Context: an optimization exercise on an open-source flow, tuned for small area. The choices shown serve that exercise and are no tape-out recipe.
RTL that was checked went through simulation tests only; none was proved equivalent to the original.
Some runs may be left out. An edit can pass the tests and still lose a function that they never use.
No functional check of the RTL was part of run 7.

**design/flow/constraint.sdc**
```tcl
create_clock -name core_clock -period 8.0 [get_ports {clk}]
set_input_delay 1.6000 -clock core_clock [delete_from_list [all_inputs] [get_ports {clk}]]
set_output_delay 1.6000 -clock core_clock [all_outputs]
set_load 0.01 [all_outputs]
```
**design/flow/design.v**
```verilog
`timescale 1ns / 1ps
module controller(
    input clk,
    input rst_n,
    input [31:0] data_input,
    output reg cpu_trig,
    output reg [23:0] repetitions,
    output reg [23:0] samples,
    output reg [23:0] generator_hops,
    output reg [7:0] led_o
);
reg state;
reg prev_new_data_flag;
always @(posedge clk) begin
  if (!rst_n) begin
    state <= 1'd0;
    prev_new_data_flag <= 1'b0;
    cpu_trig <= 1'b0;
    repetitions <= 24'd0;
    samples <= 24'd0;
    generator_hops <= 24'd0;
    led_o <= 8'b0;
  end else begin
    prev_new_data_flag <= data_input[31];
    led_o[7] <= data_input[31];
    case (state)
        1'b0: 
            begin 
                cpu_trig <= 0;             
                if (data_input[31] != prev_new_data_flag)  
                    state <=  1'b1;               
                else                
                    state <= 1'b0;               
            end
        1'b1: 
            begin
                if (data_input[30:25] == 0 && data_input[24] == 1)  
                    begin
                    cpu_trig <= 1;
                    led_o[6:0] <= {1'b1, 6'b0};
                    state <= 1'b0;
                    end
                else if (data_input[30:25] == 6'b111111)  
                    begin
                    cpu_trig <= 0;
                    repetitions <= data_input[23:0];
                    led_o[6:0] <= {1'b0, data_input[5:0]};
                    state <= 1'b0;
                    end
                else if (data_input[30:25] == 6'b111110)  
                    begin
                    cpu_trig <= 0;
                    samples <= data_input[23:0];
                    led_o[6:0] <= {1'b0, data_input[5:0]};
                    state <= 1'b0;
                    end
                else if (data_input[30:25] == 6'b111101)  
                    begin
                    cpu_trig <= 0; 
                    generator_hops <= data_input[23:0];
                    led_o[6:0] <= {1'b0, data_input[5:0]};
                    state <= 1'b0;
                    end
                else  
                    begin
                    state <= 1'b0;
                    led_o[6:0] <= 7'b0;
                    end
            end
    endcase
  end
end
endmodule
`timescale 1ns / 1ps
module trigger_FSM(
    input clk,
    input rst_n,
    input [13:0] adc_A,  
    input trig,
    input sniff_trig,
    input [23:0] max_sample_cnt,  
    input [23:0] max_repetition_cnt,
    output reg [13:0] data_out_A,
    output reg write_enable,
    output [7:0] led
);
reg [1:0] state;
reg last_trig;
reg [23:0] sample_cnt;
reg [23:0] rep_cnt;
assign led[1:0] = state; 
assign led[7:2] = 6'd0;
always @(posedge clk) begin
    last_trig <= trig;
  if (!rst_n) begin
    state <= 2'd0;
    sample_cnt <= 24'd0;
    rep_cnt <= 24'd0;
    data_out_A <= 14'd0;
    write_enable <= 1'd0;
  end else begin
    case (state)
        2'b0: 
            begin
                rep_cnt <= max_repetition_cnt;
                if (sniff_trig == 1)
                begin
                    state <=  2'b1;
                end
                else
                begin
                    state <= 2'b0;
                end
                write_enable <= 1'b0;
            end
        2'b1: 
            begin
                sample_cnt <= 24'd5;     
                write_enable <= 1'b0;
                if (rep_cnt == 0)
                    state <= 2'b0;
                else if (trig == 1'b1 && last_trig == 1'b0)
                    state <= 2'b10;
                else
                    state <= 2'b1;
            end
        2'b10:
            begin 
                if (sample_cnt == 24'd0)
                    begin
                    state <= 2'b11;  
                    sample_cnt <= max_sample_cnt;
                    data_out_A <= adc_A;
                    write_enable <= 1'b1;
                    end
                else
                    begin
                    state <= 2'b10;
                    sample_cnt <= sample_cnt - 24'd1;
                    write_enable <= 1'b0;
                    end
            end
        2'b11:
            begin 
            if (sample_cnt == 24'd0)
                begin
                state <= 2'b1;
                write_enable <= 1'b0;
                rep_cnt <= rep_cnt - 24'd1;
                end
            else
                begin
                state <= 2'b11;
                sample_cnt <= sample_cnt - 24'd1;
                write_enable <= 1'b1;
                end
            data_out_A <= adc_A;
            end
    endcase
  end
end
endmodule
`timescale 1ps / 1ps
module sin_cos_gen #(
    parameter OUTPUT_WIDTH = 16,
    parameter lut_path = "values.hex"
) (
    input gen_clk,
    input [5:0] hop_amount,
    input rst_active_low,
    output reg [OUTPUT_WIDTH-1:0] sine_value,
    output reg [OUTPUT_WIDTH-1:0] cosine_value
);
reg [5:0] sine_phase;
reg [5:0] cosine_phase;
reg [OUTPUT_WIDTH-1:0] trig_table [0:63];
initial	begin
	$readmemh("values.hex", trig_table);
end
always @(posedge gen_clk) begin
    if (rst_active_low != 0) begin
        sine_phase <= sine_phase + hop_amount;
        cosine_phase <= cosine_phase + hop_amount;
    end else begin
        sine_phase <= 6'd0;
        cosine_phase <= 6'd17;
    end
    sine_value <= trig_table[sine_phase];
    cosine_value <= trig_table[cosine_phase];
end
endmodule
`timescale 1ns / 1ps
module mult_gen_0 (
    input CLK,
    input signed [13:0] A,
    input signed [15:0] B,
    output reg signed [31:0] P
);
always @(posedge CLK) begin
    P <= A * B;
end
endmodule
`timescale 1ns / 1ps
module multiplier_wrapper(
    input clk,
    input write_enable_in,
    input [13:0] adc_in,
    input [15:0] trigonometry_in,
    output [31:0] product,
    output write_enable_out
);
mult_gen_0 u0 (clk, {adc_in[13], ~adc_in[12:0]}, trigonometry_in, product);
assign write_enable_out = write_enable_in;
endmodule
`timescale 1ns / 1ps
module BRAM_Store(
    input clk,
    input rst_n,
    input [31:0] data_in,
    input write_enable,
    output reg [31:0] BRAM_write_address,
    output [31:0] BRAM_write_data,
    output [3:0] BRAM_wren
);
always @(posedge clk) begin
    if (!rst_n) begin
        BRAM_write_address <= 32'd0 - 32'd4;
    end else if (write_enable == 1'b1) begin
        BRAM_write_address <= BRAM_write_address + 32'd4;
    end else begin
        BRAM_write_address <= 32'd0 - 32'd4;
    end 
end
    assign BRAM_write_data = data_in;
    assign BRAM_wren[0] = write_enable;
    assign BRAM_wren[1] = write_enable;
    assign BRAM_wren[2] = write_enable;
    assign BRAM_wren[3] = write_enable;
endmodule
`timescale 1ns / 1ps
module rp_acq #(
    parameter TRIGONOMETRY_GENERATOR_OUTPUT_WIDTH = 16
) (
    input clk,
    input rst_n,
    input [31:0] gpio_data,
    input [13:0] adc_dat_a_in,
    input ext_trig,
    output [7:0] led_o,
    output [31:0] BRAM_write_address,
    output [31:0] BRAM_write_data,
    output [3:0] BRAM_wren
);
    wire controller_trigger_to_trigger_fsm;
    wire [23:0] sample_cnt;
    wire [23:0] repetition_cnt;
    wire [23:0] trigonometry_sample_hop_cnt;
    wire trigger_fsm_wr_en_to_muliplier;
    wire [13:0] trigger_fsm_adc_dat_to_multiplier;
    wire [TRIGONOMETRY_GENERATOR_OUTPUT_WIDTH-1:0] sine_value;
    wire [31:0] value_to_bram;
    wire muliplier_wr_en_to_bram_store_controller;
    controller u_controller (
        .clk(clk),
        .rst_n(rst_n),
        .data_input(gpio_data),
        .cpu_trig(controller_trigger_to_trigger_fsm),
        .repetitions(repetition_cnt),
        .samples(sample_cnt),
        .generator_hops(trigonometry_sample_hop_cnt),
        .led_o()
    );
    trigger_FSM u_trigger_fsm (
        .clk(clk),
        .rst_n(rst_n),
        .adc_A(adc_dat_a_in),
        .trig(ext_trig),
        .sniff_trig(controller_trigger_to_trigger_fsm),
        .max_sample_cnt(sample_cnt),
        .max_repetition_cnt(repetition_cnt),
        .data_out_A(trigger_fsm_adc_dat_to_multiplier),
        .write_enable(trigger_fsm_wr_en_to_muliplier),
        .led(led_o)
    );
    sin_cos_gen #(
        .OUTPUT_WIDTH(TRIGONOMETRY_GENERATOR_OUTPUT_WIDTH)
    ) u_sin_cos_gen (
        .gen_clk(clk),
        .hop_amount(trigonometry_sample_hop_cnt[5:0]),
        .rst_active_low(rst_n),
        .sine_value(sine_value),
        .cosine_value()
    );
    multiplier_wrapper u_multiplier (
        .clk(clk),
        .write_enable_in(trigger_fsm_wr_en_to_muliplier),
        .adc_in(trigger_fsm_adc_dat_to_multiplier),
        .trigonometry_in(sine_value),
        .product(value_to_bram),
        .write_enable_out(muliplier_wr_en_to_bram_store_controller)
    );
    BRAM_Store u_bram_store (
        .clk(clk),
        .rst_n(rst_n),
        .data_in(value_to_bram),
        .write_enable(muliplier_wr_en_to_bram_store_controller),
        .BRAM_write_address(BRAM_write_address),
        .BRAM_write_data(BRAM_write_data),
        .BRAM_wren(BRAM_wren)
    );
endmodule
```
**design/flow/values.hex**
```
@0000
0000
0664
0cb7
12ea
18ec
1eaf
2423
293b
2de9
3222
35db
390a
3ba7
3dab
3f12
3fd7
4000
3fae
3eb9
3d24
3af3
382a
34d2
30f3
2c97
27c8
2294
1d08
1731
111f
0ae1
0487
0000
f99c
f349
ed16
e714
e151
dbdd
d6c5
d217
cdde
ca25
c6f6
c459
c255
c0ee
c029
c000
c052
c147
c2dc
c50d
c7d6
cb2e
cf0d
d369
d838
dd6c
e2f8
e8cf
eee1
f51f
fb79
```
**design/flow/run.sh**
```bash
#!/bin/bash
# synth_recipe.tcl (not shown) runs the flow's synth.tcl, then flattens the netlist and writes it again
# the make line also repeats each setting of config.mk as NAME=value (left out here)
make -C /OpenROAD-flow-scripts/flow DESIGN_CONFIG=/design/flow/config.mk WORK_HOME=/design/flow/orfs CLKGATE_MAP_FILE= SYNTH_SCRIPT=/design/flow/synth_recipe.tcl finish
```
**design/flow/config.mk**
```make
export PLATFORM = sky130hd
export DESIGN_NAME = rp_acq
export DESIGN_NICKNAME = rp_acq
export VERILOG_FILES = /design/flow/design.v
export SDC_FILE = /design/flow/constraint.sdc
export NUM_CORES = 8
export LEC_CHECK = 0
export CAP_MARGIN = 20
export CORE_MARGIN = 2
export CORE_UTILIZATION = 40
export SLEW_MARGIN = 20
```
run_1/layer_met1.png
Scale: 3 px per um.
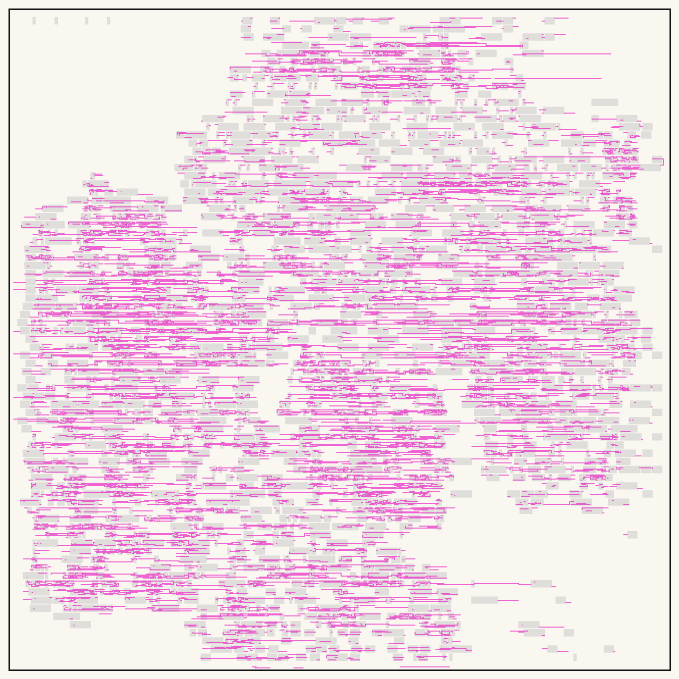
The layer carries 20.6 mm of wire. 2375 nets have wire on it. The layer holds 43% of the routed length.

run_1/io_fan.png
Scale: 1.5 px per um.
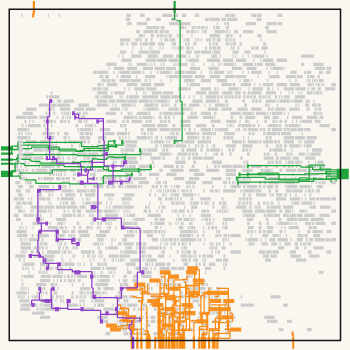
`adc_dat_a_in`: drawn in green, direction input, edge 8 west, 5 east, 1 north, end cells 14, buffers 14, wire 1180 um. `BRAM_write_address`: drawn in orange, direction output, edge 31 south, 1 north, end cells 32, buffers 30, wire 1440 um. `rst_n`: drawn in purple, direction input, edge south, end cells 52, buffers 2, wire 704 um.
count of input and output buffers: 116
IO Count: 125

==> metrics.md, run 1 <==
| Metric | Value |
|---|---|
| Run status | timing/DRC/antenna clean |
| Wirelength per Cell | 16.7 um |
| Hold Slack | 0.436 ns |
| HP Start | u_bram_store.BRAM_write_address[2]$_SDFF_PN1_ |
| Mux cell area share after synthesis | 0.0129 |
| Antenna-violating nets left | 0 |
| Largest net degree at the start of global routing | 67 |
| Fmax | 143 MHz |
| Area share of fa/ha/maj cells after synthesis | 0.304 |
| Ranking of synthesized cells by area | fa_1, dfxtp_1, ha_1 |
| Fin. max-slew vios | 0 |
| Setup TNS | 0 ns |
| Drt total wl | 47700 um |
| Fill cells | 4576 |
| Seq cells | 205 |
| Most frequent cells in the layout | inv_1, nand2_1, fa_1, dfxtp_1, a21oi_1 |
| Critical Path Stages | 19 |
| Global-route wire length before repair | 78900 um |
| Hold Buf Count CTS | 0 |
| Worst setup EP type | register |
| Register area share after synthesis | 0.220 |
| Reg2reg start | u_trigger_fsm.data_out_A[0]$_SDFFE_PN0P_ |
| Yosys top cell area share | 0.236 |
| Setup CP Type | register to register |
| Worst min path class | register to register |
| CP max stage delay | 0.78 ns |
| Die X | 220 um |
| Worst R2R Setup Slack | 1.03 ns |
| Placement Setup Slack | 1.03 ns |
| Drt first pass iters | 5 |
| Crit Path Max Fanout | 17 |
| Grt ovf | 0 |
| Post-route clock skew | 0.0291 ns |
| Largest buffer count on any clock path | 3 |
| Layout area overhead | 12.4% |
| Placed cell areas | 0.0201 mm^2 |
| Post-Synth Simple-Gate Area | 0.212 |
| Worst-skew pair later-pin latency | 0.57 ns |
| Core Region | 0.0463 mm^2 |
| Cells after Synth | 2190 |
| DR vias | 15.1k |
| Fraction of area in clock buffers and inverters | 0.0402 |
| Detailed Route Iter0 Violations | 911 |
| Largest family of logic cells by synthesized area | adder cells |
| Initial antenna violation count | 0 |
| Synth Warn # | 5 |
| Final setup violation count | 0 |
| Syn avg cell area | 8.51 um^2 |
| Synth area leader | fa_1 |
| DP HPWL | 35800 um |
| CTS tree | yes |
| Worst-path clk slew | 0.06 ns |
| Buf/Inv on CP | 4 |
| Max-area cell class | multi-input combinational cells |
| TritonCTS buffer count | 26 |
| TAP cells | 607 |
| Fin util | 0.453 |
| Synth cell types | 87 |
| Vias in the first global route | 15.3k |
| Synth Area in XOR/XNOR | 0.0282 |
| Fraction of layout cells with a size suffix above 1 | 0.0414 |
| # clk buffers | 40 |
| Worst EP arrival | 7.40 ns |
| Multi-input logic area | 0.0130 mm^2 |
| NonClk Buf Share | 0.0590 |
| Period minus WS final | 6.97 ns |
| Unrepaired setup endpoints after global routing | false |
| Layout Nets | 2595 |
| H-tree depth | 1 |
| Fraction of registers with async set/reset | 0 |
| Seq area share | 0.196 |
| CP delay by family, top | adder cells |
| Final period utilization | 0.872 |
| Post-synthesis compound-gate area fraction | 0.139 |
| Post-route worst setup slack | 1.03 ns |
| Most numerous cell in the Yosys netlist | inv_1 |
| Number of max-cap violations | 0 |
| Placed cells | 2805 |
| DR vias/cell | 5.28 |
| R2R depth | 19 |
| CP max-delay cell | dfxtp_1 |
| Worst Hold End | u_bram_store.BRAM_write_address[2]$_SDFF_PN1_ |
| Initial Utilization | 0.403 |
| Ys flop type | dfxtp_1 |
| Worst Setup SP | u_trigger_fsm.data_out_A[0]$_SDFFE_PN0P_ |
| Most frequent cells after synthesis | inv_1, nand2_1, fa_1 |
| Slew @ Worst Pin | 1.12 ns |
| Number of post-CTS setup repair buffers | 0 |
| Multi-In Gates | 1603 |
| Post-Syn Area | 0.0186 mm^2 |
| Resized cells post-CTS | 0 |
| Routability cong. | 0.848 |
| CTS sink count | 205 |
| Hold Crit Depth | 1 |
| Row count | 79 |
| Critical Path End | u_multiplier.u0.P[30]$_DFF_P_ |
| Post-Layout Inst Area | 0.0209 mm^2 |
| N_diodes | 0 |
| CP Cell Sequence | nor2b_1 -> ha_1 -> inv_1 -> fa_1 -> inv_1 -> fa_1 -> fa_1 -> fa_1 -> inv_1 -> fa_1 -> inv_1 -> ha_1 -> nand4_1 -> nor3_1 -> nand4b_1 -> nand4bb_1 -> a31o_2 -> a21oi_1 -> xnor2_1 |
| Die height | 220 um |
| Yosys reg bits | 205 |
| Bufs w/o clock | 126 |
| CP most frequent cell | fa_1 |
| Final hold vios | 0 |
| Max_slew headroom | 0.245 |
| Full die area | 0.0483 mm^2 |
| Reg2reg end | u_multiplier.u0.P[30]$_DFF_P_ |
| Post-synth EDFFs | 0 |
| Worst setup SP type | register |
| Sequential cell area | 0.00410 mm^2 |
| GRT Util Overall | 0.203 |
| Clk root buf | clkbuf_16 |
| DRC Markers | 0 |
| CP required | 8.43 ns |
| Inverters | 264 |
run_1/logic_types.png
Scale: 2 px per um.
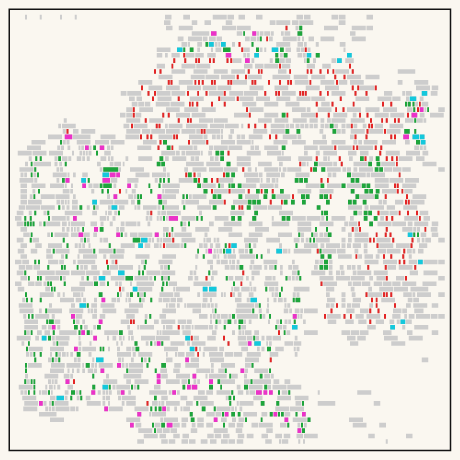
NAND gates: drawn in green, cells 394, most used nand2_1. inverters: drawn in red, cells 264, most used inv_1. AND-OR and OR-AND gates: drawn in cyan, cells 41, most used a21o_1, where spread over the die. AND and OR gates: drawn in magenta, cells 64, most used and3_1.
fraction of area in multi-input gates: 0.621
Layout Cells excl Fill: 2852
most common cell after layout, fill and taps aside: inv_1

==> run 1: routing by layer <==
layer | part of all wire | vias to the layer above | routed length (um) | GRT usage
met5 | 0 | - | 0 | 0
met4 | 0.020 | 0 | 942 | 0.0494
met3 | 0.058 | 63 | 2780 | 0.0288
met2 | 0.49 | 417 | 23400 | 0.352
met1 | 0.43 | 7383 | 20600 | 0.266
li1 | - | 7208 | - | -
==> run 1: flip-flops by register name (all words and copies together), names as in the netlist <==
register                         cells
u_bram_store.BRAM_write_address     30
u_trigger_fsm.sample_cnt            24
u_trigger_fsm.state                  2
u_trigger_fsm.rep_cnt               24
u_controller.cpu_trig                1
u_multiplier.u0.P                   30
u_controller.generator_hops          6
u_trigger_fsm.last_trig              1
u_controller.state                   1
u_sin_cos_gen.sine_value            16
u_sin_cos_gen.sine_phase             6
u_trigger_fsm.write_enable           1
u_trigger_fsm.data_out_A            14
u_controller.repetitions            24
u_controller.samples                24
u_controller.prev_new_data_flag      1
## Run 2: files that changed since run 1, shown whole
removed: design/flow/values.hex
==> design/flow/design.v <==
`timescale 1ns / 1ps
module rp_acq (
    input clk,
    input rst_n,
    input [31:0] gpio_data,
    input [13:0] adc_dat_a_in,
    input ext_trig,
    output [7:0] led_o,
    output [31:0] BRAM_write_address,
    output [31:0] BRAM_write_data,
    output [3:0] BRAM_wren
);
    reg c_st;             
    reg c_prev;           
    reg c_start;          
    reg [23:0] samples;
    reg [23:0] reps;
    reg [5:0] hops;       
    always @(posedge clk) begin
        c_prev <= rst_n & gpio_data[31];
        if (!rst_n) begin
            c_st <= 1'b0;
            c_start <= 1'b0;
            samples <= 24'd0;
            reps <= 24'd0;
            hops <= 6'd0;
        end else begin
            c_st <= ~c_st & (gpio_data[31] ^ c_prev);
            c_start <= c_st & (gpio_data[30:24] == 7'b0000001);
            if (c_st && gpio_data[30:25] == 6'b111110) samples <= gpio_data[23:0];
            if (c_st && gpio_data[30:25] == 6'b111111) reps <= gpio_data[23:0];
            if (c_st && gpio_data[30:25] == 6'b111101) hops <= gpio_data[5:0];
        end
    end
    reg [1:0] st;
    reg last_trig;
    reg [2:0] pc;         
    reg [23:0] slat;      
    reg [23:0] rcnt;      
    reg [13:0] x;         
    reg [24:0] widx;      
    wire run = st[1] & st[0];
    wire [25:0] wc;
    wire [24:0] winc;
    assign wc[0] = 1'b1;
    genvar gi;
    generate for (gi = 0; gi < 25; gi = gi + 1) begin : g_winc
        assign winc[gi] = widx[gi] ^ wc[gi];
        assign wc[gi + 1] = widx[gi] & wc[gi];
    end endgenerate
    wire last = (winc[23:0] == slat);
    wire [24:0] rb;
    wire [23:0] rdec;
    assign rb[0] = 1'b1;
    generate for (gi = 0; gi < 24; gi = gi + 1) begin : g_rdec
        assign rdec[gi] = rcnt[gi] ^ rb[gi];
        assign rb[gi + 1] = rb[gi] & ~rcnt[gi];
    end endgenerate
    always @(posedge clk) begin
        last_trig <= ext_trig;
        if (!rst_n) begin
            st <= 2'd0;
            x <= 14'h1fff;
        end else begin
            case (st)
                2'd0: begin
                    rcnt <= reps;
                    if (c_start) st <= 2'd1;
                end
                2'd1: begin
                    pc <= 3'd0;
                    if (rcnt == 24'd0) st <= 2'd0;
                    else if (ext_trig & ~last_trig) st <= 2'd2;
                end
                2'd2: begin
                    if (pc == 3'd5) begin
                        st <= 2'd3;
                        slat <= samples;
                        x <= {adc_dat_a_in[13], ~adc_dat_a_in[12:0]};
                    end else begin
                        pc <= pc + 3'd1;
                    end
                end
                2'd3: begin
                    x <= {adc_dat_a_in[13], ~adc_dat_a_in[12:0]};
                    if (last) begin
                        st <= 2'd1;
                        rcnt <= rdec;
                    end
                end
            endcase
        end
    end
    always @(posedge clk) begin
        if (rst_n & run) widx <= winc;
        else widx <= {25{1'b1}};
    end
    reg [5:0] ph;         
    reg [5:0] ph1;        
    wire [6:0] pcy;
    wire [5:0] pnext;
    assign pcy[0] = 1'b0;
    generate for (gi = 0; gi < 6; gi = gi + 1) begin : g_ph
        assign pnext[gi] = ph[gi] ^ hops[gi] ^ pcy[gi];
        assign pcy[gi + 1] = (ph[gi] & hops[gi]) | (ph[gi] & pcy[gi]) | (hops[gi] & pcy[gi]);
    end endgenerate
    always @(posedge clk) begin
        if (!rst_n) ph <= 6'd0;
        else ph <= pnext;
        ph1 <= ph;
    end
    reg [14:0] mag;
    always @(*) begin
        case (ph1[4:0])
            5'd0: mag = 15'd0;
            5'd1: mag = 15'd1636;
            5'd2: mag = 15'd3255;
            5'd3: mag = 15'd4842;
            5'd4: mag = 15'd6380;
            5'd5: mag = 15'd7855;
            5'd6: mag = 15'd9251;
            5'd7: mag = 15'd10555;
            5'd8: mag = 15'd11753;
            5'd9: mag = 15'd12834;
            5'd10: mag = 15'd13787;
            5'd11: mag = 15'd14602;
            5'd12: mag = 15'd15271;
            5'd13: mag = 15'd15787;
            5'd14: mag = 15'd16146;
            5'd15: mag = 15'd16343;
            5'd16: mag = 15'd16384;
            5'd17: mag = 15'd16302;
            5'd18: mag = 15'd16057;
            5'd19: mag = 15'd15652;
            5'd20: mag = 15'd15091;
            5'd21: mag = 15'd14378;
            5'd22: mag = 15'd13522;
            5'd23: mag = 15'd12531;
            5'd24: mag = 15'd11415;
            5'd25: mag = 15'd10184;
            5'd26: mag = 15'd8852;
            5'd27: mag = 15'd7432;
            5'd28: mag = 15'd5937;
            5'd29: mag = 15'd4383;
            5'd30: mag = 15'd2785;
            5'd31: mag = 15'd1159;
        endcase
    end
    wire s = ph1[5];
    wire [14:0] xb = {x, 1'b0};
    wire one0 = xb[1] ^ xb[0];
    wire two0 = (xb[2] & ~xb[1] & ~xb[0]) | (~xb[2] & xb[1] & xb[0]);
    wire neg0 = xb[2] ^ s;
    wire one1 = xb[3] ^ xb[2];
    wire two1 = (xb[4] & ~xb[3] & ~xb[2]) | (~xb[4] & xb[3] & xb[2]);
    wire neg1 = xb[4] ^ s;
    wire one2 = xb[5] ^ xb[4];
    wire two2 = (xb[6] & ~xb[5] & ~xb[4]) | (~xb[6] & xb[5] & xb[4]);
    wire neg2 = xb[6] ^ s;
    wire one3 = xb[7] ^ xb[6];
    wire two3 = (xb[8] & ~xb[7] & ~xb[6]) | (~xb[8] & xb[7] & xb[6]);
    wire neg3 = xb[8] ^ s;
    wire one4 = xb[9] ^ xb[8];
    wire two4 = (xb[10] & ~xb[9] & ~xb[8]) | (~xb[10] & xb[9] & xb[8]);
    wire neg4 = xb[10] ^ s;
    wire one5 = xb[11] ^ xb[10];
    wire two5 = (xb[12] & ~xb[11] & ~xb[10]) | (~xb[12] & xb[11] & xb[10]);
    wire neg5 = xb[12] ^ s;
    wire one6 = xb[13] ^ xb[12];
    wire two6 = (xb[14] & ~xb[13] & ~xb[12]) | (~xb[14] & xb[13] & xb[12]);
    wire neg6 = xb[14] ^ s;
    wire w0 = ((one0 & mag[0]) | (two0 & 1'b0)) ^ neg0;
    wire w1 = ((one0 & mag[1]) | (two0 & mag[0])) ^ neg0;
    wire w2 = ((one0 & mag[2]) | (two0 & mag[1])) ^ neg0;
    wire w3 = ((one0 & mag[3]) | (two0 & mag[2])) ^ neg0;
    wire w4 = ((one0 & mag[4]) | (two0 & mag[3])) ^ neg0;
    wire w5 = ((one0 & mag[5]) | (two0 & mag[4])) ^ neg0;
    wire w6 = ((one0 & mag[6]) | (two0 & mag[5])) ^ neg0;
    wire w7 = ((one0 & mag[7]) | (two0 & mag[6])) ^ neg0;
    wire w8 = ((one0 & mag[8]) | (two0 & mag[7])) ^ neg0;
    wire w9 = ((one0 & mag[9]) | (two0 & mag[8])) ^ neg0;
    wire w10 = ((one0 & mag[10]) | (two0 & mag[9])) ^ neg0;
    wire w11 = ((one0 & mag[11]) | (two0 & mag[10])) ^ neg0;
    wire w12 = ((one0 & mag[12]) | (two0 & mag[11])) ^ neg0;
    wire w13 = ((one0 & mag[13]) | (two0 & mag[12])) ^ neg0;
    wire w14 = ((one0 & mag[14]) | (two0 & mag[13])) ^ neg0;
    wire w15 = ((one0 & 1'b0) | (two0 & mag[14])) ^ neg0;
    wire w16 = ~neg0;
    wire w17 = ((one1 & mag[0]) | (two1 & 1'b0)) ^ neg1;
    wire w18 = ((one1 & mag[1]) | (two1 & mag[0])) ^ neg1;
    wire w19 = ((one1 & mag[2]) | (two1 & mag[1])) ^ neg1;
    wire w20 = ((one1 & mag[3]) | (two1 & mag[2])) ^ neg1;
    wire w21 = ((one1 & mag[4]) | (two1 & mag[3])) ^ neg1;
    wire w22 = ((one1 & mag[5]) | (two1 & mag[4])) ^ neg1;
    wire w23 = ((one1 & mag[6]) | (two1 & mag[5])) ^ neg1;
    wire w24 = ((one1 & mag[7]) | (two1 & mag[6])) ^ neg1;
    wire w25 = ((one1 & mag[8]) | (two1 & mag[7])) ^ neg1;
    wire w26 = ((one1 & mag[9]) | (two1 & mag[8])) ^ neg1;
    wire w27 = ((one1 & mag[10]) | (two1 & mag[9])) ^ neg1;
    wire w28 = ((one1 & mag[11]) | (two1 & mag[10])) ^ neg1;
    wire w29 = ((one1 & mag[12]) | (two1 & mag[11])) ^ neg1;
    wire w30 = ((one1 & mag[13]) | (two1 & mag[12])) ^ neg1;
    wire w31 = ((one1 & mag[14]) | (two1 & mag[13])) ^ neg1;
    wire w32 = ((one1 & 1'b0) | (two1 & mag[14])) ^ neg1;
    wire w33 = ~neg1;
    wire w34 = ((one2 & mag[0]) | (two2 & 1'b0)) ^ neg2;
    wire w35 = ((one2 & mag[1]) | (two2 & mag[0])) ^ neg2;
    wire w36 = ((one2 & mag[2]) | (two2 & mag[1])) ^ neg2;
    wire w37 = ((one2 & mag[3]) | (two2 & mag[2])) ^ neg2;
    wire w38 = ((one2 & mag[4]) | (two2 & mag[3])) ^ neg2;
    wire w39 = ((one2 & mag[5]) | (two2 & mag[4])) ^ neg2;
    wire w40 = ((one2 & mag[6]) | (two2 & mag[5])) ^ neg2;
    wire w41 = ((one2 & mag[7]) | (two2 & mag[6])) ^ neg2;
    wire w42 = ((one2 & mag[8]) | (two2 & mag[7])) ^ neg2;
    wire w43 = ((one2 & mag[9]) | (two2 & mag[8])) ^ neg2;
    wire w44 = ((one2 & mag[10]) | (two2 & mag[9])) ^ neg2;
    wire w45 = ((one2 & mag[11]) | (two2 & mag[10])) ^ neg2;
    wire w46 = ((one2 & mag[12]) | (two2 & mag[11])) ^ neg2;
    wire w47 = ((one2 & mag[13]) | (two2 & mag[12])) ^ neg2;
    wire w48 = ((one2 & mag[14]) | (two2 & mag[13])) ^ neg2;
    wire w49 = ((one2 & 1'b0) | (two2 & mag[14])) ^ neg2;
    wire w50 = ~neg2;
    wire w51 = ((one3 & mag[0]) | (two3 & 1'b0)) ^ neg3;
    wire w52 = ((one3 & mag[1]) | (two3 & mag[0])) ^ neg3;
    wire w53 = ((one3 & mag[2]) | (two3 & mag[1])) ^ neg3;
    wire w54 = ((one3 & mag[3]) | (two3 & mag[2])) ^ neg3;
    wire w55 = ((one3 & mag[4]) | (two3 & mag[3])) ^ neg3;
    wire w56 = ((one3 & mag[5]) | (two3 & mag[4])) ^ neg3;
    wire w57 = ((one3 & mag[6]) | (two3 & mag[5])) ^ neg3;
    wire w58 = ((one3 & mag[7]) | (two3 & mag[6])) ^ neg3;
    wire w59 = ((one3 & mag[8]) | (two3 & mag[7])) ^ neg3;
    wire w60 = ((one3 & mag[9]) | (two3 & mag[8])) ^ neg3;
    wire w61 = ((one3 & mag[10]) | (two3 & mag[9])) ^ neg3;
    wire w62 = ((one3 & mag[11]) | (two3 & mag[10])) ^ neg3;
    wire w63 = ((one3 & mag[12]) | (two3 & mag[11])) ^ neg3;
    wire w64 = ((one3 & mag[13]) | (two3 & mag[12])) ^ neg3;
    wire w65 = ((one3 & mag[14]) | (two3 & mag[13])) ^ neg3;
    wire w66 = ((one3 & 1'b0) | (two3 & mag[14])) ^ neg3;
    wire w67 = ~neg3;
    wire w68 = ((one4 & mag[0]) | (two4 & 1'b0)) ^ neg4;
    wire w69 = ((one4 & mag[1]) | (two4 & mag[0])) ^ neg4;
    wire w70 = ((one4 & mag[2]) | (two4 & mag[1])) ^ neg4;
    wire w71 = ((one4 & mag[3]) | (two4 & mag[2])) ^ neg4;
    wire w72 = ((one4 & mag[4]) | (two4 & mag[3])) ^ neg4;
    wire w73 = ((one4 & mag[5]) | (two4 & mag[4])) ^ neg4;
    wire w74 = ((one4 & mag[6]) | (two4 & mag[5])) ^ neg4;
    wire w75 = ((one4 & mag[7]) | (two4 & mag[6])) ^ neg4;
    wire w76 = ((one4 & mag[8]) | (two4 & mag[7])) ^ neg4;
    wire w77 = ((one4 & mag[9]) | (two4 & mag[8])) ^ neg4;
    wire w78 = ((one4 & mag[10]) | (two4 & mag[9])) ^ neg4;
    wire w79 = ((one4 & mag[11]) | (two4 & mag[10])) ^ neg4;
    wire w80 = ((one4 & mag[12]) | (two4 & mag[11])) ^ neg4;
    wire w81 = ((one4 & mag[13]) | (two4 & mag[12])) ^ neg4;
    wire w82 = ((one4 & mag[14]) | (two4 & mag[13])) ^ neg4;
    wire w83 = ((one4 & 1'b0) | (two4 & mag[14])) ^ neg4;
    wire w84 = ~neg4;
    wire w85 = ((one5 & mag[0]) | (two5 & 1'b0)) ^ neg5;
    wire w86 = ((one5 & mag[1]) | (two5 & mag[0])) ^ neg5;
    wire w87 = ((one5 & mag[2]) | (two5 & mag[1])) ^ neg5;
    wire w88 = ((one5 & mag[3]) | (two5 & mag[2])) ^ neg5;
    wire w89 = ((one5 & mag[4]) | (two5 & mag[3])) ^ neg5;
    wire w90 = ((one5 & mag[5]) | (two5 & mag[4])) ^ neg5;
    wire w91 = ((one5 & mag[6]) | (two5 & mag[5])) ^ neg5;
    wire w92 = ((one5 & mag[7]) | (two5 & mag[6])) ^ neg5;
    wire w93 = ((one5 & mag[8]) | (two5 & mag[7])) ^ neg5;
    wire w94 = ((one5 & mag[9]) | (two5 & mag[8])) ^ neg5;
    wire w95 = ((one5 & mag[10]) | (two5 & mag[9])) ^ neg5;
    wire w96 = ((one5 & mag[11]) | (two5 & mag[10])) ^ neg5;
    wire w97 = ((one5 & mag[12]) | (two5 & mag[11])) ^ neg5;
    wire w98 = ((one5 & mag[13]) | (two5 & mag[12])) ^ neg5;
    wire w99 = ((one5 & mag[14]) | (two5 & mag[13])) ^ neg5;
    wire w100 = ((one5 & 1'b0) | (two5 & mag[14])) ^ neg5;
    wire w101 = ~neg5;
    wire w102 = ((one6 & mag[0]) | (two6 & 1'b0)) ^ neg6;
    wire w103 = ((one6 & mag[1]) | (two6 & mag[0])) ^ neg6;
    wire w104 = ((one6 & mag[2]) | (two6 & mag[1])) ^ neg6;
    wire w105 = ((one6 & mag[3]) | (two6 & mag[2])) ^ neg6;
    wire w106 = ((one6 & mag[4]) | (two6 & mag[3])) ^ neg6;
    wire w107 = ((one6 & mag[5]) | (two6 & mag[4])) ^ neg6;
    wire w108 = ((one6 & mag[6]) | (two6 & mag[5])) ^ neg6;
    wire w109 = ((one6 & mag[7]) | (two6 & mag[6])) ^ neg6;
    wire w110 = ((one6 & mag[8]) | (two6 & mag[7])) ^ neg6;
    wire w111 = ((one6 & mag[9]) | (two6 & mag[8])) ^ neg6;
    wire w112 = ((one6 & mag[10]) | (two6 & mag[9])) ^ neg6;
    wire w113 = ((one6 & mag[11]) | (two6 & mag[10])) ^ neg6;
    wire w114 = ((one6 & mag[12]) | (two6 & mag[11])) ^ neg6;
    wire w115 = ((one6 & mag[13]) | (two6 & mag[12])) ^ neg6;
    wire w116 = ((one6 & mag[14]) | (two6 & mag[13])) ^ neg6;
    wire w117 = ((one6 & 1'b0) | (two6 & mag[14])) ^ neg6;
    wire w118 = ~neg6;
    wire w119 = neg5 ^ w10;
    wire w120 = neg5 & w10;
    wire w121 = w11 ^ w26;
    wire w122 = w11 & w26;
    wire w123 = neg6 ^ w12 ^ w27;
    wire w124 = (neg6 & w12) | (neg6 & w27) | (w12 & w27);
    wire w125 = w42 ^ w57;
    wire w126 = w42 & w57;
    wire w127 = w13 ^ w28 ^ w43;
    wire w128 = (w13 & w28) | (w13 & w43) | (w28 & w43);
    wire w129 = w58 ^ w73;
    wire w130 = w58 & w73;
    wire w131 = w14 ^ w29 ^ w44;
    wire w132 = (w14 & w29) | (w14 & w44) | (w29 & w44);
    wire w133 = w59 ^ w74;
    wire w134 = w59 & w74;
    wire w135 = w15 ^ w30 ^ w45;
    wire w136 = (w15 & w30) | (w15 & w45) | (w30 & w45);
    wire w137 = w60 ^ w75;
    wire w138 = w60 & w75;
    wire w139 = neg0 ^ w31 ^ w46;
    wire w140 = (neg0 & w31) | (neg0 & w46) | (w31 & w46);
    wire w141 = w61 ^ w76;
    wire w142 = w61 & w76;
    wire w143 = neg0 ^ w32 ^ w47;
    wire w144 = (neg0 & w32) | (neg0 & w47) | (w32 & w47);
    wire w145 = w62 ^ w77;
    wire w146 = w62 & w77;
    wire w147 = w16 ^ w33 ^ w48;
    wire w148 = (w16 & w33) | (w16 & w48) | (w33 & w48);
    wire w149 = w63 ^ w78;
    wire w150 = w63 & w78;
    wire w151 = 1'b1 ^ w49 ^ w64;
    wire w152 = (1'b1 & w49) | (1'b1 & w64) | (w49 & w64);
    wire w153 = neg3 ^ w6;
    wire w154 = neg3 & w6;
    wire w155 = w7 ^ w22;
    wire w156 = w7 & w22;
    wire w157 = neg4 ^ w8 ^ w23;
    wire w158 = (neg4 & w8) | (neg4 & w23) | (w8 & w23);
    wire w159 = w38 ^ w53;
    wire w160 = w38 & w53;
    wire w161 = w9 ^ w24 ^ w39;
    wire w162 = (w9 & w24) | (w9 & w39) | (w24 & w39);
    wire w163 = w54 ^ w69;
    wire w164 = w54 & w69;
    wire w165 = w25 ^ w40 ^ w55;
    wire w166 = (w25 & w40) | (w25 & w55) | (w40 & w55);
    wire w167 = w70 ^ w85 ^ w119;
    wire w168 = (w70 & w85) | (w70 & w119) | (w85 & w119);
    wire w169 = w41 ^ w56 ^ w71;
    wire w170 = (w41 & w56) | (w41 & w71) | (w56 & w71);
    wire w171 = w86 ^ w120 ^ w121;
    wire w172 = (w86 & w120) | (w86 & w121) | (w120 & w121);
    wire w173 = w72 ^ w87 ^ w102;
    wire w174 = (w72 & w87) | (w72 & w102) | (w87 & w102);
    wire w175 = w122 ^ w125 ^ w123;
    wire w176 = (w122 & w125) | (w122 & w123) | (w125 & w123);
    wire w177 = w88 ^ w103 ^ w126;
    wire w178 = (w88 & w103) | (w88 & w126) | (w103 & w126);
    wire w179 = w129 ^ w124 ^ w127;
    wire w180 = (w129 & w124) | (w129 & w127) | (w124 & w127);
    wire w181 = w89 ^ w104 ^ w130;
    wire w182 = (w89 & w104) | (w89 & w130) | (w104 & w130);
    wire w183 = w133 ^ w128 ^ w131;
    wire w184 = (w133 & w128) | (w133 & w131) | (w128 & w131);
    wire w185 = w90 ^ w105 ^ w134;
    wire w186 = (w90 & w105) | (w90 & w134) | (w105 & w134);
    wire w187 = w137 ^ w132 ^ w135;
    wire w188 = (w137 & w132) | (w137 & w135) | (w132 & w135);
    wire w189 = w91 ^ w106 ^ w138;
    wire w190 = (w91 & w106) | (w91 & w138) | (w106 & w138);
    wire w191 = w141 ^ w136 ^ w139;
    wire w192 = (w141 & w136) | (w141 & w139) | (w136 & w139);
    wire w193 = w92 ^ w107 ^ w142;
    wire w194 = (w92 & w107) | (w92 & w142) | (w107 & w142);
    wire w195 = w145 ^ w140 ^ w143;
    wire w196 = (w145 & w140) | (w145 & w143) | (w140 & w143);
    wire w197 = w93 ^ w108 ^ w146;
    wire w198 = (w93 & w108) | (w93 & w146) | (w108 & w146);
    wire w199 = w149 ^ w144 ^ w147;
    wire w200 = (w149 & w144) | (w149 & w147) | (w144 & w147);
    wire w201 = w79 ^ w94 ^ w109;
    wire w202 = (w79 & w94) | (w79 & w109) | (w94 & w109);
    wire w203 = w150 ^ w148 ^ w151;
    wire w204 = (w150 & w148) | (w150 & w151) | (w148 & w151);
    wire w205 = w50 ^ w65 ^ w80;
    wire w206 = (w50 & w65) | (w50 & w80) | (w65 & w80);
    wire w207 = w95 ^ w110 ^ w152;
    wire w208 = (w95 & w110) | (w95 & w152) | (w110 & w152);
    wire w209 = 1'b1 ^ w66 ^ w81;
    wire w210 = (1'b1 & w66) | (1'b1 & w81) | (w66 & w81);
    wire w211 = w96 ^ w111;
    wire w212 = w96 & w111;
    wire w213 = w67 ^ w82 ^ w97;
    wire w214 = (w67 & w82) | (w67 & w97) | (w82 & w97);
    wire w215 = 1'b1 ^ w83;
    wire w216 = 1'b1 & w83;
    wire w217 = neg2 ^ w4;
    wire w218 = neg2 & w4;
    wire w219 = w5 ^ w20;
    wire w220 = w5 & w20;
    wire w221 = w21 ^ w36 ^ w51;
    wire w222 = (w21 & w36) | (w21 & w51) | (w36 & w51);
    wire w223 = w37 ^ w52 ^ w154;
    wire w224 = (w37 & w52) | (w37 & w154) | (w52 & w154);
    wire w225 = w68 ^ w156 ^ w159;
    wire w226 = (w68 & w156) | (w68 & w159) | (w156 & w159);
    wire w227 = w160 ^ w163 ^ w158;
    wire w228 = (w160 & w163) | (w160 & w158) | (w163 & w158);
    wire w229 = w164 ^ w162 ^ w165;
    wire w230 = (w164 & w162) | (w164 & w165) | (w162 & w165);
    wire w231 = w166 ^ w169 ^ w168;
    wire w232 = (w166 & w169) | (w166 & w168) | (w169 & w168);
    wire w233 = w170 ^ w173 ^ w172;
    wire w234 = (w170 & w173) | (w170 & w172) | (w173 & w172);
    wire w235 = w174 ^ w177 ^ w176;
    wire w236 = (w174 & w177) | (w174 & w176) | (w177 & w176);
    wire w237 = w178 ^ w181 ^ w180;
    wire w238 = (w178 & w181) | (w178 & w180) | (w181 & w180);
    wire w239 = w182 ^ w185 ^ w184;
    wire w240 = (w182 & w185) | (w182 & w184) | (w185 & w184);
    wire w241 = w186 ^ w189 ^ w188;
    wire w242 = (w186 & w189) | (w186 & w188) | (w189 & w188);
    wire w243 = w190 ^ w193 ^ w192;
    wire w244 = (w190 & w193) | (w190 & w192) | (w193 & w192);
    wire w245 = w194 ^ w197 ^ w196;
    wire w246 = (w194 & w197) | (w194 & w196) | (w197 & w196);
    wire w247 = w201 ^ w198 ^ w200;
    wire w248 = (w201 & w198) | (w201 & w200) | (w198 & w200);
    wire w249 = w202 ^ w205 ^ w204;
    wire w250 = (w202 & w205) | (w202 & w204) | (w205 & w204);
    wire w251 = w211 ^ w206 ^ w209;
    wire w252 = (w211 & w206) | (w211 & w209) | (w206 & w209);
    wire w253 = w112 ^ w212 ^ w210;
    wire w254 = (w112 & w212) | (w112 & w210) | (w212 & w210);
    wire w255 = w98 ^ w113 ^ w215;
    wire w256 = (w98 & w113) | (w98 & w215) | (w113 & w215);
    wire w257 = w84 ^ w99 ^ w114;
    wire w258 = (w84 & w99) | (w84 & w114) | (w99 & w114);
    wire w259 = 1'b1 ^ w100;
    wire w260 = 1'b1 & w100;
    wire w261 = neg1 ^ w2;
    wire w262 = neg1 & w2;
    wire w263 = w3 ^ w18;
    wire w264 = w3 & w18;
    wire w265 = w19 ^ w34 ^ w217;
    wire w266 = (w19 & w34) | (w19 & w217) | (w34 & w217);
    wire w267 = w35 ^ w218 ^ w219;
    wire w268 = (w35 & w218) | (w35 & w219) | (w218 & w219);
    wire w269 = w220 ^ w153 ^ w221;
    wire w270 = (w220 & w153) | (w220 & w221) | (w153 & w221);
    wire w271 = w155 ^ w222 ^ w223;
    wire w272 = (w155 & w222) | (w155 & w223) | (w222 & w223);
    wire w273 = w157 ^ w224 ^ w225;
    wire w274 = (w157 & w224) | (w157 & w225) | (w224 & w225);
    wire w275 = w161 ^ w226 ^ w227;
    wire w276 = (w161 & w226) | (w161 & w227) | (w226 & w227);
    wire w277 = w167 ^ w228 ^ w229;
    wire w278 = (w167 & w228) | (w167 & w229) | (w228 & w229);
    wire w279 = w171 ^ w230 ^ w231;
    wire w280 = (w171 & w230) | (w171 & w231) | (w230 & w231);
    wire w281 = w175 ^ w232 ^ w233;
    wire w282 = (w175 & w232) | (w175 & w233) | (w232 & w233);
    wire w283 = w179 ^ w234 ^ w235;
    wire w284 = (w179 & w234) | (w179 & w235) | (w234 & w235);
    wire w285 = w183 ^ w236 ^ w237;
    wire w286 = (w183 & w236) | (w183 & w237) | (w236 & w237);
    wire w287 = w187 ^ w238 ^ w239;
    wire w288 = (w187 & w238) | (w187 & w239) | (w238 & w239);
    wire w289 = w191 ^ w240 ^ w241;
    wire w290 = (w191 & w240) | (w191 & w241) | (w240 & w241);
    wire w291 = w195 ^ w242 ^ w243;
    wire w292 = (w195 & w242) | (w195 & w243) | (w242 & w243);
    wire w293 = w199 ^ w244 ^ w245;
    wire w294 = (w199 & w244) | (w199 & w245) | (w244 & w245);
    wire w295 = w203 ^ w246 ^ w247;
    wire w296 = (w203 & w246) | (w203 & w247) | (w246 & w247);
    wire w297 = w207 ^ w248 ^ w249;
    wire w298 = (w207 & w248) | (w207 & w249) | (w248 & w249);
    wire w299 = w208 ^ w251 ^ w250;
    wire w300 = (w208 & w251) | (w208 & w250) | (w251 & w250);
    wire w301 = w213 ^ w252 ^ w253;
    wire w302 = (w213 & w252) | (w213 & w253) | (w252 & w253);
    wire w303 = w214 ^ w255 ^ w254;
    wire w304 = (w214 & w255) | (w214 & w254) | (w255 & w254);
    wire w305 = w216 ^ w257 ^ w256;
    wire w306 = (w216 & w257) | (w216 & w256) | (w257 & w256);
    wire w307 = w115 ^ w259 ^ w258;
    wire w308 = (w115 & w259) | (w115 & w258) | (w259 & w258);
    wire w309 = w101 ^ w116 ^ w260;
    wire w310 = (w101 & w116) | (w101 & w260) | (w116 & w260);
    wire w311 = 1'b1 ^ w117;
    wire w312 = 1'b1 & w117;
    wire w313 = neg0 ^ w0;
    wire w314 = neg0 & w0;
    wire w315 = w1 ^ w314;
    wire w316 = w1 & w314;
    wire w317 = w17 ^ w261 ^ w316;
    wire w318 = (w17 & w261) | (w17 & w316) | (w261 & w316);
    wire w319 = w262 ^ w263 ^ w318;
    wire w320 = (w262 & w263) | (w262 & w318) | (w263 & w318);
    wire w321 = w264 ^ w265 ^ w320;
    wire w322 = (w264 & w265) | (w264 & w320) | (w265 & w320);
    wire w323 = w266 ^ w267 ^ w322;
    wire w324 = (w266 & w267) | (w266 & w322) | (w267 & w322);
    wire w325 = w268 ^ w269 ^ w324;
    wire w326 = (w268 & w269) | (w268 & w324) | (w269 & w324);
    wire w327 = w270 ^ w271 ^ w326;
    wire w328 = (w270 & w271) | (w270 & w326) | (w271 & w326);
    wire w329 = w272 ^ w273 ^ w328;
    wire w330 = (w272 & w273) | (w272 & w328) | (w273 & w328);
    wire w331 = w274 ^ w275;
    wire w332 = w274 & w275;
    wire w333 = w276 ^ w277 ^ w332;
    wire w334 = (w276 & w277) | (w276 & w332) | (w277 & w332);
    wire w335 = w278 ^ w279 ^ w334;
    wire w336 = (w278 & w279) | (w278 & w334) | (w279 & w334);
    wire w337 = w280 ^ w281 ^ w336;
    wire w338 = (w280 & w281) | (w280 & w336) | (w281 & w336);
    wire w339 = w282 ^ w283 ^ w338;
    wire w340 = (w282 & w283) | (w282 & w338) | (w283 & w338);
    wire w341 = w331 ^ w330;
    wire w342 = w330 & w331;
    wire w343 = w333 ^ w342;
    wire w344 = w331 & w333;
    wire w345 = w330 & w344;
    wire w346 = w335 ^ w345;
    wire w347 = w344 & w335;
    wire w348 = w330 & w347;
    wire w349 = w337 ^ w348;
    wire w350 = w347 & w337;
    wire w351 = w330 & w350;
    wire w352 = w339 ^ w351;
    wire w353 = w350 & w339;
    wire w354 = w330 & w353;
    wire w355 = w340 | w354;
    wire w356 = w284 ^ w285;
    wire w357 = w284 & w285;
    wire w358 = w286 ^ w287 ^ w357;
    wire w359 = (w286 & w287) | (w286 & w357) | (w287 & w357);
    wire w360 = w288 ^ w289 ^ w359;
    wire w361 = (w288 & w289) | (w288 & w359) | (w289 & w359);
    wire w362 = w290 ^ w291 ^ w361;
    wire w363 = (w290 & w291) | (w290 & w361) | (w291 & w361);
    wire w364 = w292 ^ w293 ^ w363;
    wire w365 = (w292 & w293) | (w292 & w363) | (w293 & w363);
    wire w366 = w356 ^ w355;
    wire w367 = w355 & w356;
    wire w368 = w358 ^ w367;
    wire w369 = w356 & w358;
    wire w370 = w355 & w369;
    wire w371 = w360 ^ w370;
    wire w372 = w369 & w360;
    wire w373 = w355 & w372;
    wire w374 = w362 ^ w373;
    wire w375 = w372 & w362;
    wire w376 = w355 & w375;
    wire w377 = w364 ^ w376;
    wire w378 = w375 & w364;
    wire w379 = w355 & w378;
    wire w380 = w365 | w379;
    wire w381 = w294 ^ w295;
    wire w382 = w294 & w295;
    wire w383 = w296 ^ w297 ^ w382;
    wire w384 = (w296 & w297) | (w296 & w382) | (w297 & w382);
    wire w385 = w298 ^ w299 ^ w384;
    wire w386 = (w298 & w299) | (w298 & w384) | (w299 & w384);
    wire w387 = w301 ^ w300 ^ w386;
    wire w388 = (w301 & w300) | (w301 & w386) | (w300 & w386);
    wire w389 = w302 ^ w303 ^ w388;
    wire w390 = (w302 & w303) | (w302 & w388) | (w303 & w388);
    wire w391 = w381 ^ w380;
    wire w392 = w380 & w381;
    wire w393 = w383 ^ w392;
    wire w394 = w381 & w383;
    wire w395 = w380 & w394;
    wire w396 = w385 ^ w395;
    wire w397 = w394 & w385;
    wire w398 = w380 & w397;
    wire w399 = w387 ^ w398;
    wire w400 = w397 & w387;
    wire w401 = w380 & w400;
    wire w402 = w389 ^ w401;
    wire w403 = w400 & w389;
    wire w404 = w380 & w403;
    wire w405 = w390 | w404;
    wire w406 = w305 ^ w304;
    wire w407 = w305 & w304;
    wire w408 = w307 ^ w306 ^ w407;
    wire w409 = (w307 & w306) | (w307 & w407) | (w306 & w407);
    wire w410 = w309 ^ w308 ^ w409;
    wire w411 = (w309 & w308) | (w309 & w409) | (w308 & w409);
    wire w412 = w311 ^ w310 ^ w411;
    wire w413 = (w311 & w310) | (w311 & w411) | (w310 & w411);
    wire w414 = w118 ^ w312 ^ w413;
    wire w415 = (w118 & w312) | (w118 & w413) | (w312 & w413);
    wire w416 = w406 ^ w405;
    wire w417 = w405 & w406;
    wire w418 = w408 ^ w417;
    wire w419 = w406 & w408;
    wire w420 = w405 & w419;
    wire w421 = w410 ^ w420;
    wire w422 = w419 & w410;
    wire w423 = w405 & w422;
    wire w424 = w412 ^ w423;
    wire w425 = w422 & w412;
    wire w426 = w405 & w425;
    wire w427 = w414 ^ w426;
    wire w428 = w425 & w414;
    wire [28:0] pm = {w427, w424, w421, w418, w416, w402, w399, w396, w393, w391, w377, w374, w371, w368, w366, w352, w349, w346, w343, w341, w329, w327, w325, w323, w321, w319, w317, w315, w313};
    reg [28:0] prod;
    always @(posedge clk) prod <= pm;
    assign led_o = {6'd0, st};
    assign BRAM_wren = {4{run}};
    assign BRAM_write_address = {{5{widx[24]}}, widx, 2'b00};
    assign BRAM_write_data = {{3{prod[28]}}, prod};
endmodule
==> design/flow/config.mk <==
export PLATFORM = sky130hd
export DESIGN_NAME = rp_acq
export DESIGN_NICKNAME = rp_acq
export VERILOG_FILES = /design/flow/design.v
export SDC_FILE = /design/flow/constraint.sdc
export NUM_CORES = 8
export LEC_CHECK = 0
export ABC_AREA = 1
export CAP_MARGIN = 20
export CORE_MARGIN = 2
export CORE_UTILIZATION = 65
export SLEW_MARGIN = 20
==> run 2 against run 1 <==
Effect of this change: non-clock buffer count up 1; synthesized area fell by 26%; global-route usage up 8.1 points; sequential share of layout area grew 9.3 points; register-to-register slack improved by 0.36 ns; worst setup slack improved by 0.36 ns; critical path type unchanged; fmax increased by 5.5%; wire length is 36% lower; critical path depth is 15 higher; critical endpoint is now rcnt[4]$_DFFE_PP_.
==> metrics.md, run 2 <==
| Metric | Value |
|---|---|
| GRT Util Overall | 0.284 (was 0.203) |
| Mux cell area share after synthesis | 0 (was 0.0129) |
| M3 GR Usage | 0.0492 (was 0.0288) |
| Met2 GRT Util | 0.445 (was 0.352) |
| Initial antenna violation count | 1 (was 0) |
| Drt first pass iters | 6 (was 5) |
| Post-Syn Area | 0.0137 mm^2 (was 0.0186 mm^2) |
| Area share of fa/ha/maj cells after synthesis | 0.228 (was 0.304) |
| Seq area share | 0.289 (was 0.196) |
| Antenna-violating nets left | 0 (unchanged) |
| Fill cells | 1566 (was 4576) |
| Placement Setup Slack | 1.41 ns (was 1.03 ns) |
| Sequential cell area | 0.00453 mm^2 (was 0.00410 mm^2) |
| Post-synthesis compound-gate area fraction | 0.123 (was 0.139) |
| Unrepaired setup endpoints after global routing | false (unchanged) |
| CTS tree | yes (unchanged) |
| Hold Slack | 0.372 ns (was 0.436 ns) |
| Post-route clock skew | 0.0238 ns (was 0.0291 ns) |
| Fraction of layout cells with a size suffix above 1 | 0.0484 (was 0.0414) |
| Worst setup EP type | register (unchanged) |
| Largest net degree at the start of global routing | 51 (was 67) |
| Crit Path Max Fanout | 15 (was 17) |
| Most frequent cells in the layout | inv_1, nand2_1, dfxtp_1, clkdlybuf4s50_1, xor2_1 (was inv_1, nand2_1, fa_1, dfxtp_1, a21oi_1) |
| Hold Buf Count CTS | 0 (unchanged) |
| Wirelength per Cell | 15.8 um (was 16.7 um) |
| Most numerous cell in the Yosys netlist | inv_1 (unchanged) |
| Fraction of registers with async set/reset | 0 (unchanged) |
| Yosys reg bits | 201 (was 205) |
| CTS sink count | 201 (was 205) |
| Slew @ Worst Pin | 0.856 ns (was 1.12 ns) |
| # clk buffers | 30 (was 40) |
| Worst min path class | register to register (unchanged) |
| Worst setup SP type | register (unchanged) |
| Most frequent cells after synthesis | inv_1, nand2_1, dfxtp_1 (was inv_1, nand2_1, fa_1) |
| Fmax | 151 MHz (was 143 MHz) |
| Period minus WS final | 6.61 ns (was 6.97 ns) |
| Vias in the first global route | 10.2k (was 15.3k) |
| Worst EP arrival | 6.82 ns (was 7.40 ns) |
| Most common cell after layout, fill and taps aside | inv_1 (unchanged) |
| Final period utilization | 0.827 (was 0.872) |
| DR vias/cell | 5.44 (was 5.28) |
| Drt total wl | 30700 um (was 47700 um) |
| Seq cells | 201 (was 205) |
| Synth area leader | dfxtp_1 (was fa_1) |
| Top Layer Used | met4 (unchanged) |
| Yosys top cell area share | 0.219 (was 0.236) |
| Fin. max-slew vios | 0 (unchanged) |
| Count of input and output buffers | 116 (unchanged) |
| Synth Warn # | 1 (was 5) |
| TritonCTS buffer count | 23 (was 26) |
| Top flop regs | prod: 29 flops, widx: 25 flops (was u_bram_store.BRAM_write_address: 30 flops, u_multiplier.u0.P: 30 flops) |
| Met1 Track Usage GR | 0.403 (was 0.266) |
| Ranking of synthesized cells by area | dfxtp_1, fa_1, edfxtp_1 (was fa_1, dfxtp_1, ha_1) |
| M1 WL | 14100 um (was 20600 um) |
| Post-synth EDFFs | 51 (was 0) |
| Run status | timing/DRC/antenna clean (unchanged) |
| Core Region | 0.0209 mm^2 (was 0.0463 mm^2) |
| DR vias | 10.6k (was 15.1k) |
| Final setup violation count | 0 (unchanged) |
| Worst-path clk slew | 0.06 ns (about the same) |
| Resized cells post-CTS | 0 (unchanged) |
| DRC Markers | 0 (unchanged) |
| Detailed Route Iter0 Violations | 826 (was 911) |
| Most flops, register | prod |
| DP HPWL | 22900 um (was 35800 um) |
| Multi-In Gates | 992 (was 1603) |
| Layout Nets | 1897 (was 2595) |
| Syn avg cell area | 8.66 um^2 (was 8.51 um^2) |
| CP most frequent cell | ha_1 (was fa_1) |
| Fraction of area in multi-input gates | 0.485 (was 0.621) |
| Full die area | 0.0223 mm^2 (was 0.0483 mm^2) |
| Max_slew headroom | 0.429 (was 0.245) |
| Grt ovf | 0 (unchanged) |
| Routability cong. | 0.909 (was 0.848) |
| Inverters | 311 (was 264) |
| TAP cells | 275 (was 607) |
| DR WL met2 | 13800 um (was 23400 um) |
| Multi-input logic area | 0.00760 mm^2 (was 0.0130 mm^2) |
| Largest buffer count on any clock path | 3 (unchanged) |
| Layout area overhead | 14.1% (was 12.4%) |
| Setup CP Type | register to register (unchanged) |
| Row count | 53 (was 79) |
| WL met3 | 2070 um (was 2780 um) |
| Max reg flops | 29 |
| Number of post-CTS setup repair buffers | 0 (unchanged) |
| Post-route worst setup slack | 1.39 ns (was 1.03 ns) |
| Die X | 149 um (was 220 um) |
| Synth cell types | 47 (was 87) |
| H-tree depth | 1 (unchanged) |
| Max-area cell class | multi-input combinational cells (unchanged) |
| Final hold vios | 0 (unchanged) |
| Clk root buf | clkbuf_16 (unchanged) |
| CP required | 8.20 ns (was 8.43 ns) |
| Largest family of logic cells by synthesized area | adder cells (unchanged) |
| Ys flop type | dfxtp_1 (unchanged) |
| Fraction of area in clock buffers and inverters | 0.0504 (was 0.0402) |
| Post-Synth Simple-Gate Area | 0.106 (was 0.212) |
| Die height | 149 um (was 220 um) |
| CP max stage delay | 0.56 ns (was 0.78 ns) |
| Setup TNS | 0 ns (unchanged) |
| Global-route wire length before repair | 50600 um (was 78900 um) |
| Fin util | 0.750 (was 0.453) |
| Cells after Synth | 1587 (was 2190) |
| NonClk Buf Share | 0.0790 (was 0.0590) |
| CP max-delay cell | nor2_1 (was dfxtp_1) |
| IO Count | 125 (unchanged) |
| Register area share after synthesis | 0.330 (was 0.220) |
| N_diodes | 1 (was 0) |
| Worst-skew pair later-pin latency | 0.52 ns (was 0.57 ns) |
| Initial Utilization | 0.658 (was 0.403) |
| Number of max-cap violations | 0 (unchanged) |
| Bufs w/o clock | 127 (was 126) |
| Busiest grt layer | met2 (unchanged) |
| Synth Area in XOR/XNOR | 0.0931 (was 0.0282) |
## run 2: cell types whose count changed after synthesis, moves of 48 or more
cell / before / now
clkbuf_1: 89 / 41
edfxtp_1: 0 / 51
dfxtp_1: 205 / 150
fa_1: 220 / 98
xor2_1: 26 / 109
nor2b_1: 126 / 0
a21oi_1: 171 / 64
nand2b_1: 108 / 0
o22ai_1: 13 / 96
## run 2: final timing paths
check        depth (start not counted)               start                 to  slack [ns]
max reg2reg                         34  widx[0]$_SDFF_PN1_  rcnt[4]$_DFFE_PP_        1.39
max                                 34  widx[0]$_SDFF_PN1_  rcnt[4]$_DFFE_PP_        1.39
min                                  0    ph[5]$_SDFF_PN0_     ph1[5]$_DFF_P_        0.37
min reg2reg                          0    ph[5]$_SDFF_PN0_     ph1[5]$_DFF_P_        0.37
## run 2: critical path: cells and delay by family (launching register included)
family        cells  cell delay (ns)
fa+ha+maj        23             4.36
flops             1             0.35
simple gates      9             1.18
buf+inv           2             0.42
## run 2: stage by stage
step / instances / cell area, um^2
final: 1949 / 15700
after global routing: 1949 / 15700
after CTS: 1948 / 15700
after detailed placement: 1906 / 14900
after global placement: 1906 / 14900
after floorplan: 1594 / 13800
run_2/io_fan.png
Scale: 2 px per um.
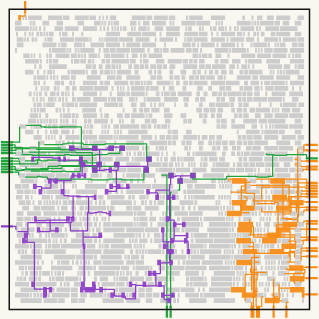
`adc_dat_a_in`: drawn in green, direction input, edge 11 west, 2 south, 1 east, end cells 14, buffers 14, wire 783 um. `BRAM_write_address`: drawn in orange, direction output, edge 25 east, 6 south, 1 north, end cells 27, buffers 30, wire 804 um. `rst_n`: drawn in purple, direction input, edge west, end cells 80, buffers 2, wire 640 um.

run_2/layer_met1.png
Scale: 4 px per um.
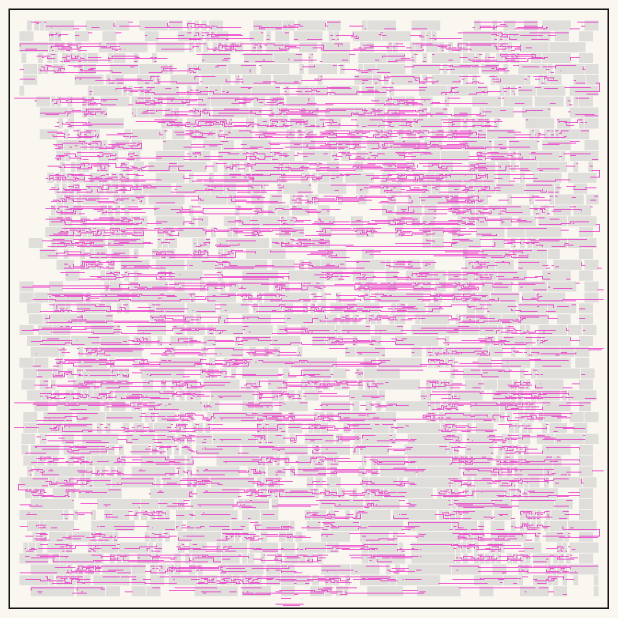
1728 nets have wire on it. The longest straight run is 54.7 um. The wires run mostly horizontal. The layer holds 46% of the routed length.

## Run 3: what changed since run 2
--- a/design/flow/config.mk
+++ b/design/flow/config.mk
@@ -8,5 +8,5 @@
 export ABC_AREA = 1
 export CAP_MARGIN = 20
 export CORE_MARGIN = 2
-export CORE_UTILIZATION = 65
+export CORE_UTILIZATION = 40
 export SLEW_MARGIN = 20
==> run 3 against run 2 <==
Effect of this change: worst setup slack lost 0.061 ns; register-to-register slack lost 0.06 ns; critical path type unchanged; clock-buffer cell count shrank 2; utilization shrank 28 points; synthesized cell count is the same; design area grew 1.5%; sequential cell count is the same; synthesized area is the same; highest routed layer unchanged; first-iteration DRC count shrank 1.6%; largest cell class unchanged; critical path depth shrank 11; critical endpoint is now prod[25]$_DFF_P_; wire length grew 6.3%.
==> metrics.md, run 3 <==
| Metric | Value |
|---|---|
| Post-synth EDFFs | 51 (unchanged) |
| CP most frequent cell | fa_1 (was ha_1) |
| Multi-input logic area | 0.00759 mm^2 (was 0.00760 mm^2) |
| Fin util | 0.472 (was 0.750) |
| Ranking of synthesized cells by area | dfxtp_1, fa_1, edfxtp_1 (unchanged) |
| DRC Markers | 0 (unchanged) |
| Top Layer Used | met4 (unchanged) |
| Most numerous cell in the Yosys netlist | inv_1 (unchanged) |
| Global-route wire length before repair | 53200 um (was 50600 um) |
| Die height | 189 um (was 149 um) |
| Vias in the first global route | 10.2k (about the same) |
| IO Count | 125 (unchanged) |
| Layout Nets | 1900 (was 1897) |
| Fin. max-slew vios | 0 (unchanged) |
| Grt ovf | 0 (unchanged) |
| Worst-skew pair later-pin latency | 0.56 ns (was 0.52 ns) |
| Fmax | 150 MHz (was 151 MHz) |
| Yosys reg bits | 201 (unchanged) |
| Register area share after synthesis | 0.330 (unchanged) |
| Synth cell types | 47 (unchanged) |
| Clk root buf | clkbuf_16 (unchanged) |
| Ys flop type | dfxtp_1 (unchanged) |
| Routability cong. | 0.897 (was 0.909) |
| Fraction of registers with async set/reset | 0 (unchanged) |
| Die X | 189 um (was 149 um) |
| WL met3 | 1770 um (was 2070 um) |
| Syn avg cell area | 8.66 um^2 (unchanged) |
| CP Cell Sequence | xor2_2 -> inv_2 -> xor2_1 -> fa_1 -> fa_1 -> fa_1 -> inv_1 -> fa_1 -> ha_1 -> inv_1 -> fa_1 -> inv_1 -> fa_1 -> inv_1 -> fa_1 -> fa_1 -> nor2_1 -> nand2_1 -> nand2_2 -> nand2_1 -> nand2_1 -> ha_1 -> xor2_1 |
| Busiest grt layer | met2 (unchanged) |
| Synth area leader | dfxtp_1 (unchanged) |
| Placement Setup Slack | 1.29 ns (was 1.41 ns) |
| Worst EP arrival | 7.10 ns (was 6.82 ns) |
| Most flops, register | prod (unchanged) |
| Wirelength per Cell | 15.4 um (was 15.8 um) |
| Sequential cell area | 0.00453 mm^2 (unchanged) |
| DP HPWL | 24200 um (was 22900 um) |
| CTS sink count | 201 (unchanged) |
| Placed cells | 2081 (was 1906) |
| Hold Crit Depth | 0 (unchanged) |
| Top flop regs | prod: 29 flops, widx: 25 flops (unchanged) |
| Layout area overhead | 15.8% (was 14.1%) |
| Buf/Inv on CP | 5 (was 2) |
| Row count | 67 (was 53) |
| Largest buffer count on any clock path | 3 (unchanged) |
| CP delay by family, top | adder cells (unchanged) |
| Resized cells post-CTS | 0 (unchanged) |
| CTS tree | yes (unchanged) |
| Worst-path clk slew | 0.06 ns (about the same) |
| CP max stage delay | 0.71 ns (was 0.56 ns) |
| Met2 GRT Util | 0.295 (was 0.445) |
| Setup TNS | 0 ns (unchanged) |
| N_diodes | 0 (was 1) |
| Initial antenna violation count | 0 (was 1) |
| Hold Buf Count CTS | 0 (unchanged) |
| Final hold vios | 0 (unchanged) |
| Number of max-cap violations | 0 (unchanged) |
| Hold Slack | 0.415 ns (was 0.372 ns) |
| Count of input and output buffers | 116 (unchanged) |
| Post-Layout Inst Area | 0.0159 mm^2 (was 0.0157 mm^2) |
| Met1 Track Usage GR | 0.265 (was 0.403) |
| M1 WL | 15800 um (was 14100 um) |
| Drt first pass iters | 5 (was 6) |
| Final setup violation count | 0 (unchanged) |
| Number of post-CTS setup repair buffers | 0 (unchanged) |
| Setup CP Type | register to register (unchanged) |
| Most common cell after layout, fill and taps aside | inv_1 (unchanged) |
| Most frequent cells in the layout | inv_1, nand2_1, dfxtp_1, clkdlybuf4s50_1, xor2_1 (unchanged) |
| GRT Util Overall | 0.186 (was 0.284) |
| Max reg flops | 29 (unchanged) |
| Core Region | 0.0337 mm^2 (was 0.0209 mm^2) |
| Layout Cells excl Fill | 2125 (was 1949) |
| Run status | timing/DRC/antenna clean (unchanged) |
| Post-route worst setup slack | 1.33 ns (was 1.39 ns) |
| Detailed Route Iter0 Violations | 813 (was 826) |
| Max_slew headroom | 0.399 (was 0.429) |
| Unrepaired setup endpoints after global routing | false (unchanged) |
| Largest net degree at the start of global routing | 81 (was 51) |
| Critical Path Stages | 23 (was 34) |
| DR vias/cell | 4.88 (was 5.44) |
| Period minus WS final | 6.67 ns (was 6.61 ns) |
| CP max-delay cell | dfxtp_1 (was nor2_1) |
| Final period utilization | 0.834 (was 0.827) |
| H-tree depth | 1 (unchanged) |
| Post-route clock skew | 0.0268 ns (was 0.0238 ns) |
| DR WL met2 | 14300 um (was 13800 um) |
| Fraction of layout cells with a size suffix above 1 | 0.0495 (was 0.0484) |
| Full die area | 0.0358 mm^2 (was 0.0223 mm^2) |
| Most frequent cells after synthesis | inv_1, nand2_1, dfxtp_1 (unchanged) |
| Placed cell areas | 0.0151 mm^2 (was 0.0149 mm^2) |
| Post-Syn Area | 0.0137 mm^2 (unchanged) |
| TritonCTS buffer count | 24 (was 23) |
| Fill cells | 3287 (was 1566) |
| Worst setup SP type | register (unchanged) |
| Cells after Synth | 1587 (unchanged) |
| Slew @ Worst Pin | 0.901 ns (was 0.856 ns) |
| Synth Warn # | 1 (unchanged) |
| Antenna-violating nets left | 0 (unchanged) |
| Yosys top cell area share | 0.219 (unchanged) |
| Worst setup EP type | register (unchanged) |
| CP required | 8.43 ns (was 8.20 ns) |
| Initial Utilization | 0.408 (was 0.658) |
| Crit Path Max Fanout | 12 (was 15) |
| Worst min path class | register to register (unchanged) |
| R2R depth | 23 (was 34) |
==> run 3: cell counts after synthesis <==
No cell type changed its count.
==> run 3: area by class of cell <==
class                      instances  area share
multi-input combinational        992       0.477
sequential                       201       0.285
timing repair buffer             129      0.0788
inverter                         311      0.0734
clock buffer                      28      0.0393
tap                              448      0.0352
clock inverter                    16      0.0112
==> run 3: worst paths after layout <==
path,startpoint,endpoint,slack [ns]
worst max-delay path,ph1[5]$_DFF_P_,prod[25]$_DFF_P_,1.33
worst min-delay path,ph[5]$_SDFF_PN0_,ph1[5]$_DFF_P_,0.41
worst max register to register,ph1[5]$_DFF_P_,prod[25]$_DFF_P_,1.33
worst min register to register,ph[5]$_SDFF_PN0_,ph1[5]$_DFF_P_,0.41
==> run 3: cell families (layout without fill, tap and decap cells) <==
family | after synthesis | in the layout | synth area share
AO/OA/AOI/OAI | 293 | 293 | 0.123
AND/OR/NAND/NOR | 362 | 362 | 0.106
XOR/XNOR | 137 | 137 | 0.0931
flip-flops | 201 | 201 | 0.330
adder cells (fa/ha/maj) | 192 | 192 | 0.228
buffers and inverters | 401 | 484 | 0.119
other | 1 | 8 | 0.000273
run_3/layer_met3.png
Scale: 2 px per um.
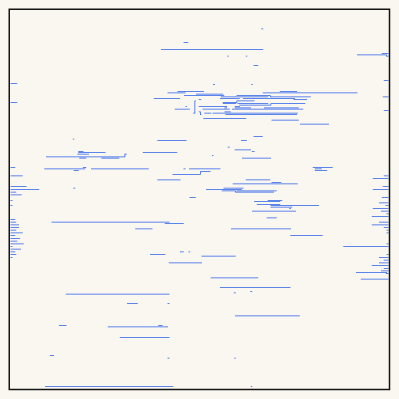
The layer holds 5.4% of the routed length. 128 nets have wire on it. The wires run mostly horizontal. The longest straight run is 63.7 um. The layer carries 1770 um of wire.
M3 GR Usage: 0.0237
DR vias: 10.4k
drt total wl: 32700 um

run_3/logic_types.png
Scale: 3 px per um.
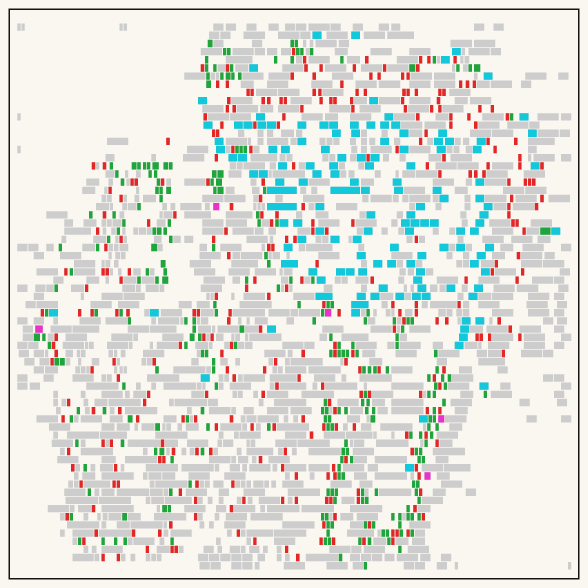
AND and OR gates: drawn in magenta, cells 5. NAND gates: drawn in green, cells 251, most used nand2_1. inverters: drawn in red, cells 311, most used inv_1, where spread over the die. XOR/XNOR gates: drawn in cyan, cells 137, most used xor2_1.

## Run 4: what changed since run 3
--- a/design/flow/config.mk
+++ b/design/flow/config.mk
@@ -9,4 +9,6 @@
 export CAP_MARGIN = 20
 export CORE_MARGIN = 2
 export CORE_UTILIZATION = 40
+export CTS_BUF_LIST = sky130_fd_sc_hd__clkbuf_2 sky130_fd_sc_hd__clkbuf_4
+export CTS_CLUSTER_SIZE = 30
 export SLEW_MARGIN = 20
==> run 4 against run 3 <==
Effect of this change: die area is the same; via count rose by 1.6%; hold slack lost 0.021 ns; still clean; global-route usage increased by 0.12 points; clock-buffer cell count increased by 52; fmax grew 1.4%; final cell count grew 2.5%; design area fell by 0.64%; critical path depth unchanged.
==> metrics.md, run 4 <==
| Metric | Value |
|---|---|
| TritonCTS buffer count | 53 (was 24) |
| Row count | 67 (unchanged) |
| Die height | 189 um (unchanged) |
| Critical Path End | prod[25]$_DFF_P_ (unchanged) |
| Hold Crit Depth | 0 (unchanged) |
| Layout Nets | 1929 (was 1900) |
| Worst-path clk slew | 0.06 ns (about the same) |
| Register area share after synthesis | 0.330 (unchanged) |
| Buf/Inv on CP | 5 (unchanged) |
| Placed cells | 2081 (unchanged) |
| Number of post-CTS setup repair buffers | 0 (unchanged) |
| Most flops, register | prod (unchanged) |
| Post-synth EDFFs | 51 (unchanged) |
| Final hold vios | 0 (unchanged) |
| H-tree depth | 2 (was 1) |
| Layout area overhead | 15.1% (was 15.8%) |
| Most numerous cell in the Yosys netlist | inv_1 (unchanged) |
| Top flop regs | prod: 29 flops, widx: 25 flops (unchanged) |
| Max reg flops | 29 (unchanged) |
| DR vias | 10.5k (was 10.4k) |
| Number of max-cap violations | 0 (unchanged) |
| Worst R2R Setup Slack | 1.42 ns (was 1.33 ns) |
| DRC Markers | 0 (unchanged) |
| Fill cells | 3324 (was 3287) |
| Core Region | 0.0337 mm^2 (unchanged) |
| Run status | timing/DRC/antenna clean (unchanged) |
| Reg2reg end | prod[25]$_DFF_P_ (unchanged) |
| Die X | 189 um (unchanged) |
| Routability cong. | 0.897 (unchanged) |
| DR vias/cell | 4.84 (was 4.88) |
| Worst Setup SP | ph1[5]$_DFF_P_ (unchanged) |
| Setup CP Type | register to register (unchanged) |
| Slew @ Worst Pin | 0.889 ns (was 0.901 ns) |
| CP max-delay cell | dfxtp_1 (unchanged) |
| CP delay by family, top | adder cells (unchanged) |
| Most frequent cells in the layout | inv_1, nand2_1, dfxtp_1, clkdlybuf4s50_1, xor2_1 (unchanged) |
| Synth Warn # | 1 (unchanged) |
| GRT Util Overall | 0.187 (was 0.186) |
| Post-Layout Inst Area | 0.0158 mm^2 (was 0.0159 mm^2) |
| Initial Utilization | 0.408 (unchanged) |
| Grt ovf | 0 (unchanged) |
| CP Cell Sequence | xor2_2 -> inv_2 -> xor2_1 -> fa_1 -> fa_1 -> fa_1 -> inv_1 -> fa_1 -> ha_1 -> inv_1 -> fa_1 -> inv_1 -> fa_1 -> inv_1 -> fa_1 -> fa_1 -> nor2_1 -> nand2_1 -> nand2_2 -> nand2_1 -> nand2_1 -> ha_1 -> xor2_1 (unchanged) |
| CP max stage delay | 0.72 ns (was 0.71 ns) |
| Full die area | 0.0358 mm^2 (unchanged) |
| Wirelength per Cell | 15.0 um (was 15.4 um) |
| Global-route wire length before repair | 53600 um (was 53200 um) |
| Synth area leader | dfxtp_1 (unchanged) |
| Fmax | 152 MHz (was 150 MHz) |
| Worst EP arrival | 7.19 ns (was 7.10 ns) |
| IO Count | 125 (unchanged) |
| Critical Path Stages | 23 (unchanged) |
| CTS sink count | 201 (unchanged) |
| DP HPWL | 24200 um (unchanged) |
| Fraction of layout cells with a size suffix above 1 | 0.0740 (was 0.0495) |
| Max_slew headroom | 0.408 (was 0.399) |
| CTS tree | yes (unchanged) |
| Detailed Route Iter0 Violations | 782 (was 813) |
| Antenna-violating nets left | 0 (unchanged) |
| Worst min path class | register to register (unchanged) |
| Worst setup SP type | register (unchanged) |
| Post-route clock skew | 0.0597 ns (was 0.0268 ns) |
| Yosys reg bits | 201 (unchanged) |
| Fin. max-slew vios | 0 (unchanged) |
| R2R depth | 23 (unchanged) |
| Syn avg cell area | 8.66 um^2 (unchanged) |
| HP Start | samples[0]$_SDFFE_PN0P_ (was ph[5]$_SDFF_PN0_) |
| Ys flop type | dfxtp_1 (unchanged) |
| Most common cell after layout, fill and taps aside | inv_1 (unchanged) |
| Post-route worst setup slack | 1.42 ns (was 1.33 ns) |
| Crit Path Max Fanout | 12 (unchanged) |
| Hold Slack | 0.394 ns (was 0.415 ns) |
| Drt total wl | 32600 um (was 32700 um) |
| Resized cells post-CTS | 0 (unchanged) |
| Fraction of registers with async set/reset | 0 (unchanged) |
| Worst-skew pair later-pin latency | 0.72 ns (was 0.56 ns) |
| Worst setup EP type | register (unchanged) |
[run 4: cell counts after synthesis]
Identical to the previous run, type by type.
[run 4: layout make-up]
cell class,count,area (um^2),area share
antenna,1,2.50,0.000158
clock buffer,80,601,0.0380
clock inverter,17,97.6,0.00617
inverter,311,1170,0.0738
multi-input combinational,992,7590,0.480
sequential,201,4530,0.287
tap,448,561,0.0355
timing repair buffer,129,1250,0.0793
[run 4: layer usage]
metal | track usage | up-vias | routed length [um]
met3 | 0.0317 | 67 | 1960
met4 | 0.0599 | 2 | 838
met5 | 0 | - | 13
met2 | 0.296 | 308 | 14300
met1 | 0.260 | 4902 | 15600
li1 | - | 5262 | -
[run 4: logic make-up (layout without fill, tap and decap cells)]
| group | count (synthesis) | count (layout) | synth area share |
|---|---|---|---|
| AO/OA/AOI/OAI | 293 | 293 | 0.123 |
| XOR/XNOR | 137 | 137 | 0.0931 |
| adder cells (fa/ha/maj) | 192 | 192 | 0.228 |
| buffers and inverters | 401 | 537 | 0.119 |
| flip-flops | 201 | 201 | 0.330 |
| other | 1 | 9 | 0.000273 |
| AND/OR/NAND/NOR | 362 | 362 | 0.106 |
run_4/layer_met3.png
Scale: 2 px per um.
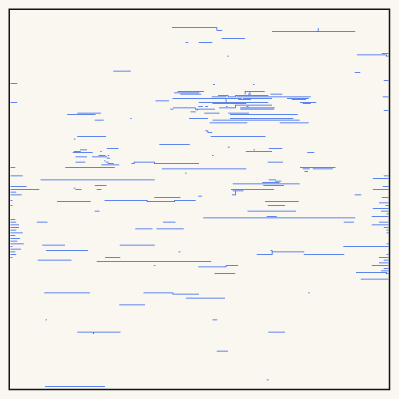
The longest straight run is 75.7 um. The layer carries 1960 um of wire. The layer holds 6.0% of the routed length.

run_4/worst_path.png
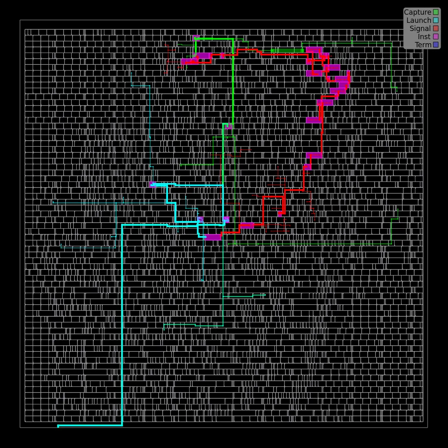
fin util: 0.469
Layout Cells excl Fill: 2179
Period minus WS final: 6.58 ns
setup TNS: 0 ns

## Run 5: what changed since run 4
--- a/design/flow/config.mk
+++ b/design/flow/config.mk
@@ -9,6 +9,7 @@
 export CAP_MARGIN = 20
 export CORE_MARGIN = 2
 export CORE_UTILIZATION = 40
-export CTS_BUF_LIST = sky130_fd_sc_hd__clkbuf_2 sky130_fd_sc_hd__clkbuf_4
-export CTS_CLUSTER_SIZE = 30
+export CTS_BUF_LIST = sky130_fd_sc_hd__clkbuf_8
+export CTS_CLUSTER_DIAMETER = 60
+export CTS_CLUSTER_SIZE = 40
 export SLEW_MARGIN = 20
==> run 5 against run 4 <==
Effect of this change: non-clock buffer count is the same; fmax shrank 1.5%; worst setup slack lost 0.10 ns; global-route usage decreased by 0.31 points; first-iteration DRC count increased by 3.7%; via count shrank 1.8%; design area down 0.59%; wire length is 1.0% lower.
==> metrics.md, run 5 <==
| Metric | Value |
|---|---|
| Run status | timing/DRC/antenna clean (unchanged) |
| Cells after Synth | 1587 (unchanged) |
| Initial Utilization | 0.408 (unchanged) |
| Worst EP arrival | 7.16 ns (was 7.19 ns) |
| M1 WL | 15600 um (about the same) |
| Post-route clock skew | 0.0212 ns (was 0.0597 ns) |
| Full die area | 0.0358 mm^2 (unchanged) |
| CTS sink count | 201 (unchanged) |
| Ys flop type | dfxtp_1 (unchanged) |
| Fraction of layout cells with a size suffix above 1 | 0.0530 (was 0.0740) |
| Layout area overhead | 14.4% (was 15.1%) |
| Antenna-violating nets left | 0 (unchanged) |
| CP most frequent cell | fa_1 (unchanged) |
| Post-synth EDFFs | 51 (unchanged) |
| Worst setup SP type | register (unchanged) |
| Die X | 189 um (unchanged) |
| Routability cong. | 0.897 (unchanged) |
| Fmax | 150 MHz (was 152 MHz) |
| H-tree depth | 1 (was 2) |
| Largest net degree at the start of global routing | 81 (unchanged) |
| Row count | 67 (unchanged) |
| TritonCTS buffer count | 25 (was 53) |
| Drt first pass iters | 5 (unchanged) |
| Max_slew headroom | 0.417 (was 0.408) |
| Resized cells post-CTS | 0 (unchanged) |
| Final hold vios | 0 (unchanged) |
| Busiest grt layer | met2 (unchanged) |
| Buf/Inv on CP | 5 (unchanged) |
| Most numerous cell in the Yosys netlist | inv_1 (unchanged) |
| Synth cell types | 47 (unchanged) |
| Register area share after synthesis | 0.330 (unchanged) |
| Top Layer Used | met4 (was met5) |
| N_diodes | 0 (was 1) |
| Most frequent cells after synthesis | inv_1, nand2_1, dfxtp_1 (unchanged) |
| Fin. max-slew vios | 0 (unchanged) |
| Seq area share | 0.289 (was 0.287) |
| CP Cell Sequence | xor2_2 -> inv_2 -> xor2_1 -> fa_1 -> fa_1 -> fa_1 -> inv_1 -> fa_1 -> ha_1 -> inv_1 -> fa_1 -> inv_1 -> fa_1 -> inv_1 -> fa_1 -> fa_1 -> nor2_1 -> nand2_1 -> nand2_2 -> nand2_1 -> nand2_1 -> ha_1 -> xor2_1 (unchanged) |
| Seq cells | 201 (unchanged) |
| Detailed Route Iter0 Violations | 811 (was 782) |
| Vias in the first global route | 10.2k (was 10.5k) |
| # clk buffers | 25 (was 80) |
| Bufs w/o clock | 129 (unchanged) |
| DR WL met2 | 14200 um (was 14300 um) |
| Unrepaired setup endpoints after global routing | false (unchanged) |
| Top flop regs | prod: 29 flops, widx: 25 flops (unchanged) |
| Placed cells | 2081 (unchanged) |
| Crit Path Max Fanout | 12 (unchanged) |
| Global-route wire length before repair | 53000 um (was 53600 um) |
| CP max-delay cell | dfxtp_1 (unchanged) |
| Fill cells | 3311 (was 3324) |
| Syn avg cell area | 8.66 um^2 (unchanged) |
| Synth Warn # | 1 (unchanged) |
| Initial antenna violation count | 0 (was 2) |
| Core Region | 0.0337 mm^2 (unchanged) |
| Count of input and output buffers | 116 (unchanged) |
| Sequential cell area | 0.00453 mm^2 (unchanged) |
| CP delay by family, top | adder cells (unchanged) |
| Fraction of registers with async set/reset | 0 (unchanged) |
| Worst-skew pair later-pin latency | 0.60 ns (was 0.72 ns) |
| Final setup violation count | 0 (unchanged) |
| Largest buffer count on any clock path | 3 (unchanged) |
| Post-Layout Inst Area | 0.0157 mm^2 (was 0.0158 mm^2) |
| DR vias/cell | 4.86 (was 4.84) |
| Number of post-CTS setup repair buffers | 0 (unchanged) |
| CP max stage delay | 0.73 ns (was 0.72 ns) |
| Max-area cell class | multi-input combinational cells (unchanged) |
| CP required | 8.48 ns (was 8.61 ns) |
| Slew @ Worst Pin | 0.875 ns (was 0.889 ns) |
| Met1 Track Usage GR | 0.263 (was 0.260) |
| Die height | 189 um (unchanged) |
| CTS tree | yes (unchanged) |
| Most frequent cells in the layout | inv_1, nand2_1, dfxtp_1, clkdlybuf4s50_1, xor2_1 (unchanged) |
| Final period utilization | 0.835 (was 0.823) |
| DR vias | 10.3k (was 10.5k) |
| Most common cell after layout, fill and taps aside | inv_1 (unchanged) |
| Setup TNS | 0 ns (unchanged) |
| Post-Syn Area | 0.0137 mm^2 (unchanged) |
| Wirelength per Cell | 15.2 um (was 15.0 um) |
| Most flops, register | prod (unchanged) |
| Worst-path clk slew | 0.10 ns (was 0.06 ns) |
| Placed cell areas | 0.0151 mm^2 (unchanged) |
| Met2 GRT Util | 0.293 (was 0.296) |
| NonClk Buf Share | 0.0798 (was 0.0793) |
==> run 5: cell counts after synthesis <==
Identical to the previous run, type by type.
==> run 5: worst paths after layout <==
path	startpoint	end	slack [ns]	depth (start not counted)
worst min-delay path	ph[5]$_SDFF_PN0_	ph1[5]$_DFF_P_	0.40	0
worst max register to register	ph1[5]$_DFF_P_	prod[25]$_DFF_P_	1.32	23
worst max-delay path	ph1[5]$_DFF_P_	prod[25]$_DFF_P_	1.32	23
worst min register to register	ph[5]$_SDFF_PN0_	ph1[5]$_DFF_P_	0.40	0
==> run 5: cell families after synthesis <==
| kind of cell | synth area share |
|---|---|
| other | 0.000273 |
| adders and majority gates | 0.228 |
| and+or+nand+nor | 0.106 |
| AOI/OAI and AO/OA | 0.123 |
| xor gates and xnor gates | 0.0931 |
| DFF | 0.330 |
| buffers and inverters | 0.119 |
run_5/worst_path.png
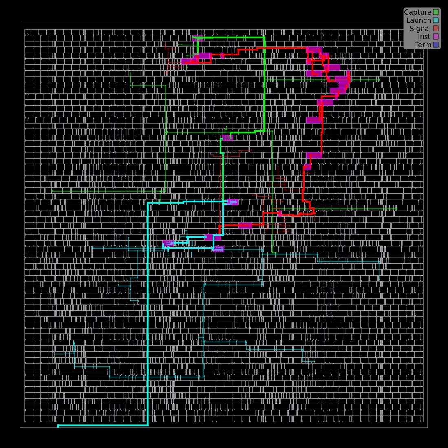
Period minus WS final: 6.68 ns
fin util: 0.466
post-route worst setup slack: 1.32 ns
Layout Cells excl Fill: 2127

run_5/logic_types.png
Scale: 3 px per um.
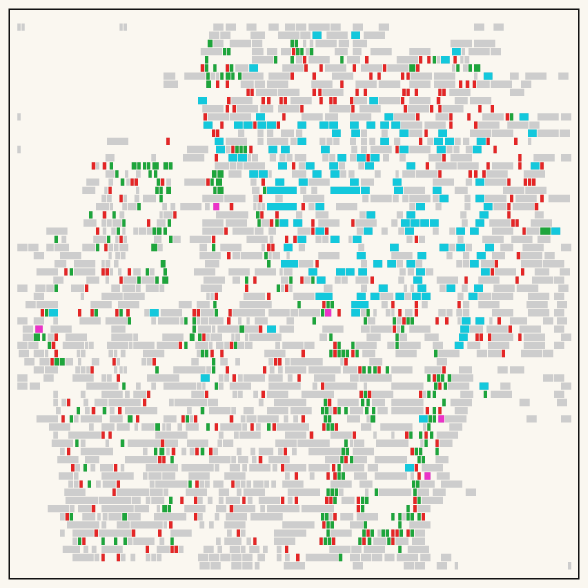
NAND gates: drawn in green, cells 251, most used nand2_1. AND and OR gates: drawn in magenta, cells 5. XOR/XNOR gates: drawn in cyan, cells 137, most used xor2_1. inverters: drawn in red, cells 311, most used inv_1, where spread over the die.
fraction of area in multi-input gates: 0.483

## Run 6: what changed since run 5
==> design/flow/flow/run.sh (new file) <==
#!/bin/bash
# Own layout flow: the standard synthesis, then the combinational logic
# between the standard synthesis's registers and adder cells is re-mapped for
# area with ABC (registers, full and half adders and tie cells are kept as
# they are), then the standard layout with a minimum-size buffer on every
# port.  Each tool writes its full output to a log file in this folder.
set -euo pipefail
W=$PWD
F=$W/flow
R=$W/orfs/results/${FLOW_PLATFORM}/rp_acq/base
YOSYS=${FLOW_HOME}/../tools/install/yosys/bin/yosys
[ -x "$YOSYS" ] || YOSYS=yosys
LIB=${FLOW_HOME}/platforms/${FLOW_PLATFORM}/lib/sky130_fd_sc_hd__tt_025C_1v80.lib

bash standard.sh synth > $W/log_1_standard_synth.log 2>&1
cp $R/1_2_yosys.v $W/standard_synth.v

python3 $F/reopt.py $W/standard_synth.v $W/reopt_in.v > $W/log_2_reopt_py.log 2>&1
$YOSYS -p "read_liberty -lib $LIB; read_verilog $W/reopt_in.v; hierarchy -top ${FLOW_TOP}; opt -purge; techmap; opt -fast; abc -liberty $LIB -dont_use *probe* -dont_use *lpflow* -script $F/reopt.abc; opt_clean -purge; setundef -zero; hilomap -singleton -hicell sky130_fd_sc_hd__conb_1 HI -locell sky130_fd_sc_hd__conb_1 LO; splitnets; opt_clean -purge; check; stat -liberty $LIB; write_verilog -noattr -nohex -nodec $W/reopt_out.v" > $W/log_3_reopt_yosys.log 2>&1
cp $W/reopt_out.v $R/1_2_yosys.v

bash standard.sh BUFFER_PORTS_ARGS="-buffer_cell sky130_fd_sc_hd__buf_1" finish > $W/log_4_standard_layout.log 2>&1
==> design/flow/flow/libfunc.py (new file) <==
"""Read combinational cell functions from the sky130hd liberty file and turn
an ABC-mapped gate netlist into Verilog assign statements."""
import re

def lib_functions(path):
    txt = open(path).read()
    funcs = {}
    for m in re.finditer(r'\n\s*cell\s*\(\s*"?(\w+)"?\s*\)\s*\{', txt):
        name = m.group(1)
        start = m.end()
        nxt = txt.find('\n    cell (', start)
        body = txt[start:nxt if nxt > 0 else len(txt)]
        outs = {}
        for pm in re.finditer(r'pin\s*\(\s*"?(\w+)"?\s*\)\s*\{', body):
            pb = body[pm.end():pm.end() + 4000]
            d = re.search(r'direction\s*:\s*"?(\w+)"?', pb)
            f = re.search(r'function\s*:\s*"([^"]*)"', pb)
            if d and d.group(1) == 'output' and f:
                outs[pm.group(1)] = f.group(1)
        if outs:
            funcs[name] = outs
    return funcs

def to_verilog_expr(f, pins):
    # liberty: ! not, & or space and, | or + or, ^ xor
    e = f.replace('!', '~').replace('+', '|')
    e = re.sub(r'\)\s+\(', ')&(', e)
    e = re.sub(r'(\w)\s+(\w)', r'\1&\2', e)
    e = re.sub(r'(\w)\s+\(', r'\1&(', e)
    e = re.sub(r'\)\s+(\w)', r')&\1', e)
    e = re.sub(r'\b([A-Z]\w*)\b', lambda m: '(%s)' % pins[m.group(1)] if m.group(1) in pins else m.group(0), e)
    return e

import subprocess, os, tempfile
ABC = '/OpenROAD-flow-scripts/tools/install/yosys/bin/yosys-abc'
LIB = '/OpenROAD-flow-scripts/flow/platforms/sky130hd/lib/sky130_fd_sc_hd__tt_025C_1v80.lib'
DONT = ['sky130_fd_sc_hd__probe_p_8', 'sky130_fd_sc_hd__probec_p_8']

def abc_map(blif_text, script, prefix):
    """Optimize and map a BLIF with ABC; return (verilog assign lines, area)."""
    d = tempfile.mkdtemp()
    fi = os.path.join(d, 'in.blif'); fo = os.path.join(d, 'out.blif')
    open(fi, 'w').write(blif_text)
    cmd = 'read_lib -w %s; read %s; %s; print_stats; write_blif %s' % (LIB, fi, script, fo)
    r = subprocess.run([ABC, '-c', cmd], capture_output=True, text=True)
    area = re.findall(r'area\s*=\s*([0-9.]+)', r.stdout)
    funcs = lib_functions(LIB)
    lines = []
    txt = open(fo).read().replace('\\\n', ' ')
    n = 0
    for ln in txt.split('\n'):
        ln = ln.strip()
        if ln.startswith('.gate'):
            parts = ln.split()[1:]
            cell = parts[0]
            pins = dict(p.split('=') for p in parts[1:])
            outs = funcs[cell]
            for op, f in outs.items():
                if op in pins:
                    lines.append('    assign %s = %s;' % (pins[op], to_verilog_expr(f, pins)))
        elif ln.startswith('.names'):
            parts = ln.split()[1:]
            lines.append(('NAMES', parts))
    # handle .names (constants / buffers) simply
    out = []
    tl = txt.split('\n')
    i = 0
    while i < len(tl):
        ln = tl[i].strip()
        if ln.startswith('.names'):
            parts = ln.split()[1:]
            rows = []
            i += 1
            while i < len(tl) and tl[i].strip() and not tl[i].strip().startswith('.'):
                rows.append(tl[i].strip()); i += 1
            if len(parts) == 1:
                out.append("    assign %s = 1'b%d;" % (parts[0], 1 if rows and rows[0] == '1' else 0))
            elif len(parts) == 2 and rows in (['1 1'],):
                out.append('    assign %s = %s;' % (parts[1], parts[0]))
            elif len(parts) == 2 and rows in (['0 1'],):
                out.append('    assign %s = ~%s;' % (parts[1], parts[0]))
            else:
                raise Exception('names %s %s' % (parts, rows))
            continue
        i += 1
    return [l for l in lines if not isinstance(l, tuple)] + out, float(area[-1]) if area else None
==> design/flow/flow/reopt.abc (new file) <==
strash
&get -n
&dch
&nf -a
&put
==> design/flow/flow/reopt.py (new file) <==
#!/usr/bin/env python3
"""Turn a mapped sky130 netlist (flat, one module) into Verilog where the
combinational single-output cells become assign statements, while flip-flops,
full/half adders and tie cells stay as cell instances.  Also normalizes full
adders whose inputs are mostly inverted (FA(~a,~b,c) = ~FA(a,b,~c)).
usage: reopt.py in.v out.v"""
import re, sys
sys.path.insert(0, __file__.rsplit('/', 1)[0])
import libfunc

KEEP = re.compile(r'sky130_fd_sc_hd__(fa|ha|dfxtp|edfxtp|dfrtp|conb|dfstp|sdf|edf)')

def parse(net):
    m = re.search(r'module\s+(\w+)\s*\((.*?)\);(.*)endmodule', net, re.S)
    top, ports, body = m.group(1), m.group(2), m.group(3)
    stmts = [s.strip() for s in body.split(';')]
    return top, ports, stmts

def main(fi, fo):
    net = open(fi).read()
    funcs = libfunc.lib_functions(libfunc.LIB)
    top, ports, stmts = parse(net)
    out = ['module %s(%s);' % (top, ports)]
    for s in stmts:
        if not s:
            continue
        mi = re.match(r'(sky130_fd_sc_hd__\w+)\s+(\S+)\s*\((.*)\)$', s, re.S)
        if mi and not KEEP.match(mi.group(1)):
            cell = mi.group(1)
            pins = dict((a, b.strip() + (' ' if b.strip().startswith('\\') else '')) for a, b in re.findall(r'\.(\w+)\(([^()]*)\)', mi.group(3)))
            for op, f in funcs[cell].items():
                if op in pins and pins[op]:
                    out.append('  assign %s = %s;' % (pins[op], libfunc.to_verilog_expr(f, pins)))
        else:
            out.append('  ' + s + ' ;')
    out.append('endmodule')
    open(fo, 'w').write('\n'.join(out) + '\n')

if __name__ == '__main__':
    main(sys.argv[1], sys.argv[2])
==> design/flow/standard.sh (new file) <==
#!/bin/bash
# synth_recipe.tcl (not shown) runs the flow's synth.tcl, then flattens the netlist and writes it again
# the make line also repeats each setting of config.mk as NAME=value (left out here)
make -C /OpenROAD-flow-scripts/flow DESIGN_CONFIG=/design/flow/config.mk WORK_HOME=/design/flow/orfs CLKGATE_MAP_FILE= SYNTH_SCRIPT=/design/flow/synth_recipe.tcl "${@:-finish}"
--- a/design/flow/config.mk
+++ b/design/flow/config.mk
@@ -9,7 +9,4 @@
 export CAP_MARGIN = 20
 export CORE_MARGIN = 2
 export CORE_UTILIZATION = 40
-export CTS_BUF_LIST = sky130_fd_sc_hd__clkbuf_8
-export CTS_CLUSTER_DIAMETER = 60
-export CTS_CLUSTER_SIZE = 40
 export SLEW_MARGIN = 20
removed: design/flow/run.sh
==> run 6 against run 5 <==
Effect of this change: via count decreased by 6.4%; first-iteration DRC count decreased by 17%; utilization grew 0.67 points; wire length fell by 4.2%; non-clock buffer count is 20 higher; critical path depth is 5 higher; sequential share of layout area up 1.6 points; final cell count decreased by 11%; clock-buffer cell count grew 6; global-route usage increased by 0.35 points; critical endpoint is now rcnt[2]$_DFFE_PP_.
==> metrics.md, run 6 <==
| Metric | Value |
|---|---|
| Routability cong. | 0.868 (was 0.897) |
| N_diodes | 0 (unchanged) |
| Fraction of layout cells with a size suffix above 1 | 0.0510 (was 0.0530) |
| Slew @ Worst Pin | 1.03 ns (was 0.875 ns) |
| Max_slew headroom | 0.311 (was 0.417) |
| Worst EP arrival | 7.31 ns (was 7.16 ns) |
| CP max stage delay | 0.89 ns (was 0.73 ns) |
| Post-route worst setup slack | 0.846 ns (was 1.32 ns) |
| Layout Cells excl Fill | 1891 (was 2127) |
| Layout Nets | 1713 (was 1901) |
| Clk root buf | clkbuf_16 (was clkbuf_8) |
| Die height | 183 um (was 189 um) |
| Post-route clock skew | 0.0228 ns (was 0.0212 ns) |
| Fin util | 0.473 (was 0.466) |
| DR vias | 9681 (was 10.3k) |
| IO Count | 125 (unchanged) |
| CP max-delay cell | o211a_1 (was dfxtp_1) |
| Resized cells post-CTS | 0 (unchanged) |
| Syn avg cell area | 9.91 um^2 (was 8.66 um^2) |
| Final hold vios | 0 (unchanged) |
| Global-route wire length before repair | 50200 um (was 53000 um) |
| Cells after Synth | 1290 (was 1587) |
| Drt first pass iters | 5 (unchanged) |
| Initial Utilization | 0.406 (was 0.408) |
| Fin. max-slew vios | 0 (unchanged) |
| Final setup violation count | 0 (unchanged) |
| Number of post-CTS setup repair buffers | 0 (unchanged) |
| Worst setup SP type | register (unchanged) |
| DR vias/cell | 5.12 (was 4.86) |
| DRC Markers | 0 (unchanged) |
| Worst min path class | register to register (unchanged) |
| Placement Setup Slack | 0.806 ns (was 1.29 ns) |
| Setup TNS | 0 ns (unchanged) |
| Multi-input logic area | 0.00775 mm^2 (was 0.00759 mm^2) |
| CTS sink count | 201 (unchanged) |
| Worst-path clk slew | 0.06 ns (was 0.10 ns) |
| Die X | 183 um (was 189 um) |
| Setup CP Type | register to register (unchanged) |
| Layout area overhead | 16.5% (was 14.4%) |
| Row count | 65 (was 67) |
| Post-Layout Inst Area | 0.0149 mm^2 (was 0.0157 mm^2) |
| CP delay by family, top | adder cells (unchanged) |
| GRT Util Overall | 0.187 (was 0.184) |
| DP HPWL | 23100 um (was 24200 um) |
| Largest net degree at the start of global routing | 55 (was 81) |
| Buf/Inv on CP | 0 (was 5) |
| Worst setup EP type | register (unchanged) |
| Fill cells | 2984 (was 3311) |
| Largest buffer count on any clock path | 3 (unchanged) |
| Count of input and output buffers | 116 (unchanged) |
| CP required | 8.16 ns (was 8.48 ns) |
| Most common cell after layout, fill and taps aside | nor2_1 (was inv_1) |
| Initial antenna violation count | 0 (unchanged) |
| CTS tree | yes (unchanged) |
| Most flops, register | prod (unchanged) |
| Most frequent cells in the layout | nor2_1, dfxtp_1, clkinv_1, buf_1, xnor2_1 (was inv_1, nand2_1, dfxtp_1, clkdlybuf4s50_1, xor2_1) |
| Placed cells | 1847 (was 2081) |
| Fmax | 140 MHz (was 150 MHz) |
| Detailed Route Iter0 Violations | 672 (was 811) |
| Drt total wl | 31000 um (was 32300 um) |
| Antenna-violating nets left | 0 (unchanged) |
| Hold Slack | 0.430 ns (was 0.402 ns) |
| Max reg flops | 29 (unchanged) |
| Post-Syn Area | 0.0128 mm^2 (was 0.0137 mm^2) |
| CP most frequent cell | ha_1 (was fa_1) |
| Final period utilization | 0.894 (was 0.835) |
| Period minus WS final | 7.15 ns (was 6.68 ns) |
| Core Region | 0.0315 mm^2 (was 0.0337 mm^2) |
| Placed cell areas | 0.0140 mm^2 (was 0.0151 mm^2) |
| Number of max-cap violations | 0 (unchanged) |
| Worst-skew pair later-pin latency | 0.54 ns (was 0.60 ns) |
| H-tree depth | 1 (unchanged) |
| Crit Path Max Fanout | 24 (was 12) |
| Grt ovf | 0 (unchanged) |
| Vias in the first global route | 9422 (was 10.2k) |
| Wirelength per Cell | 16.4 um (was 15.2 um) |
| Hold Buf Count CTS | 0 (unchanged) |
| Full die area | 0.0334 mm^2 (was 0.0358 mm^2) |
| Unrepaired setup endpoints after global routing | false (unchanged) |
| TritonCTS buffer count | 24 (was 25) |
| Top flop regs | prod: 29 flops, widx: 25 flops (unchanged) |
| Run status | timing/DRC/antenna clean (unchanged) |
| Synth Warn # | 1 (unchanged) |
| Sequential cell area | 0.00453 mm^2 (unchanged) |
## run 6: cell type report
class / count / area share
Clock inverter: 12 / 0.0129
Multi-Input combinational cell: 948 / 0.521
Sequential cell: 201 / 0.305
Clock buffer: 31 / 0.0442
Inverter: 148 / 0.0373
Timing Repair Buffer: 149 / 0.0465
Tap cell: 402 / 0.0338
## run 6: final timing paths
kind | endpoint | startpoint | depth (start not counted) | slack [ns]
max | rcnt[2]$_DFFE_PP_ | widx[0]$_SDFF_PN1_ | 28 | 0.85
max reg2reg | rcnt[2]$_DFFE_PP_ | widx[0]$_SDFF_PN1_ | 28 | 0.85
min | slat[23]$_DFFE_PP_ | samples[23]$_SDFFE_PN0P_ | 0 | 0.43
min reg2reg | slat[23]$_DFFE_PP_ | samples[23]$_SDFFE_PN0P_ | 0 | 0.43
## run 6: per-layer routing
metal / vias up / share of wire / track usage
met5: - / 0 / 0
met4: 0 / 0.017 / 0.0445
met3: 35 / 0.060 / 0.0312
met2: 260 / 0.46 / 0.302
met1: 4647 / 0.46 / 0.264
li1: 4739 / - / -
run_6/layer_met1.png
Scale: 4 px per um.
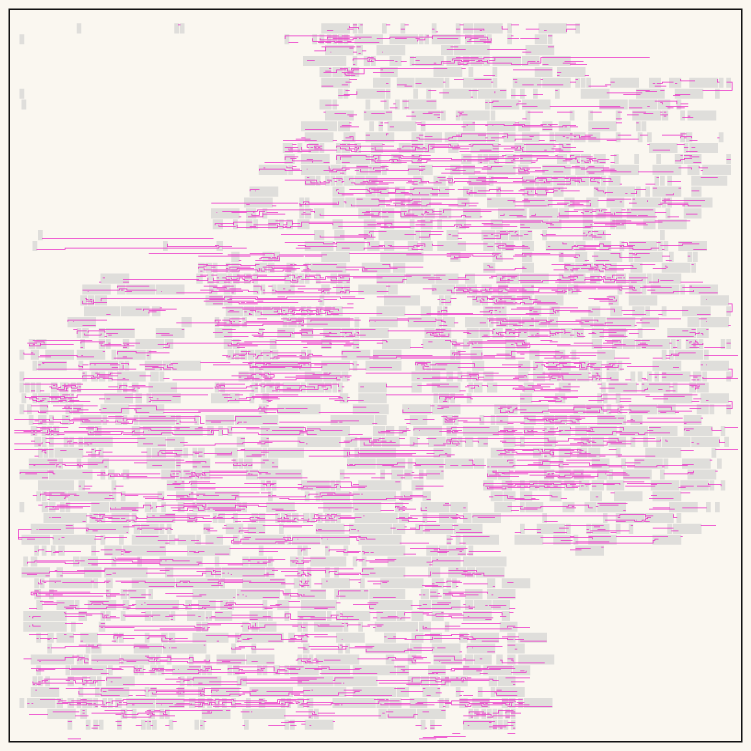
The longest straight run is 73.1 um. The layer carries 14400 um of wire.

run_6/io_fan.png
Scale: 2 px per um.
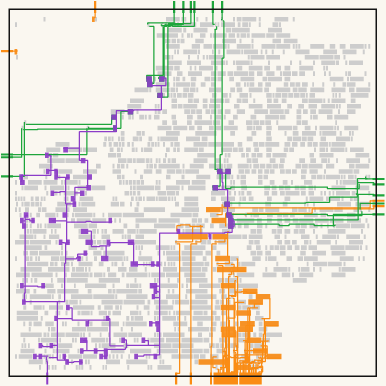
`adc_dat_a_in`: drawn in green, direction input, edge 6 north, 5 east, 3 west, end cells 14, buffers 14, wire 1060 um. `BRAM_write_address`: drawn in orange, direction output, edge 28 south, 2 east, 1 north, 1 west, end cells 27, buffers 30, wire 1290 um. `rst_n`: drawn in purple, direction input, edge south, end cells 84, buffers 3, wire 822 um.

## Run 7: what changed since run 6
--- a/design/flow/design.v
+++ b/design/flow/design.v
@@ -14,7 +14,7 @@
     reg c_prev;           
     reg c_start;          
     reg [23:0] samples;
-    reg [23:0] reps;
+    reg [23:0] repsn;     
     reg [5:0] hops;       
     always @(posedge clk) begin
         c_prev <= rst_n & gpio_data[31];
@@ -22,13 +22,13 @@
             c_st <= 1'b0;
             c_start <= 1'b0;
             samples <= 24'd0;
-            reps <= 24'd0;
+            repsn <= 24'hffffff;
             hops <= 6'd0;
         end else begin
             c_st <= ~c_st & (gpio_data[31] ^ c_prev);
             c_start <= c_st & (gpio_data[30:24] == 7'b0000001);
             if (c_st && gpio_data[30:25] == 6'b111110) samples <= gpio_data[23:0];
-            if (c_st && gpio_data[30:25] == 6'b111111) reps <= gpio_data[23:0];
+            if (c_st && gpio_data[30:25] == 6'b111111) repsn <= ~gpio_data[23:0];
             if (c_st && gpio_data[30:25] == 6'b111101) hops <= gpio_data[5:0];
         end
     end
@@ -36,8 +36,8 @@
     reg last_trig;
     reg [2:0] pc;         
     reg [23:0] slat;      
-    reg [23:0] rcnt;      
-    reg [13:0] x;         
+    reg [23:0] rcn;       
+    reg [13:0] xr;        
     reg [24:0] widx;      
     wire run = st[1] & st[0];
     wire [25:0] wc;
@@ -53,39 +53,39 @@
     wire [23:0] rdec;
     assign rb[0] = 1'b1;
     generate for (gi = 0; gi < 24; gi = gi + 1) begin : g_rdec
-        assign rdec[gi] = rcnt[gi] ^ rb[gi];
-        assign rb[gi + 1] = rb[gi] & ~rcnt[gi];
+        assign rdec[gi] = rcn[gi] ^ rb[gi];
+        assign rb[gi + 1] = rcn[gi] & rb[gi];
     end endgenerate
+    wire pc_last = pc[2] & ~pc[1];
     always @(posedge clk) begin
         last_trig <= ext_trig;
         if (!rst_n) begin
             st <= 2'd0;
-            x <= 14'h1fff;
+            xr <= 14'd0;
         end else begin
             case (st)
                 2'd0: begin
-                    rcnt <= reps;
+                    rcn <= repsn;
                     if (c_start) st <= 2'd1;
                 end
                 2'd1: begin
                     pc <= 3'd0;
-                    if (rcnt == 24'd0) st <= 2'd0;
+                    if (&rcn) st <= 2'd0;
                     else if (ext_trig & ~last_trig) st <= 2'd2;
                 end
                 2'd2: begin
-                    if (pc == 3'd5) begin
+                    pc <= {pc[1:0], ~pc[2]};
+                    if (pc_last) begin
                         st <= 2'd3;
                         slat <= samples;
-                        x <= {adc_dat_a_in[13], ~adc_dat_a_in[12:0]};
-                    end else begin
-                        pc <= pc + 3'd1;
+                        xr <= adc_dat_a_in;
                     end
                 end
                 2'd3: begin
-                    x <= {adc_dat_a_in[13], ~adc_dat_a_in[12:0]};
+                    xr <= adc_dat_a_in;
                     if (last) begin
                         st <= 2'd1;
-                        rcnt <= rdec;
+                        rcn <= rdec;
                     end
                 end
             endcase
@@ -97,6 +97,7 @@
     end
     reg [5:0] ph;         
     reg [5:0] ph1;        
+    wire [13:0] x = {xr[13], ~xr[12:0]};    
     wire [6:0] pcy;
     wire [5:0] pnext;
     assign pcy[0] = 1'b0;
@@ -109,43 +110,27 @@
         else ph <= pnext;
         ph1 <= ph;
     end
-    reg [14:0] mag;
-    always @(*) begin
-        case (ph1[4:0])
-            5'd0: mag = 15'd0;
-            5'd1: mag = 15'd1636;
-            5'd2: mag = 15'd3255;
-            5'd3: mag = 15'd4842;
-            5'd4: mag = 15'd6380;
-            5'd5: mag = 15'd7855;
-            5'd6: mag = 15'd9251;
-            5'd7: mag = 15'd10555;
-            5'd8: mag = 15'd11753;
-            5'd9: mag = 15'd12834;
-            5'd10: mag = 15'd13787;
-            5'd11: mag = 15'd14602;
-            5'd12: mag = 15'd15271;
-            5'd13: mag = 15'd15787;
-            5'd14: mag = 15'd16146;
-            5'd15: mag = 15'd16343;
-            5'd16: mag = 15'd16384;
-            5'd17: mag = 15'd16302;
-            5'd18: mag = 15'd16057;
-            5'd19: mag = 15'd15652;
-            5'd20: mag = 15'd15091;
-            5'd21: mag = 15'd14378;
-            5'd22: mag = 15'd13522;
-            5'd23: mag = 15'd12531;
-            5'd24: mag = 15'd11415;
-            5'd25: mag = 15'd10184;
-            5'd26: mag = 15'd8852;
-            5'd27: mag = 15'd7432;
-            5'd28: mag = 15'd5937;
-            5'd29: mag = 15'd4383;
-            5'd30: mag = 15'd2785;
-            5'd31: mag = 15'd1159;
-        endcase
-    end
+    wire [31:0] pdec;
+    genvar gp;
+    generate for (gp = 0; gp < 32; gp = gp + 1) begin : g_pdec
+        assign pdec[gp] = (ph1[4:0] == gp);
+    end endgenerate
+    wire [14:0] mag;
+    assign mag[0] = |(pdec & 32'hf194b5e4);
+    assign mag[1] = |(pdec & 32'ha1f2feec);
+    assign mag[2] = |(pdec & 32'ha50a9036);
+    assign mag[3] = |(pdec & 32'h2a262db8);
+    assign mag[4] = |(pdec & 32'h35d4c484);
+    assign mag[5] = |(pdec & 32'h50be33fe);
+    assign mag[6] = |(pdec & 32'h42d0851a);
+    assign mag[7] = |(pdec & 32'hc7d6b53c);
+    assign mag[8] = |(pdec & 32'h3a0afd80);
+    assign mag[9] = |(pdec & 32'h5616d22a);
+    assign mag[10] = |(pdec & 32'h9b4ee566);
+    assign mag[11] = |(pdec & 32'h493ef9b4);
+    assign mag[12] = |(pdec & 32'h38fefe38);
+    assign mag[13] = |(pdec & 32'h07feffc0);
+    assign mag[14] = |(pdec & 32'h00010000);
     wire s = ph1[5];
     wire [14:0] xb = {x, 1'b0};
     wire one0 = xb[1] ^ xb[0];
==> design/flow/flow/reopt.py (replaced) <==
#!/usr/bin/env python3
"""Prepare a mapped sky130 netlist (flat, one module) for re-mapping its
combinational logic: single-output combinational cells become assign
statements; flip-flops, full/half adders and tie cells stay as instances.
Full adders with two or three inverted inputs are flipped
(FA(~a,~b,~c) = ~FA(a,b,c)), so the inverters can cancel; half adders with
an unused output become a plain gate.
usage: reopt.py in.v out.v"""
import re, sys
sys.path.insert(0, __file__.rsplit('/', 1)[0])
import libfunc

KEEP = re.compile(r'sky130_fd_sc_hd__(fa|ha|dfxtp|edfxtp|dfrtp|conb|dfstp|sdf|edf)')
INV = re.compile(r'sky130_fd_sc_hd__(inv|clkinv)_\d+$')

def esc(n):
    return n + ' ' if n.startswith('\\') else n

def main(fi, fo):
    net = open(fi).read()
    funcs = libfunc.lib_functions(libfunc.LIB)
    m = re.search(r'module\s+(\w+)\s*\((.*?)\);(.*)endmodule', net, re.S)
    top, ports, body = m.group(1), m.group(2), m.group(3)
    stmts = [s.strip() for s in body.split(';') if s.strip()]
    cells = []   # [type, name, pins dict] or None for plain statements
    other = []
    for s in stmts:
        mi = re.match(r'(sky130_fd_sc_hd__\w+)\s+(\S+)\s*\((.*)\)$', s, re.S)
        if mi:
            pins = dict((a, b.strip()) for a, b in re.findall(r'\.(\w+)\(([^()]*)\)', mi.group(3)))
            cells.append([mi.group(1), mi.group(2), pins])
        else:
            other.append(s)
    outpins = ('X', 'Y', 'Q', 'Q_N', 'SUM', 'COUT', 'HI', 'LO')
    use = {}
    for t, n, p in cells:
        for k, v in p.items():
            if k not in outpins and v:
                use[v] = use.get(v, 0) + 1
    for s in other:
        if s.startswith('assign'):
            rhs = s.split('=', 1)[1]
            for v in re.findall(r'(\\\S+|[A-Za-z_][\w$]*(?:\s*\[\d+\])?)', rhs):
                v = v.strip()
                use[v] = use.get(v, 0) + 1
    inv_of = {}
    for t, n, p in cells:
        if INV.match(t):
            inv_of[p['Y']] = p['A']
    extra = []
    wires = []
    cnt = [0]
    def newnet():
        cnt[0] += 1
        w = 'reopt_n%d' % cnt[0]
        wires.append(w)
        return w
    # Choose a polarity for every full adder (flipped: it gets complemented
    # inputs and gives complemented outputs) to need as few inverters as
    # possible.  A net's value is traced back through inverters to a base
    # net; a base driven by other logic is taken to be free in either
    # polarity, one driven by a flip-flop or half adder is true only.
    drv = {}
    for i, (t, n, p) in enumerate(cells):
        for k, v in p.items():
            if k in outpins and v:
                drv[v] = i
    def base(v):
        r = 0
        while v in inv_of:
            v = inv_of[v]; r ^= 1
        return v, r
    fas = [i for i, c in enumerate(cells) if re.match(r'sky130_fd_sc_hd__fa_\d', c[0])]
    fa_idx = dict((i, j) for j, i in enumerate(fas))
    pol = [0] * len(fas)
    # requirements: base -> list of (kind, fa index or None, parity)
    req = {}
    for i, (t, n, p) in enumerate(cells):
        if INV.match(t):
            continue
        generic = not KEEP.match(t)
        for k, v in p.items():
            if k in outpins or not v:
                continue
            b, r = base(v)
            if i in fa_idx:
                req.setdefault(b, []).append((fa_idx[i], r))
            elif not generic:
                req.setdefault(b, []).append((None, r))
    for s_ in other:
        if s_.startswith('assign'):
            rhs = s_.split('=', 1)[1].strip()
            b, r = base(rhs)
            req.setdefault(b, []).append((None, r))
    def src_pol(b):
        j = drv.get(b)
        if j is None:
            return 0
        if j in fa_idx:
            return ('fa', fa_idx[j])
        if KEEP.match(cells[j][0]):
            return 0
        return None   # generic logic: free
    bases = list(req.keys())
    bsrc = dict((b, src_pol(b)) for b in bases)
    def cost_of(b):
        sp = bsrc[b]
        if sp is None:
            return 0
        have = pol[sp[1]] if isinstance(sp, tuple) else 0
        need = set((r ^ (pol[j] if j is not None else 0)) for j, r in req[b])
        return 1 if any(x != have for x in need) else 0
    touch = {}
    for b in bases:
        sp = bsrc[b]
        if isinstance(sp, tuple):
            touch.setdefault(sp[1], set()).add(b)
        for j, r in req[b]:
            if j is not None:
                touch.setdefault(j, set()).add(b)
    improved = True
    rounds = 0
    while improved and rounds < 50:
        improved = False
        rounds += 1
        for j in range(len(fas)):
            bs = touch.get(j, ())
            before = sum(cost_of(b) for b in bs)
            pol[j] ^= 1
            after = sum(cost_of(b) for b in bs)
            if after < before:
                improved = True
            else:
                pol[j] ^= 1
    flips = 0
    for j, i in enumerate(fas):
        if not pol[j]:
            continue
        flips += 1
        t, n, p = cells[i]
        new = []
        for k in ('A', 'B', 'CIN'):
            w = newnet()
            extra.append('assign %s = ~%s;' % (w, esc(p[k])))
            p[k] = w
        for k in ('SUM', 'COUT'):
            o = p.get(k, '')
            if o:
                w = newnet()
                extra.append('assign %s = ~%s;' % (esc(o), w))
                p[k] = w
    out = ['module %s(%s);' % (top, ports)]
    for s in other:
        out.append('  ' + s + ' ;')
    for w in wires:
        out.append('  wire %s;' % w)
    ha_fixed = 0
    for t, n, p in cells:
        if re.match(r'sky130_fd_sc_hd__ha_\d', t):
            s_, c_ = p.get('SUM', ''), p.get('COUT', '')
            if not s_ or use.get(s_, 0) == 0:
                out.append('  assign %s = %s & %s;' % (esc(c_), esc(p['A']), esc(p['B'])))
                ha_fixed += 1
                continue
            if not c_ or use.get(c_, 0) == 0:
                out.append('  assign %s = %s ^ %s;' % (esc(s_), esc(p['A']), esc(p['B'])))
                ha_fixed += 1
                continue
        if KEEP.match(t):
            out.append('  %s %s (%s);' % (t, n, ', '.join('.%s(%s)' % (k, esc(v)) for k, v in p.items())))
            continue
        pe = dict((k, esc(v)) for k, v in p.items())
        for op, f in funcs[t].items():
            if op in p and p[op]:
                out.append('  assign %s = %s;' % (pe[op], libfunc.to_verilog_expr(f, pe)))
    for s in extra:
        out.append('  ' + s)
    out.append('endmodule')
    open(fo, 'w').write('\n'.join(out) + '\n')
    print('full adders flipped: %d, half adders made plain gates: %d' % (flips, ha_fixed))

if __name__ == '__main__':
    main(sys.argv[1], sys.argv[2])
==> run 7 against run 6 <==
Effect of this change: non-clock buffer count is 37 higher; sequential share of layout area down 0.46 points; wire length is 4.7% higher; synthesized area is 4.1% lower; utilization rose by 0.34 points; fmax decreased by 6.0%; global-route usage up 2.3 points; die area decreased by 4.0%.
==> metrics.md, run 7 <==
| Metric | Value |
|---|---|
| Max_slew headroom | 0.321 (was 0.311) |
| Synth Warn # | 1 (unchanged) |
| CP most frequent cell | fa_1 (was ha_1) |
| Drt first pass iters | 5 (unchanged) |
| Grt ovf | 0 (unchanged) |
| Antenna-violating nets left | 0 (unchanged) |
| Placement Setup Slack | 0.124 ns (was 0.806 ns) |
| HP Start | ph[0]$_SDFF_PN0_ (was samples[23]$_SDFFE_PN0P_) |
| Most flops, register | prod (unchanged) |
| Buf/Inv on CP | 5 (was 0) |
| Row count | 64 (was 65) |
| Most common cell after layout, fill and taps aside | dfxtp_1 (was nor2_1) |
| Initial Utilization | 0.404 (was 0.406) |
| Core Region | 0.0303 mm^2 (was 0.0315 mm^2) |
| Detailed Route Iter0 Violations | 645 (was 672) |
| Fin. max-slew vios | 0 (unchanged) |
| CTS tree | yes (unchanged) |
| Wirelength per Cell | 18.0 um (was 16.4 um) |
| Worst Hold End | ph1[0]$_DFF_P_ (was slat[23]$_DFFE_PP_) |
| Count of input and output buffers | 116 (unchanged) |
| Crit Path Max Fanout | 11 (was 24) |
| Worst-skew pair later-pin latency | 0.46 ns (was 0.54 ns) |
| DR vias/cell | 5.30 (was 5.12) |
| Fraction of layout cells with a size suffix above 1 | 0.0855 (was 0.0510) |
| CP max-delay cell | or4_1 (was o211a_1) |
| Post-Syn Area | 0.0123 mm^2 (was 0.0128 mm^2) |
| DR vias | 9542 (was 9681) |
| Largest buffer count on any clock path | 2 (was 3) |
| Number of post-CTS setup repair buffers | 0 (unchanged) |
| Final setup violation count | 0 (unchanged) |
| Vias in the first global route | 9524 (was 9422) |
| H-tree depth | 4 (was 1) |
| Full die area | 0.0321 mm^2 (was 0.0334 mm^2) |
| Period minus WS final | 7.61 ns (was 7.15 ns) |
| Max reg flops | 29 (unchanged) |
| R2R depth | 25 (was 28) |
| Fmax | 131 MHz (was 140 MHz) |
| Syn avg cell area | 10.4 um^2 (was 9.91 um^2) |
| CTS sink count | 191 (was 201) |
| Layout Cells excl Fill | 1799 (was 1891) |
| Reg2reg end | prod[28]$_DFF_P_ (was rcnt[2]$_DFFE_PP_) |
| N_diodes | 0 (unchanged) |
| Worst-path clk slew | 0.07 ns (was 0.06 ns) |
| Worst EP arrival | 7.94 ns (was 7.31 ns) |
| Worst min path class | register to register (unchanged) |
| Drt total wl | 32400 um (was 31000 um) |
| Post-route worst setup slack | 0.386 ns (was 0.846 ns) |
| Worst setup EP type | register (unchanged) |
| Slew @ Worst Pin | 1.01 ns (was 1.03 ns) |
| Multi-input logic area | 0.00787 mm^2 (was 0.00775 mm^2) |
| CP max stage delay | 0.63 ns (was 0.89 ns) |
| Placed cell areas | 0.0138 mm^2 (was 0.0140 mm^2) |
| Post-Layout Inst Area | 0.0145 mm^2 (was 0.0149 mm^2) |
| Setup TNS | 0 ns (unchanged) |
| Unrepaired setup endpoints after global routing | false (unchanged) |
| Hold Buf Count CTS | 0 (unchanged) |
| Reg2reg start | ph1[3]$_DFF_P_ (was widx[0]$_SDFF_PN1_) |
| Number of max-cap violations | 0 (unchanged) |
| TritonCTS buffer count | 17 (was 24) |
| Top flop regs | prod: 29 flops, widx: 25 flops (unchanged) |
| Routability cong. | 0.923 (was 0.868) |
| CP delay by family, top | adder cells (unchanged) |
| Final hold vios | 0 (unchanged) |
| Cells after Synth | 1178 (was 1290) |
| Die height | 179 um (was 183 um) |
| Layout Nets | 1614 (was 1713) |
| DRC Markers | 0 (unchanged) |
| Most frequent cells in the layout | dfxtp_1, nor2_1, xnor2_1, buf_1, fa_1 (was nor2_1, dfxtp_1, clkinv_1, buf_1, xnor2_1) |
| Global-route wire length before repair | 51500 um (was 50200 um) |
| Fill cells | 2871 (was 2984) |
| Largest net degree at the start of global routing | 49 (was 55) |
| Die X | 179 um (was 183 um) |
| Fin util | 0.477 (was 0.473) |
| Sequential cell area | 0.00434 mm^2 (was 0.00453 mm^2) |
| IO Count | 125 (unchanged) |
| Hold Slack | 0.356 ns (was 0.430 ns) |
| Worst setup SP type | register (unchanged) |
| GRT Util Overall | 0.210 (was 0.187) |
| Placed cells | 1767 (was 1847) |
| Run status | timing/DRC/antenna clean (unchanged) |
| Setup CP Type | register to register (unchanged) |
| CP required | 8.33 ns (was 8.16 ns) |
| Post-route clock skew | 0.0220 ns (was 0.0228 ns) |
| Worst R2R Setup Slack | 0.39 ns (was 0.85 ns) |
| Clk root buf | clkbuf_16 (unchanged) |
| DP HPWL | 25500 um (was 23100 um) |
| Final period utilization | 0.952 (was 0.894) |
| Layout area overhead | 18.0% (was 16.5%) |
| Hold Crit Depth | 0 (unchanged) |
| Initial antenna violation count | 0 (unchanged) |
-- run 7: how the worst max path moves through the flow --
stage / endpoint / startpoint / cells past startpoint
after floorplan: prod[28]$_DFF_P_ / ph1[1]$_DFF_P_ / 22
after global placement: prod[25]$_DFF_P_ / ph1[0]$_DFF_P_ / 25
after detailed placement: prod[28]$_DFF_P_ / ph1[0]$_DFF_P_ / 26
after CTS: prod[28]$_DFF_P_ / ph1[0]$_DFF_P_ / 26
after global routing: prod[28]$_DFF_P_ / ph1[3]$_DFF_P_ / 25
final: prod[28]$_DFF_P_ / ph1[3]$_DFF_P_ / 25
-- run 7: repair_timing --
item,in CTS,in global routing
resized for setup,0,8
endpoints found under the setup margin,0,8
hold endpoints to repair,0,0
-- run 7: layout make-up --
cell class                      count  area share
Timing Repair Buffer              186      0.0674
Clock inverter                     14      0.0120
Inverter                           49      0.0127
Multi-Input combinational cell    945       0.544
Tap cell                          396      0.0343
Clock buffer                       18      0.0297
Sequential cell                   191       0.300
-- run 7: per-layer routing --
metal	wire length, um	GRT usage
met1	13900	0.259
met2	16100	0.362
met3	1450	0.0428
met4	981	0.0820
met5	0	0
run_7/logic_types.png
Scale: 3 px per um.
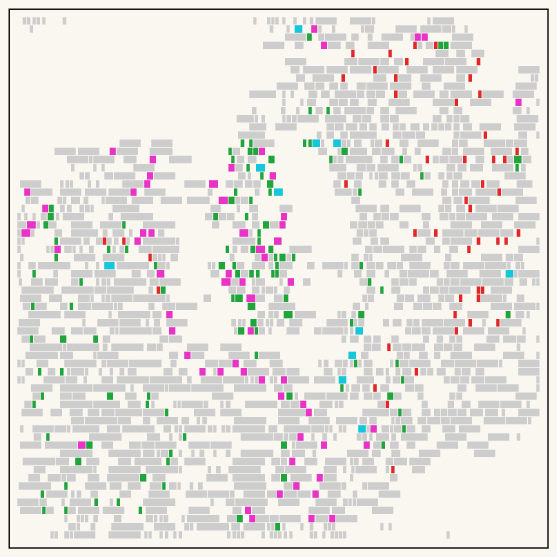
inverters: drawn in red, cells 49, most used clkinv_1. AND and OR gates: drawn in magenta, cells 62, most used or2_0. AND-OR and OR-AND gates: drawn in cyan, cells 11. NAND gates: drawn in green, cells 115, most used nand2_1.

run_7/io_fan.png
Scale: 2 px per um.
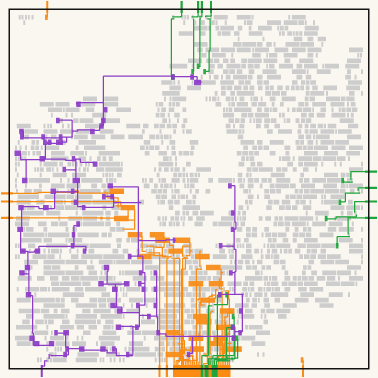
`rst_n`: drawn in purple, direction input, edge south, end cells 85, buffers 3, wire 954 um. `BRAM_write_address`: drawn in orange, direction output, edge 28 south, 3 west, 1 north, end cells 27, buffers 30, wire 1200 um. `adc_dat_a_in`: drawn in green, direction input, edge 6 south, 4 north, 4 east, end cells 14, buffers 14, wire 436 um.

separate check: timing with driven ports:
The flow's constraints put no driver on any port. The routed layouts listed below were extracted and timed again, unchanged, in two steps. Step 1 sets driving cells, clkbuf_16 on the clock port and buf_2 on the other inputs (assumed; they add their load-dependent delay and slew). Step 2 adds t to the input delays and takes it off the output delays; t is the mean of the earliest and latest rising clock arrival at the registers after step 1. Input paths then give back, and output paths get back, about the clock's delay inside the block. a / b / c = ideal / step 1 / step 2; a / b = the first two.
run	t, ns	slack for setup (ns)	hold WS [ns]	worst data-port slew with drivers (ns)	cell pins on the clock port's net
run 1	0.611	1.025 / 1.025 / 1.025	0.436 / 0.436 / 0.436	0.06	1
run 2	0.552	1.388 / 1.387 / 1.387	0.372 / 0.372 / 0.372	0.07	1
run 3	0.599	1.326 / 1.326 / 1.326	0.415 / 0.415 / 0.415	0.07	1
run 4	0.734	1.419 / 1.419 / 1.419	0.394 / 0.394 / 0.394	0.07	1
run 5	0.631	1.317 / 1.317 / 1.317	0.402 / 0.402 / 0.402	0.06	1
run 6	0.580	0.846 / 0.846 / 0.846	0.430 / 0.430 / 0.430	0.06	1
run 7	0.495	0.386 / 0.386 / 0.386	0.356 / 0.356 / 0.356	0.06	1
After both steps every run listed still meets setup and hold. The setup slack of run 2, which loses most, moves by -0.001 ns with the drivers and by -0.001 ns with both steps.
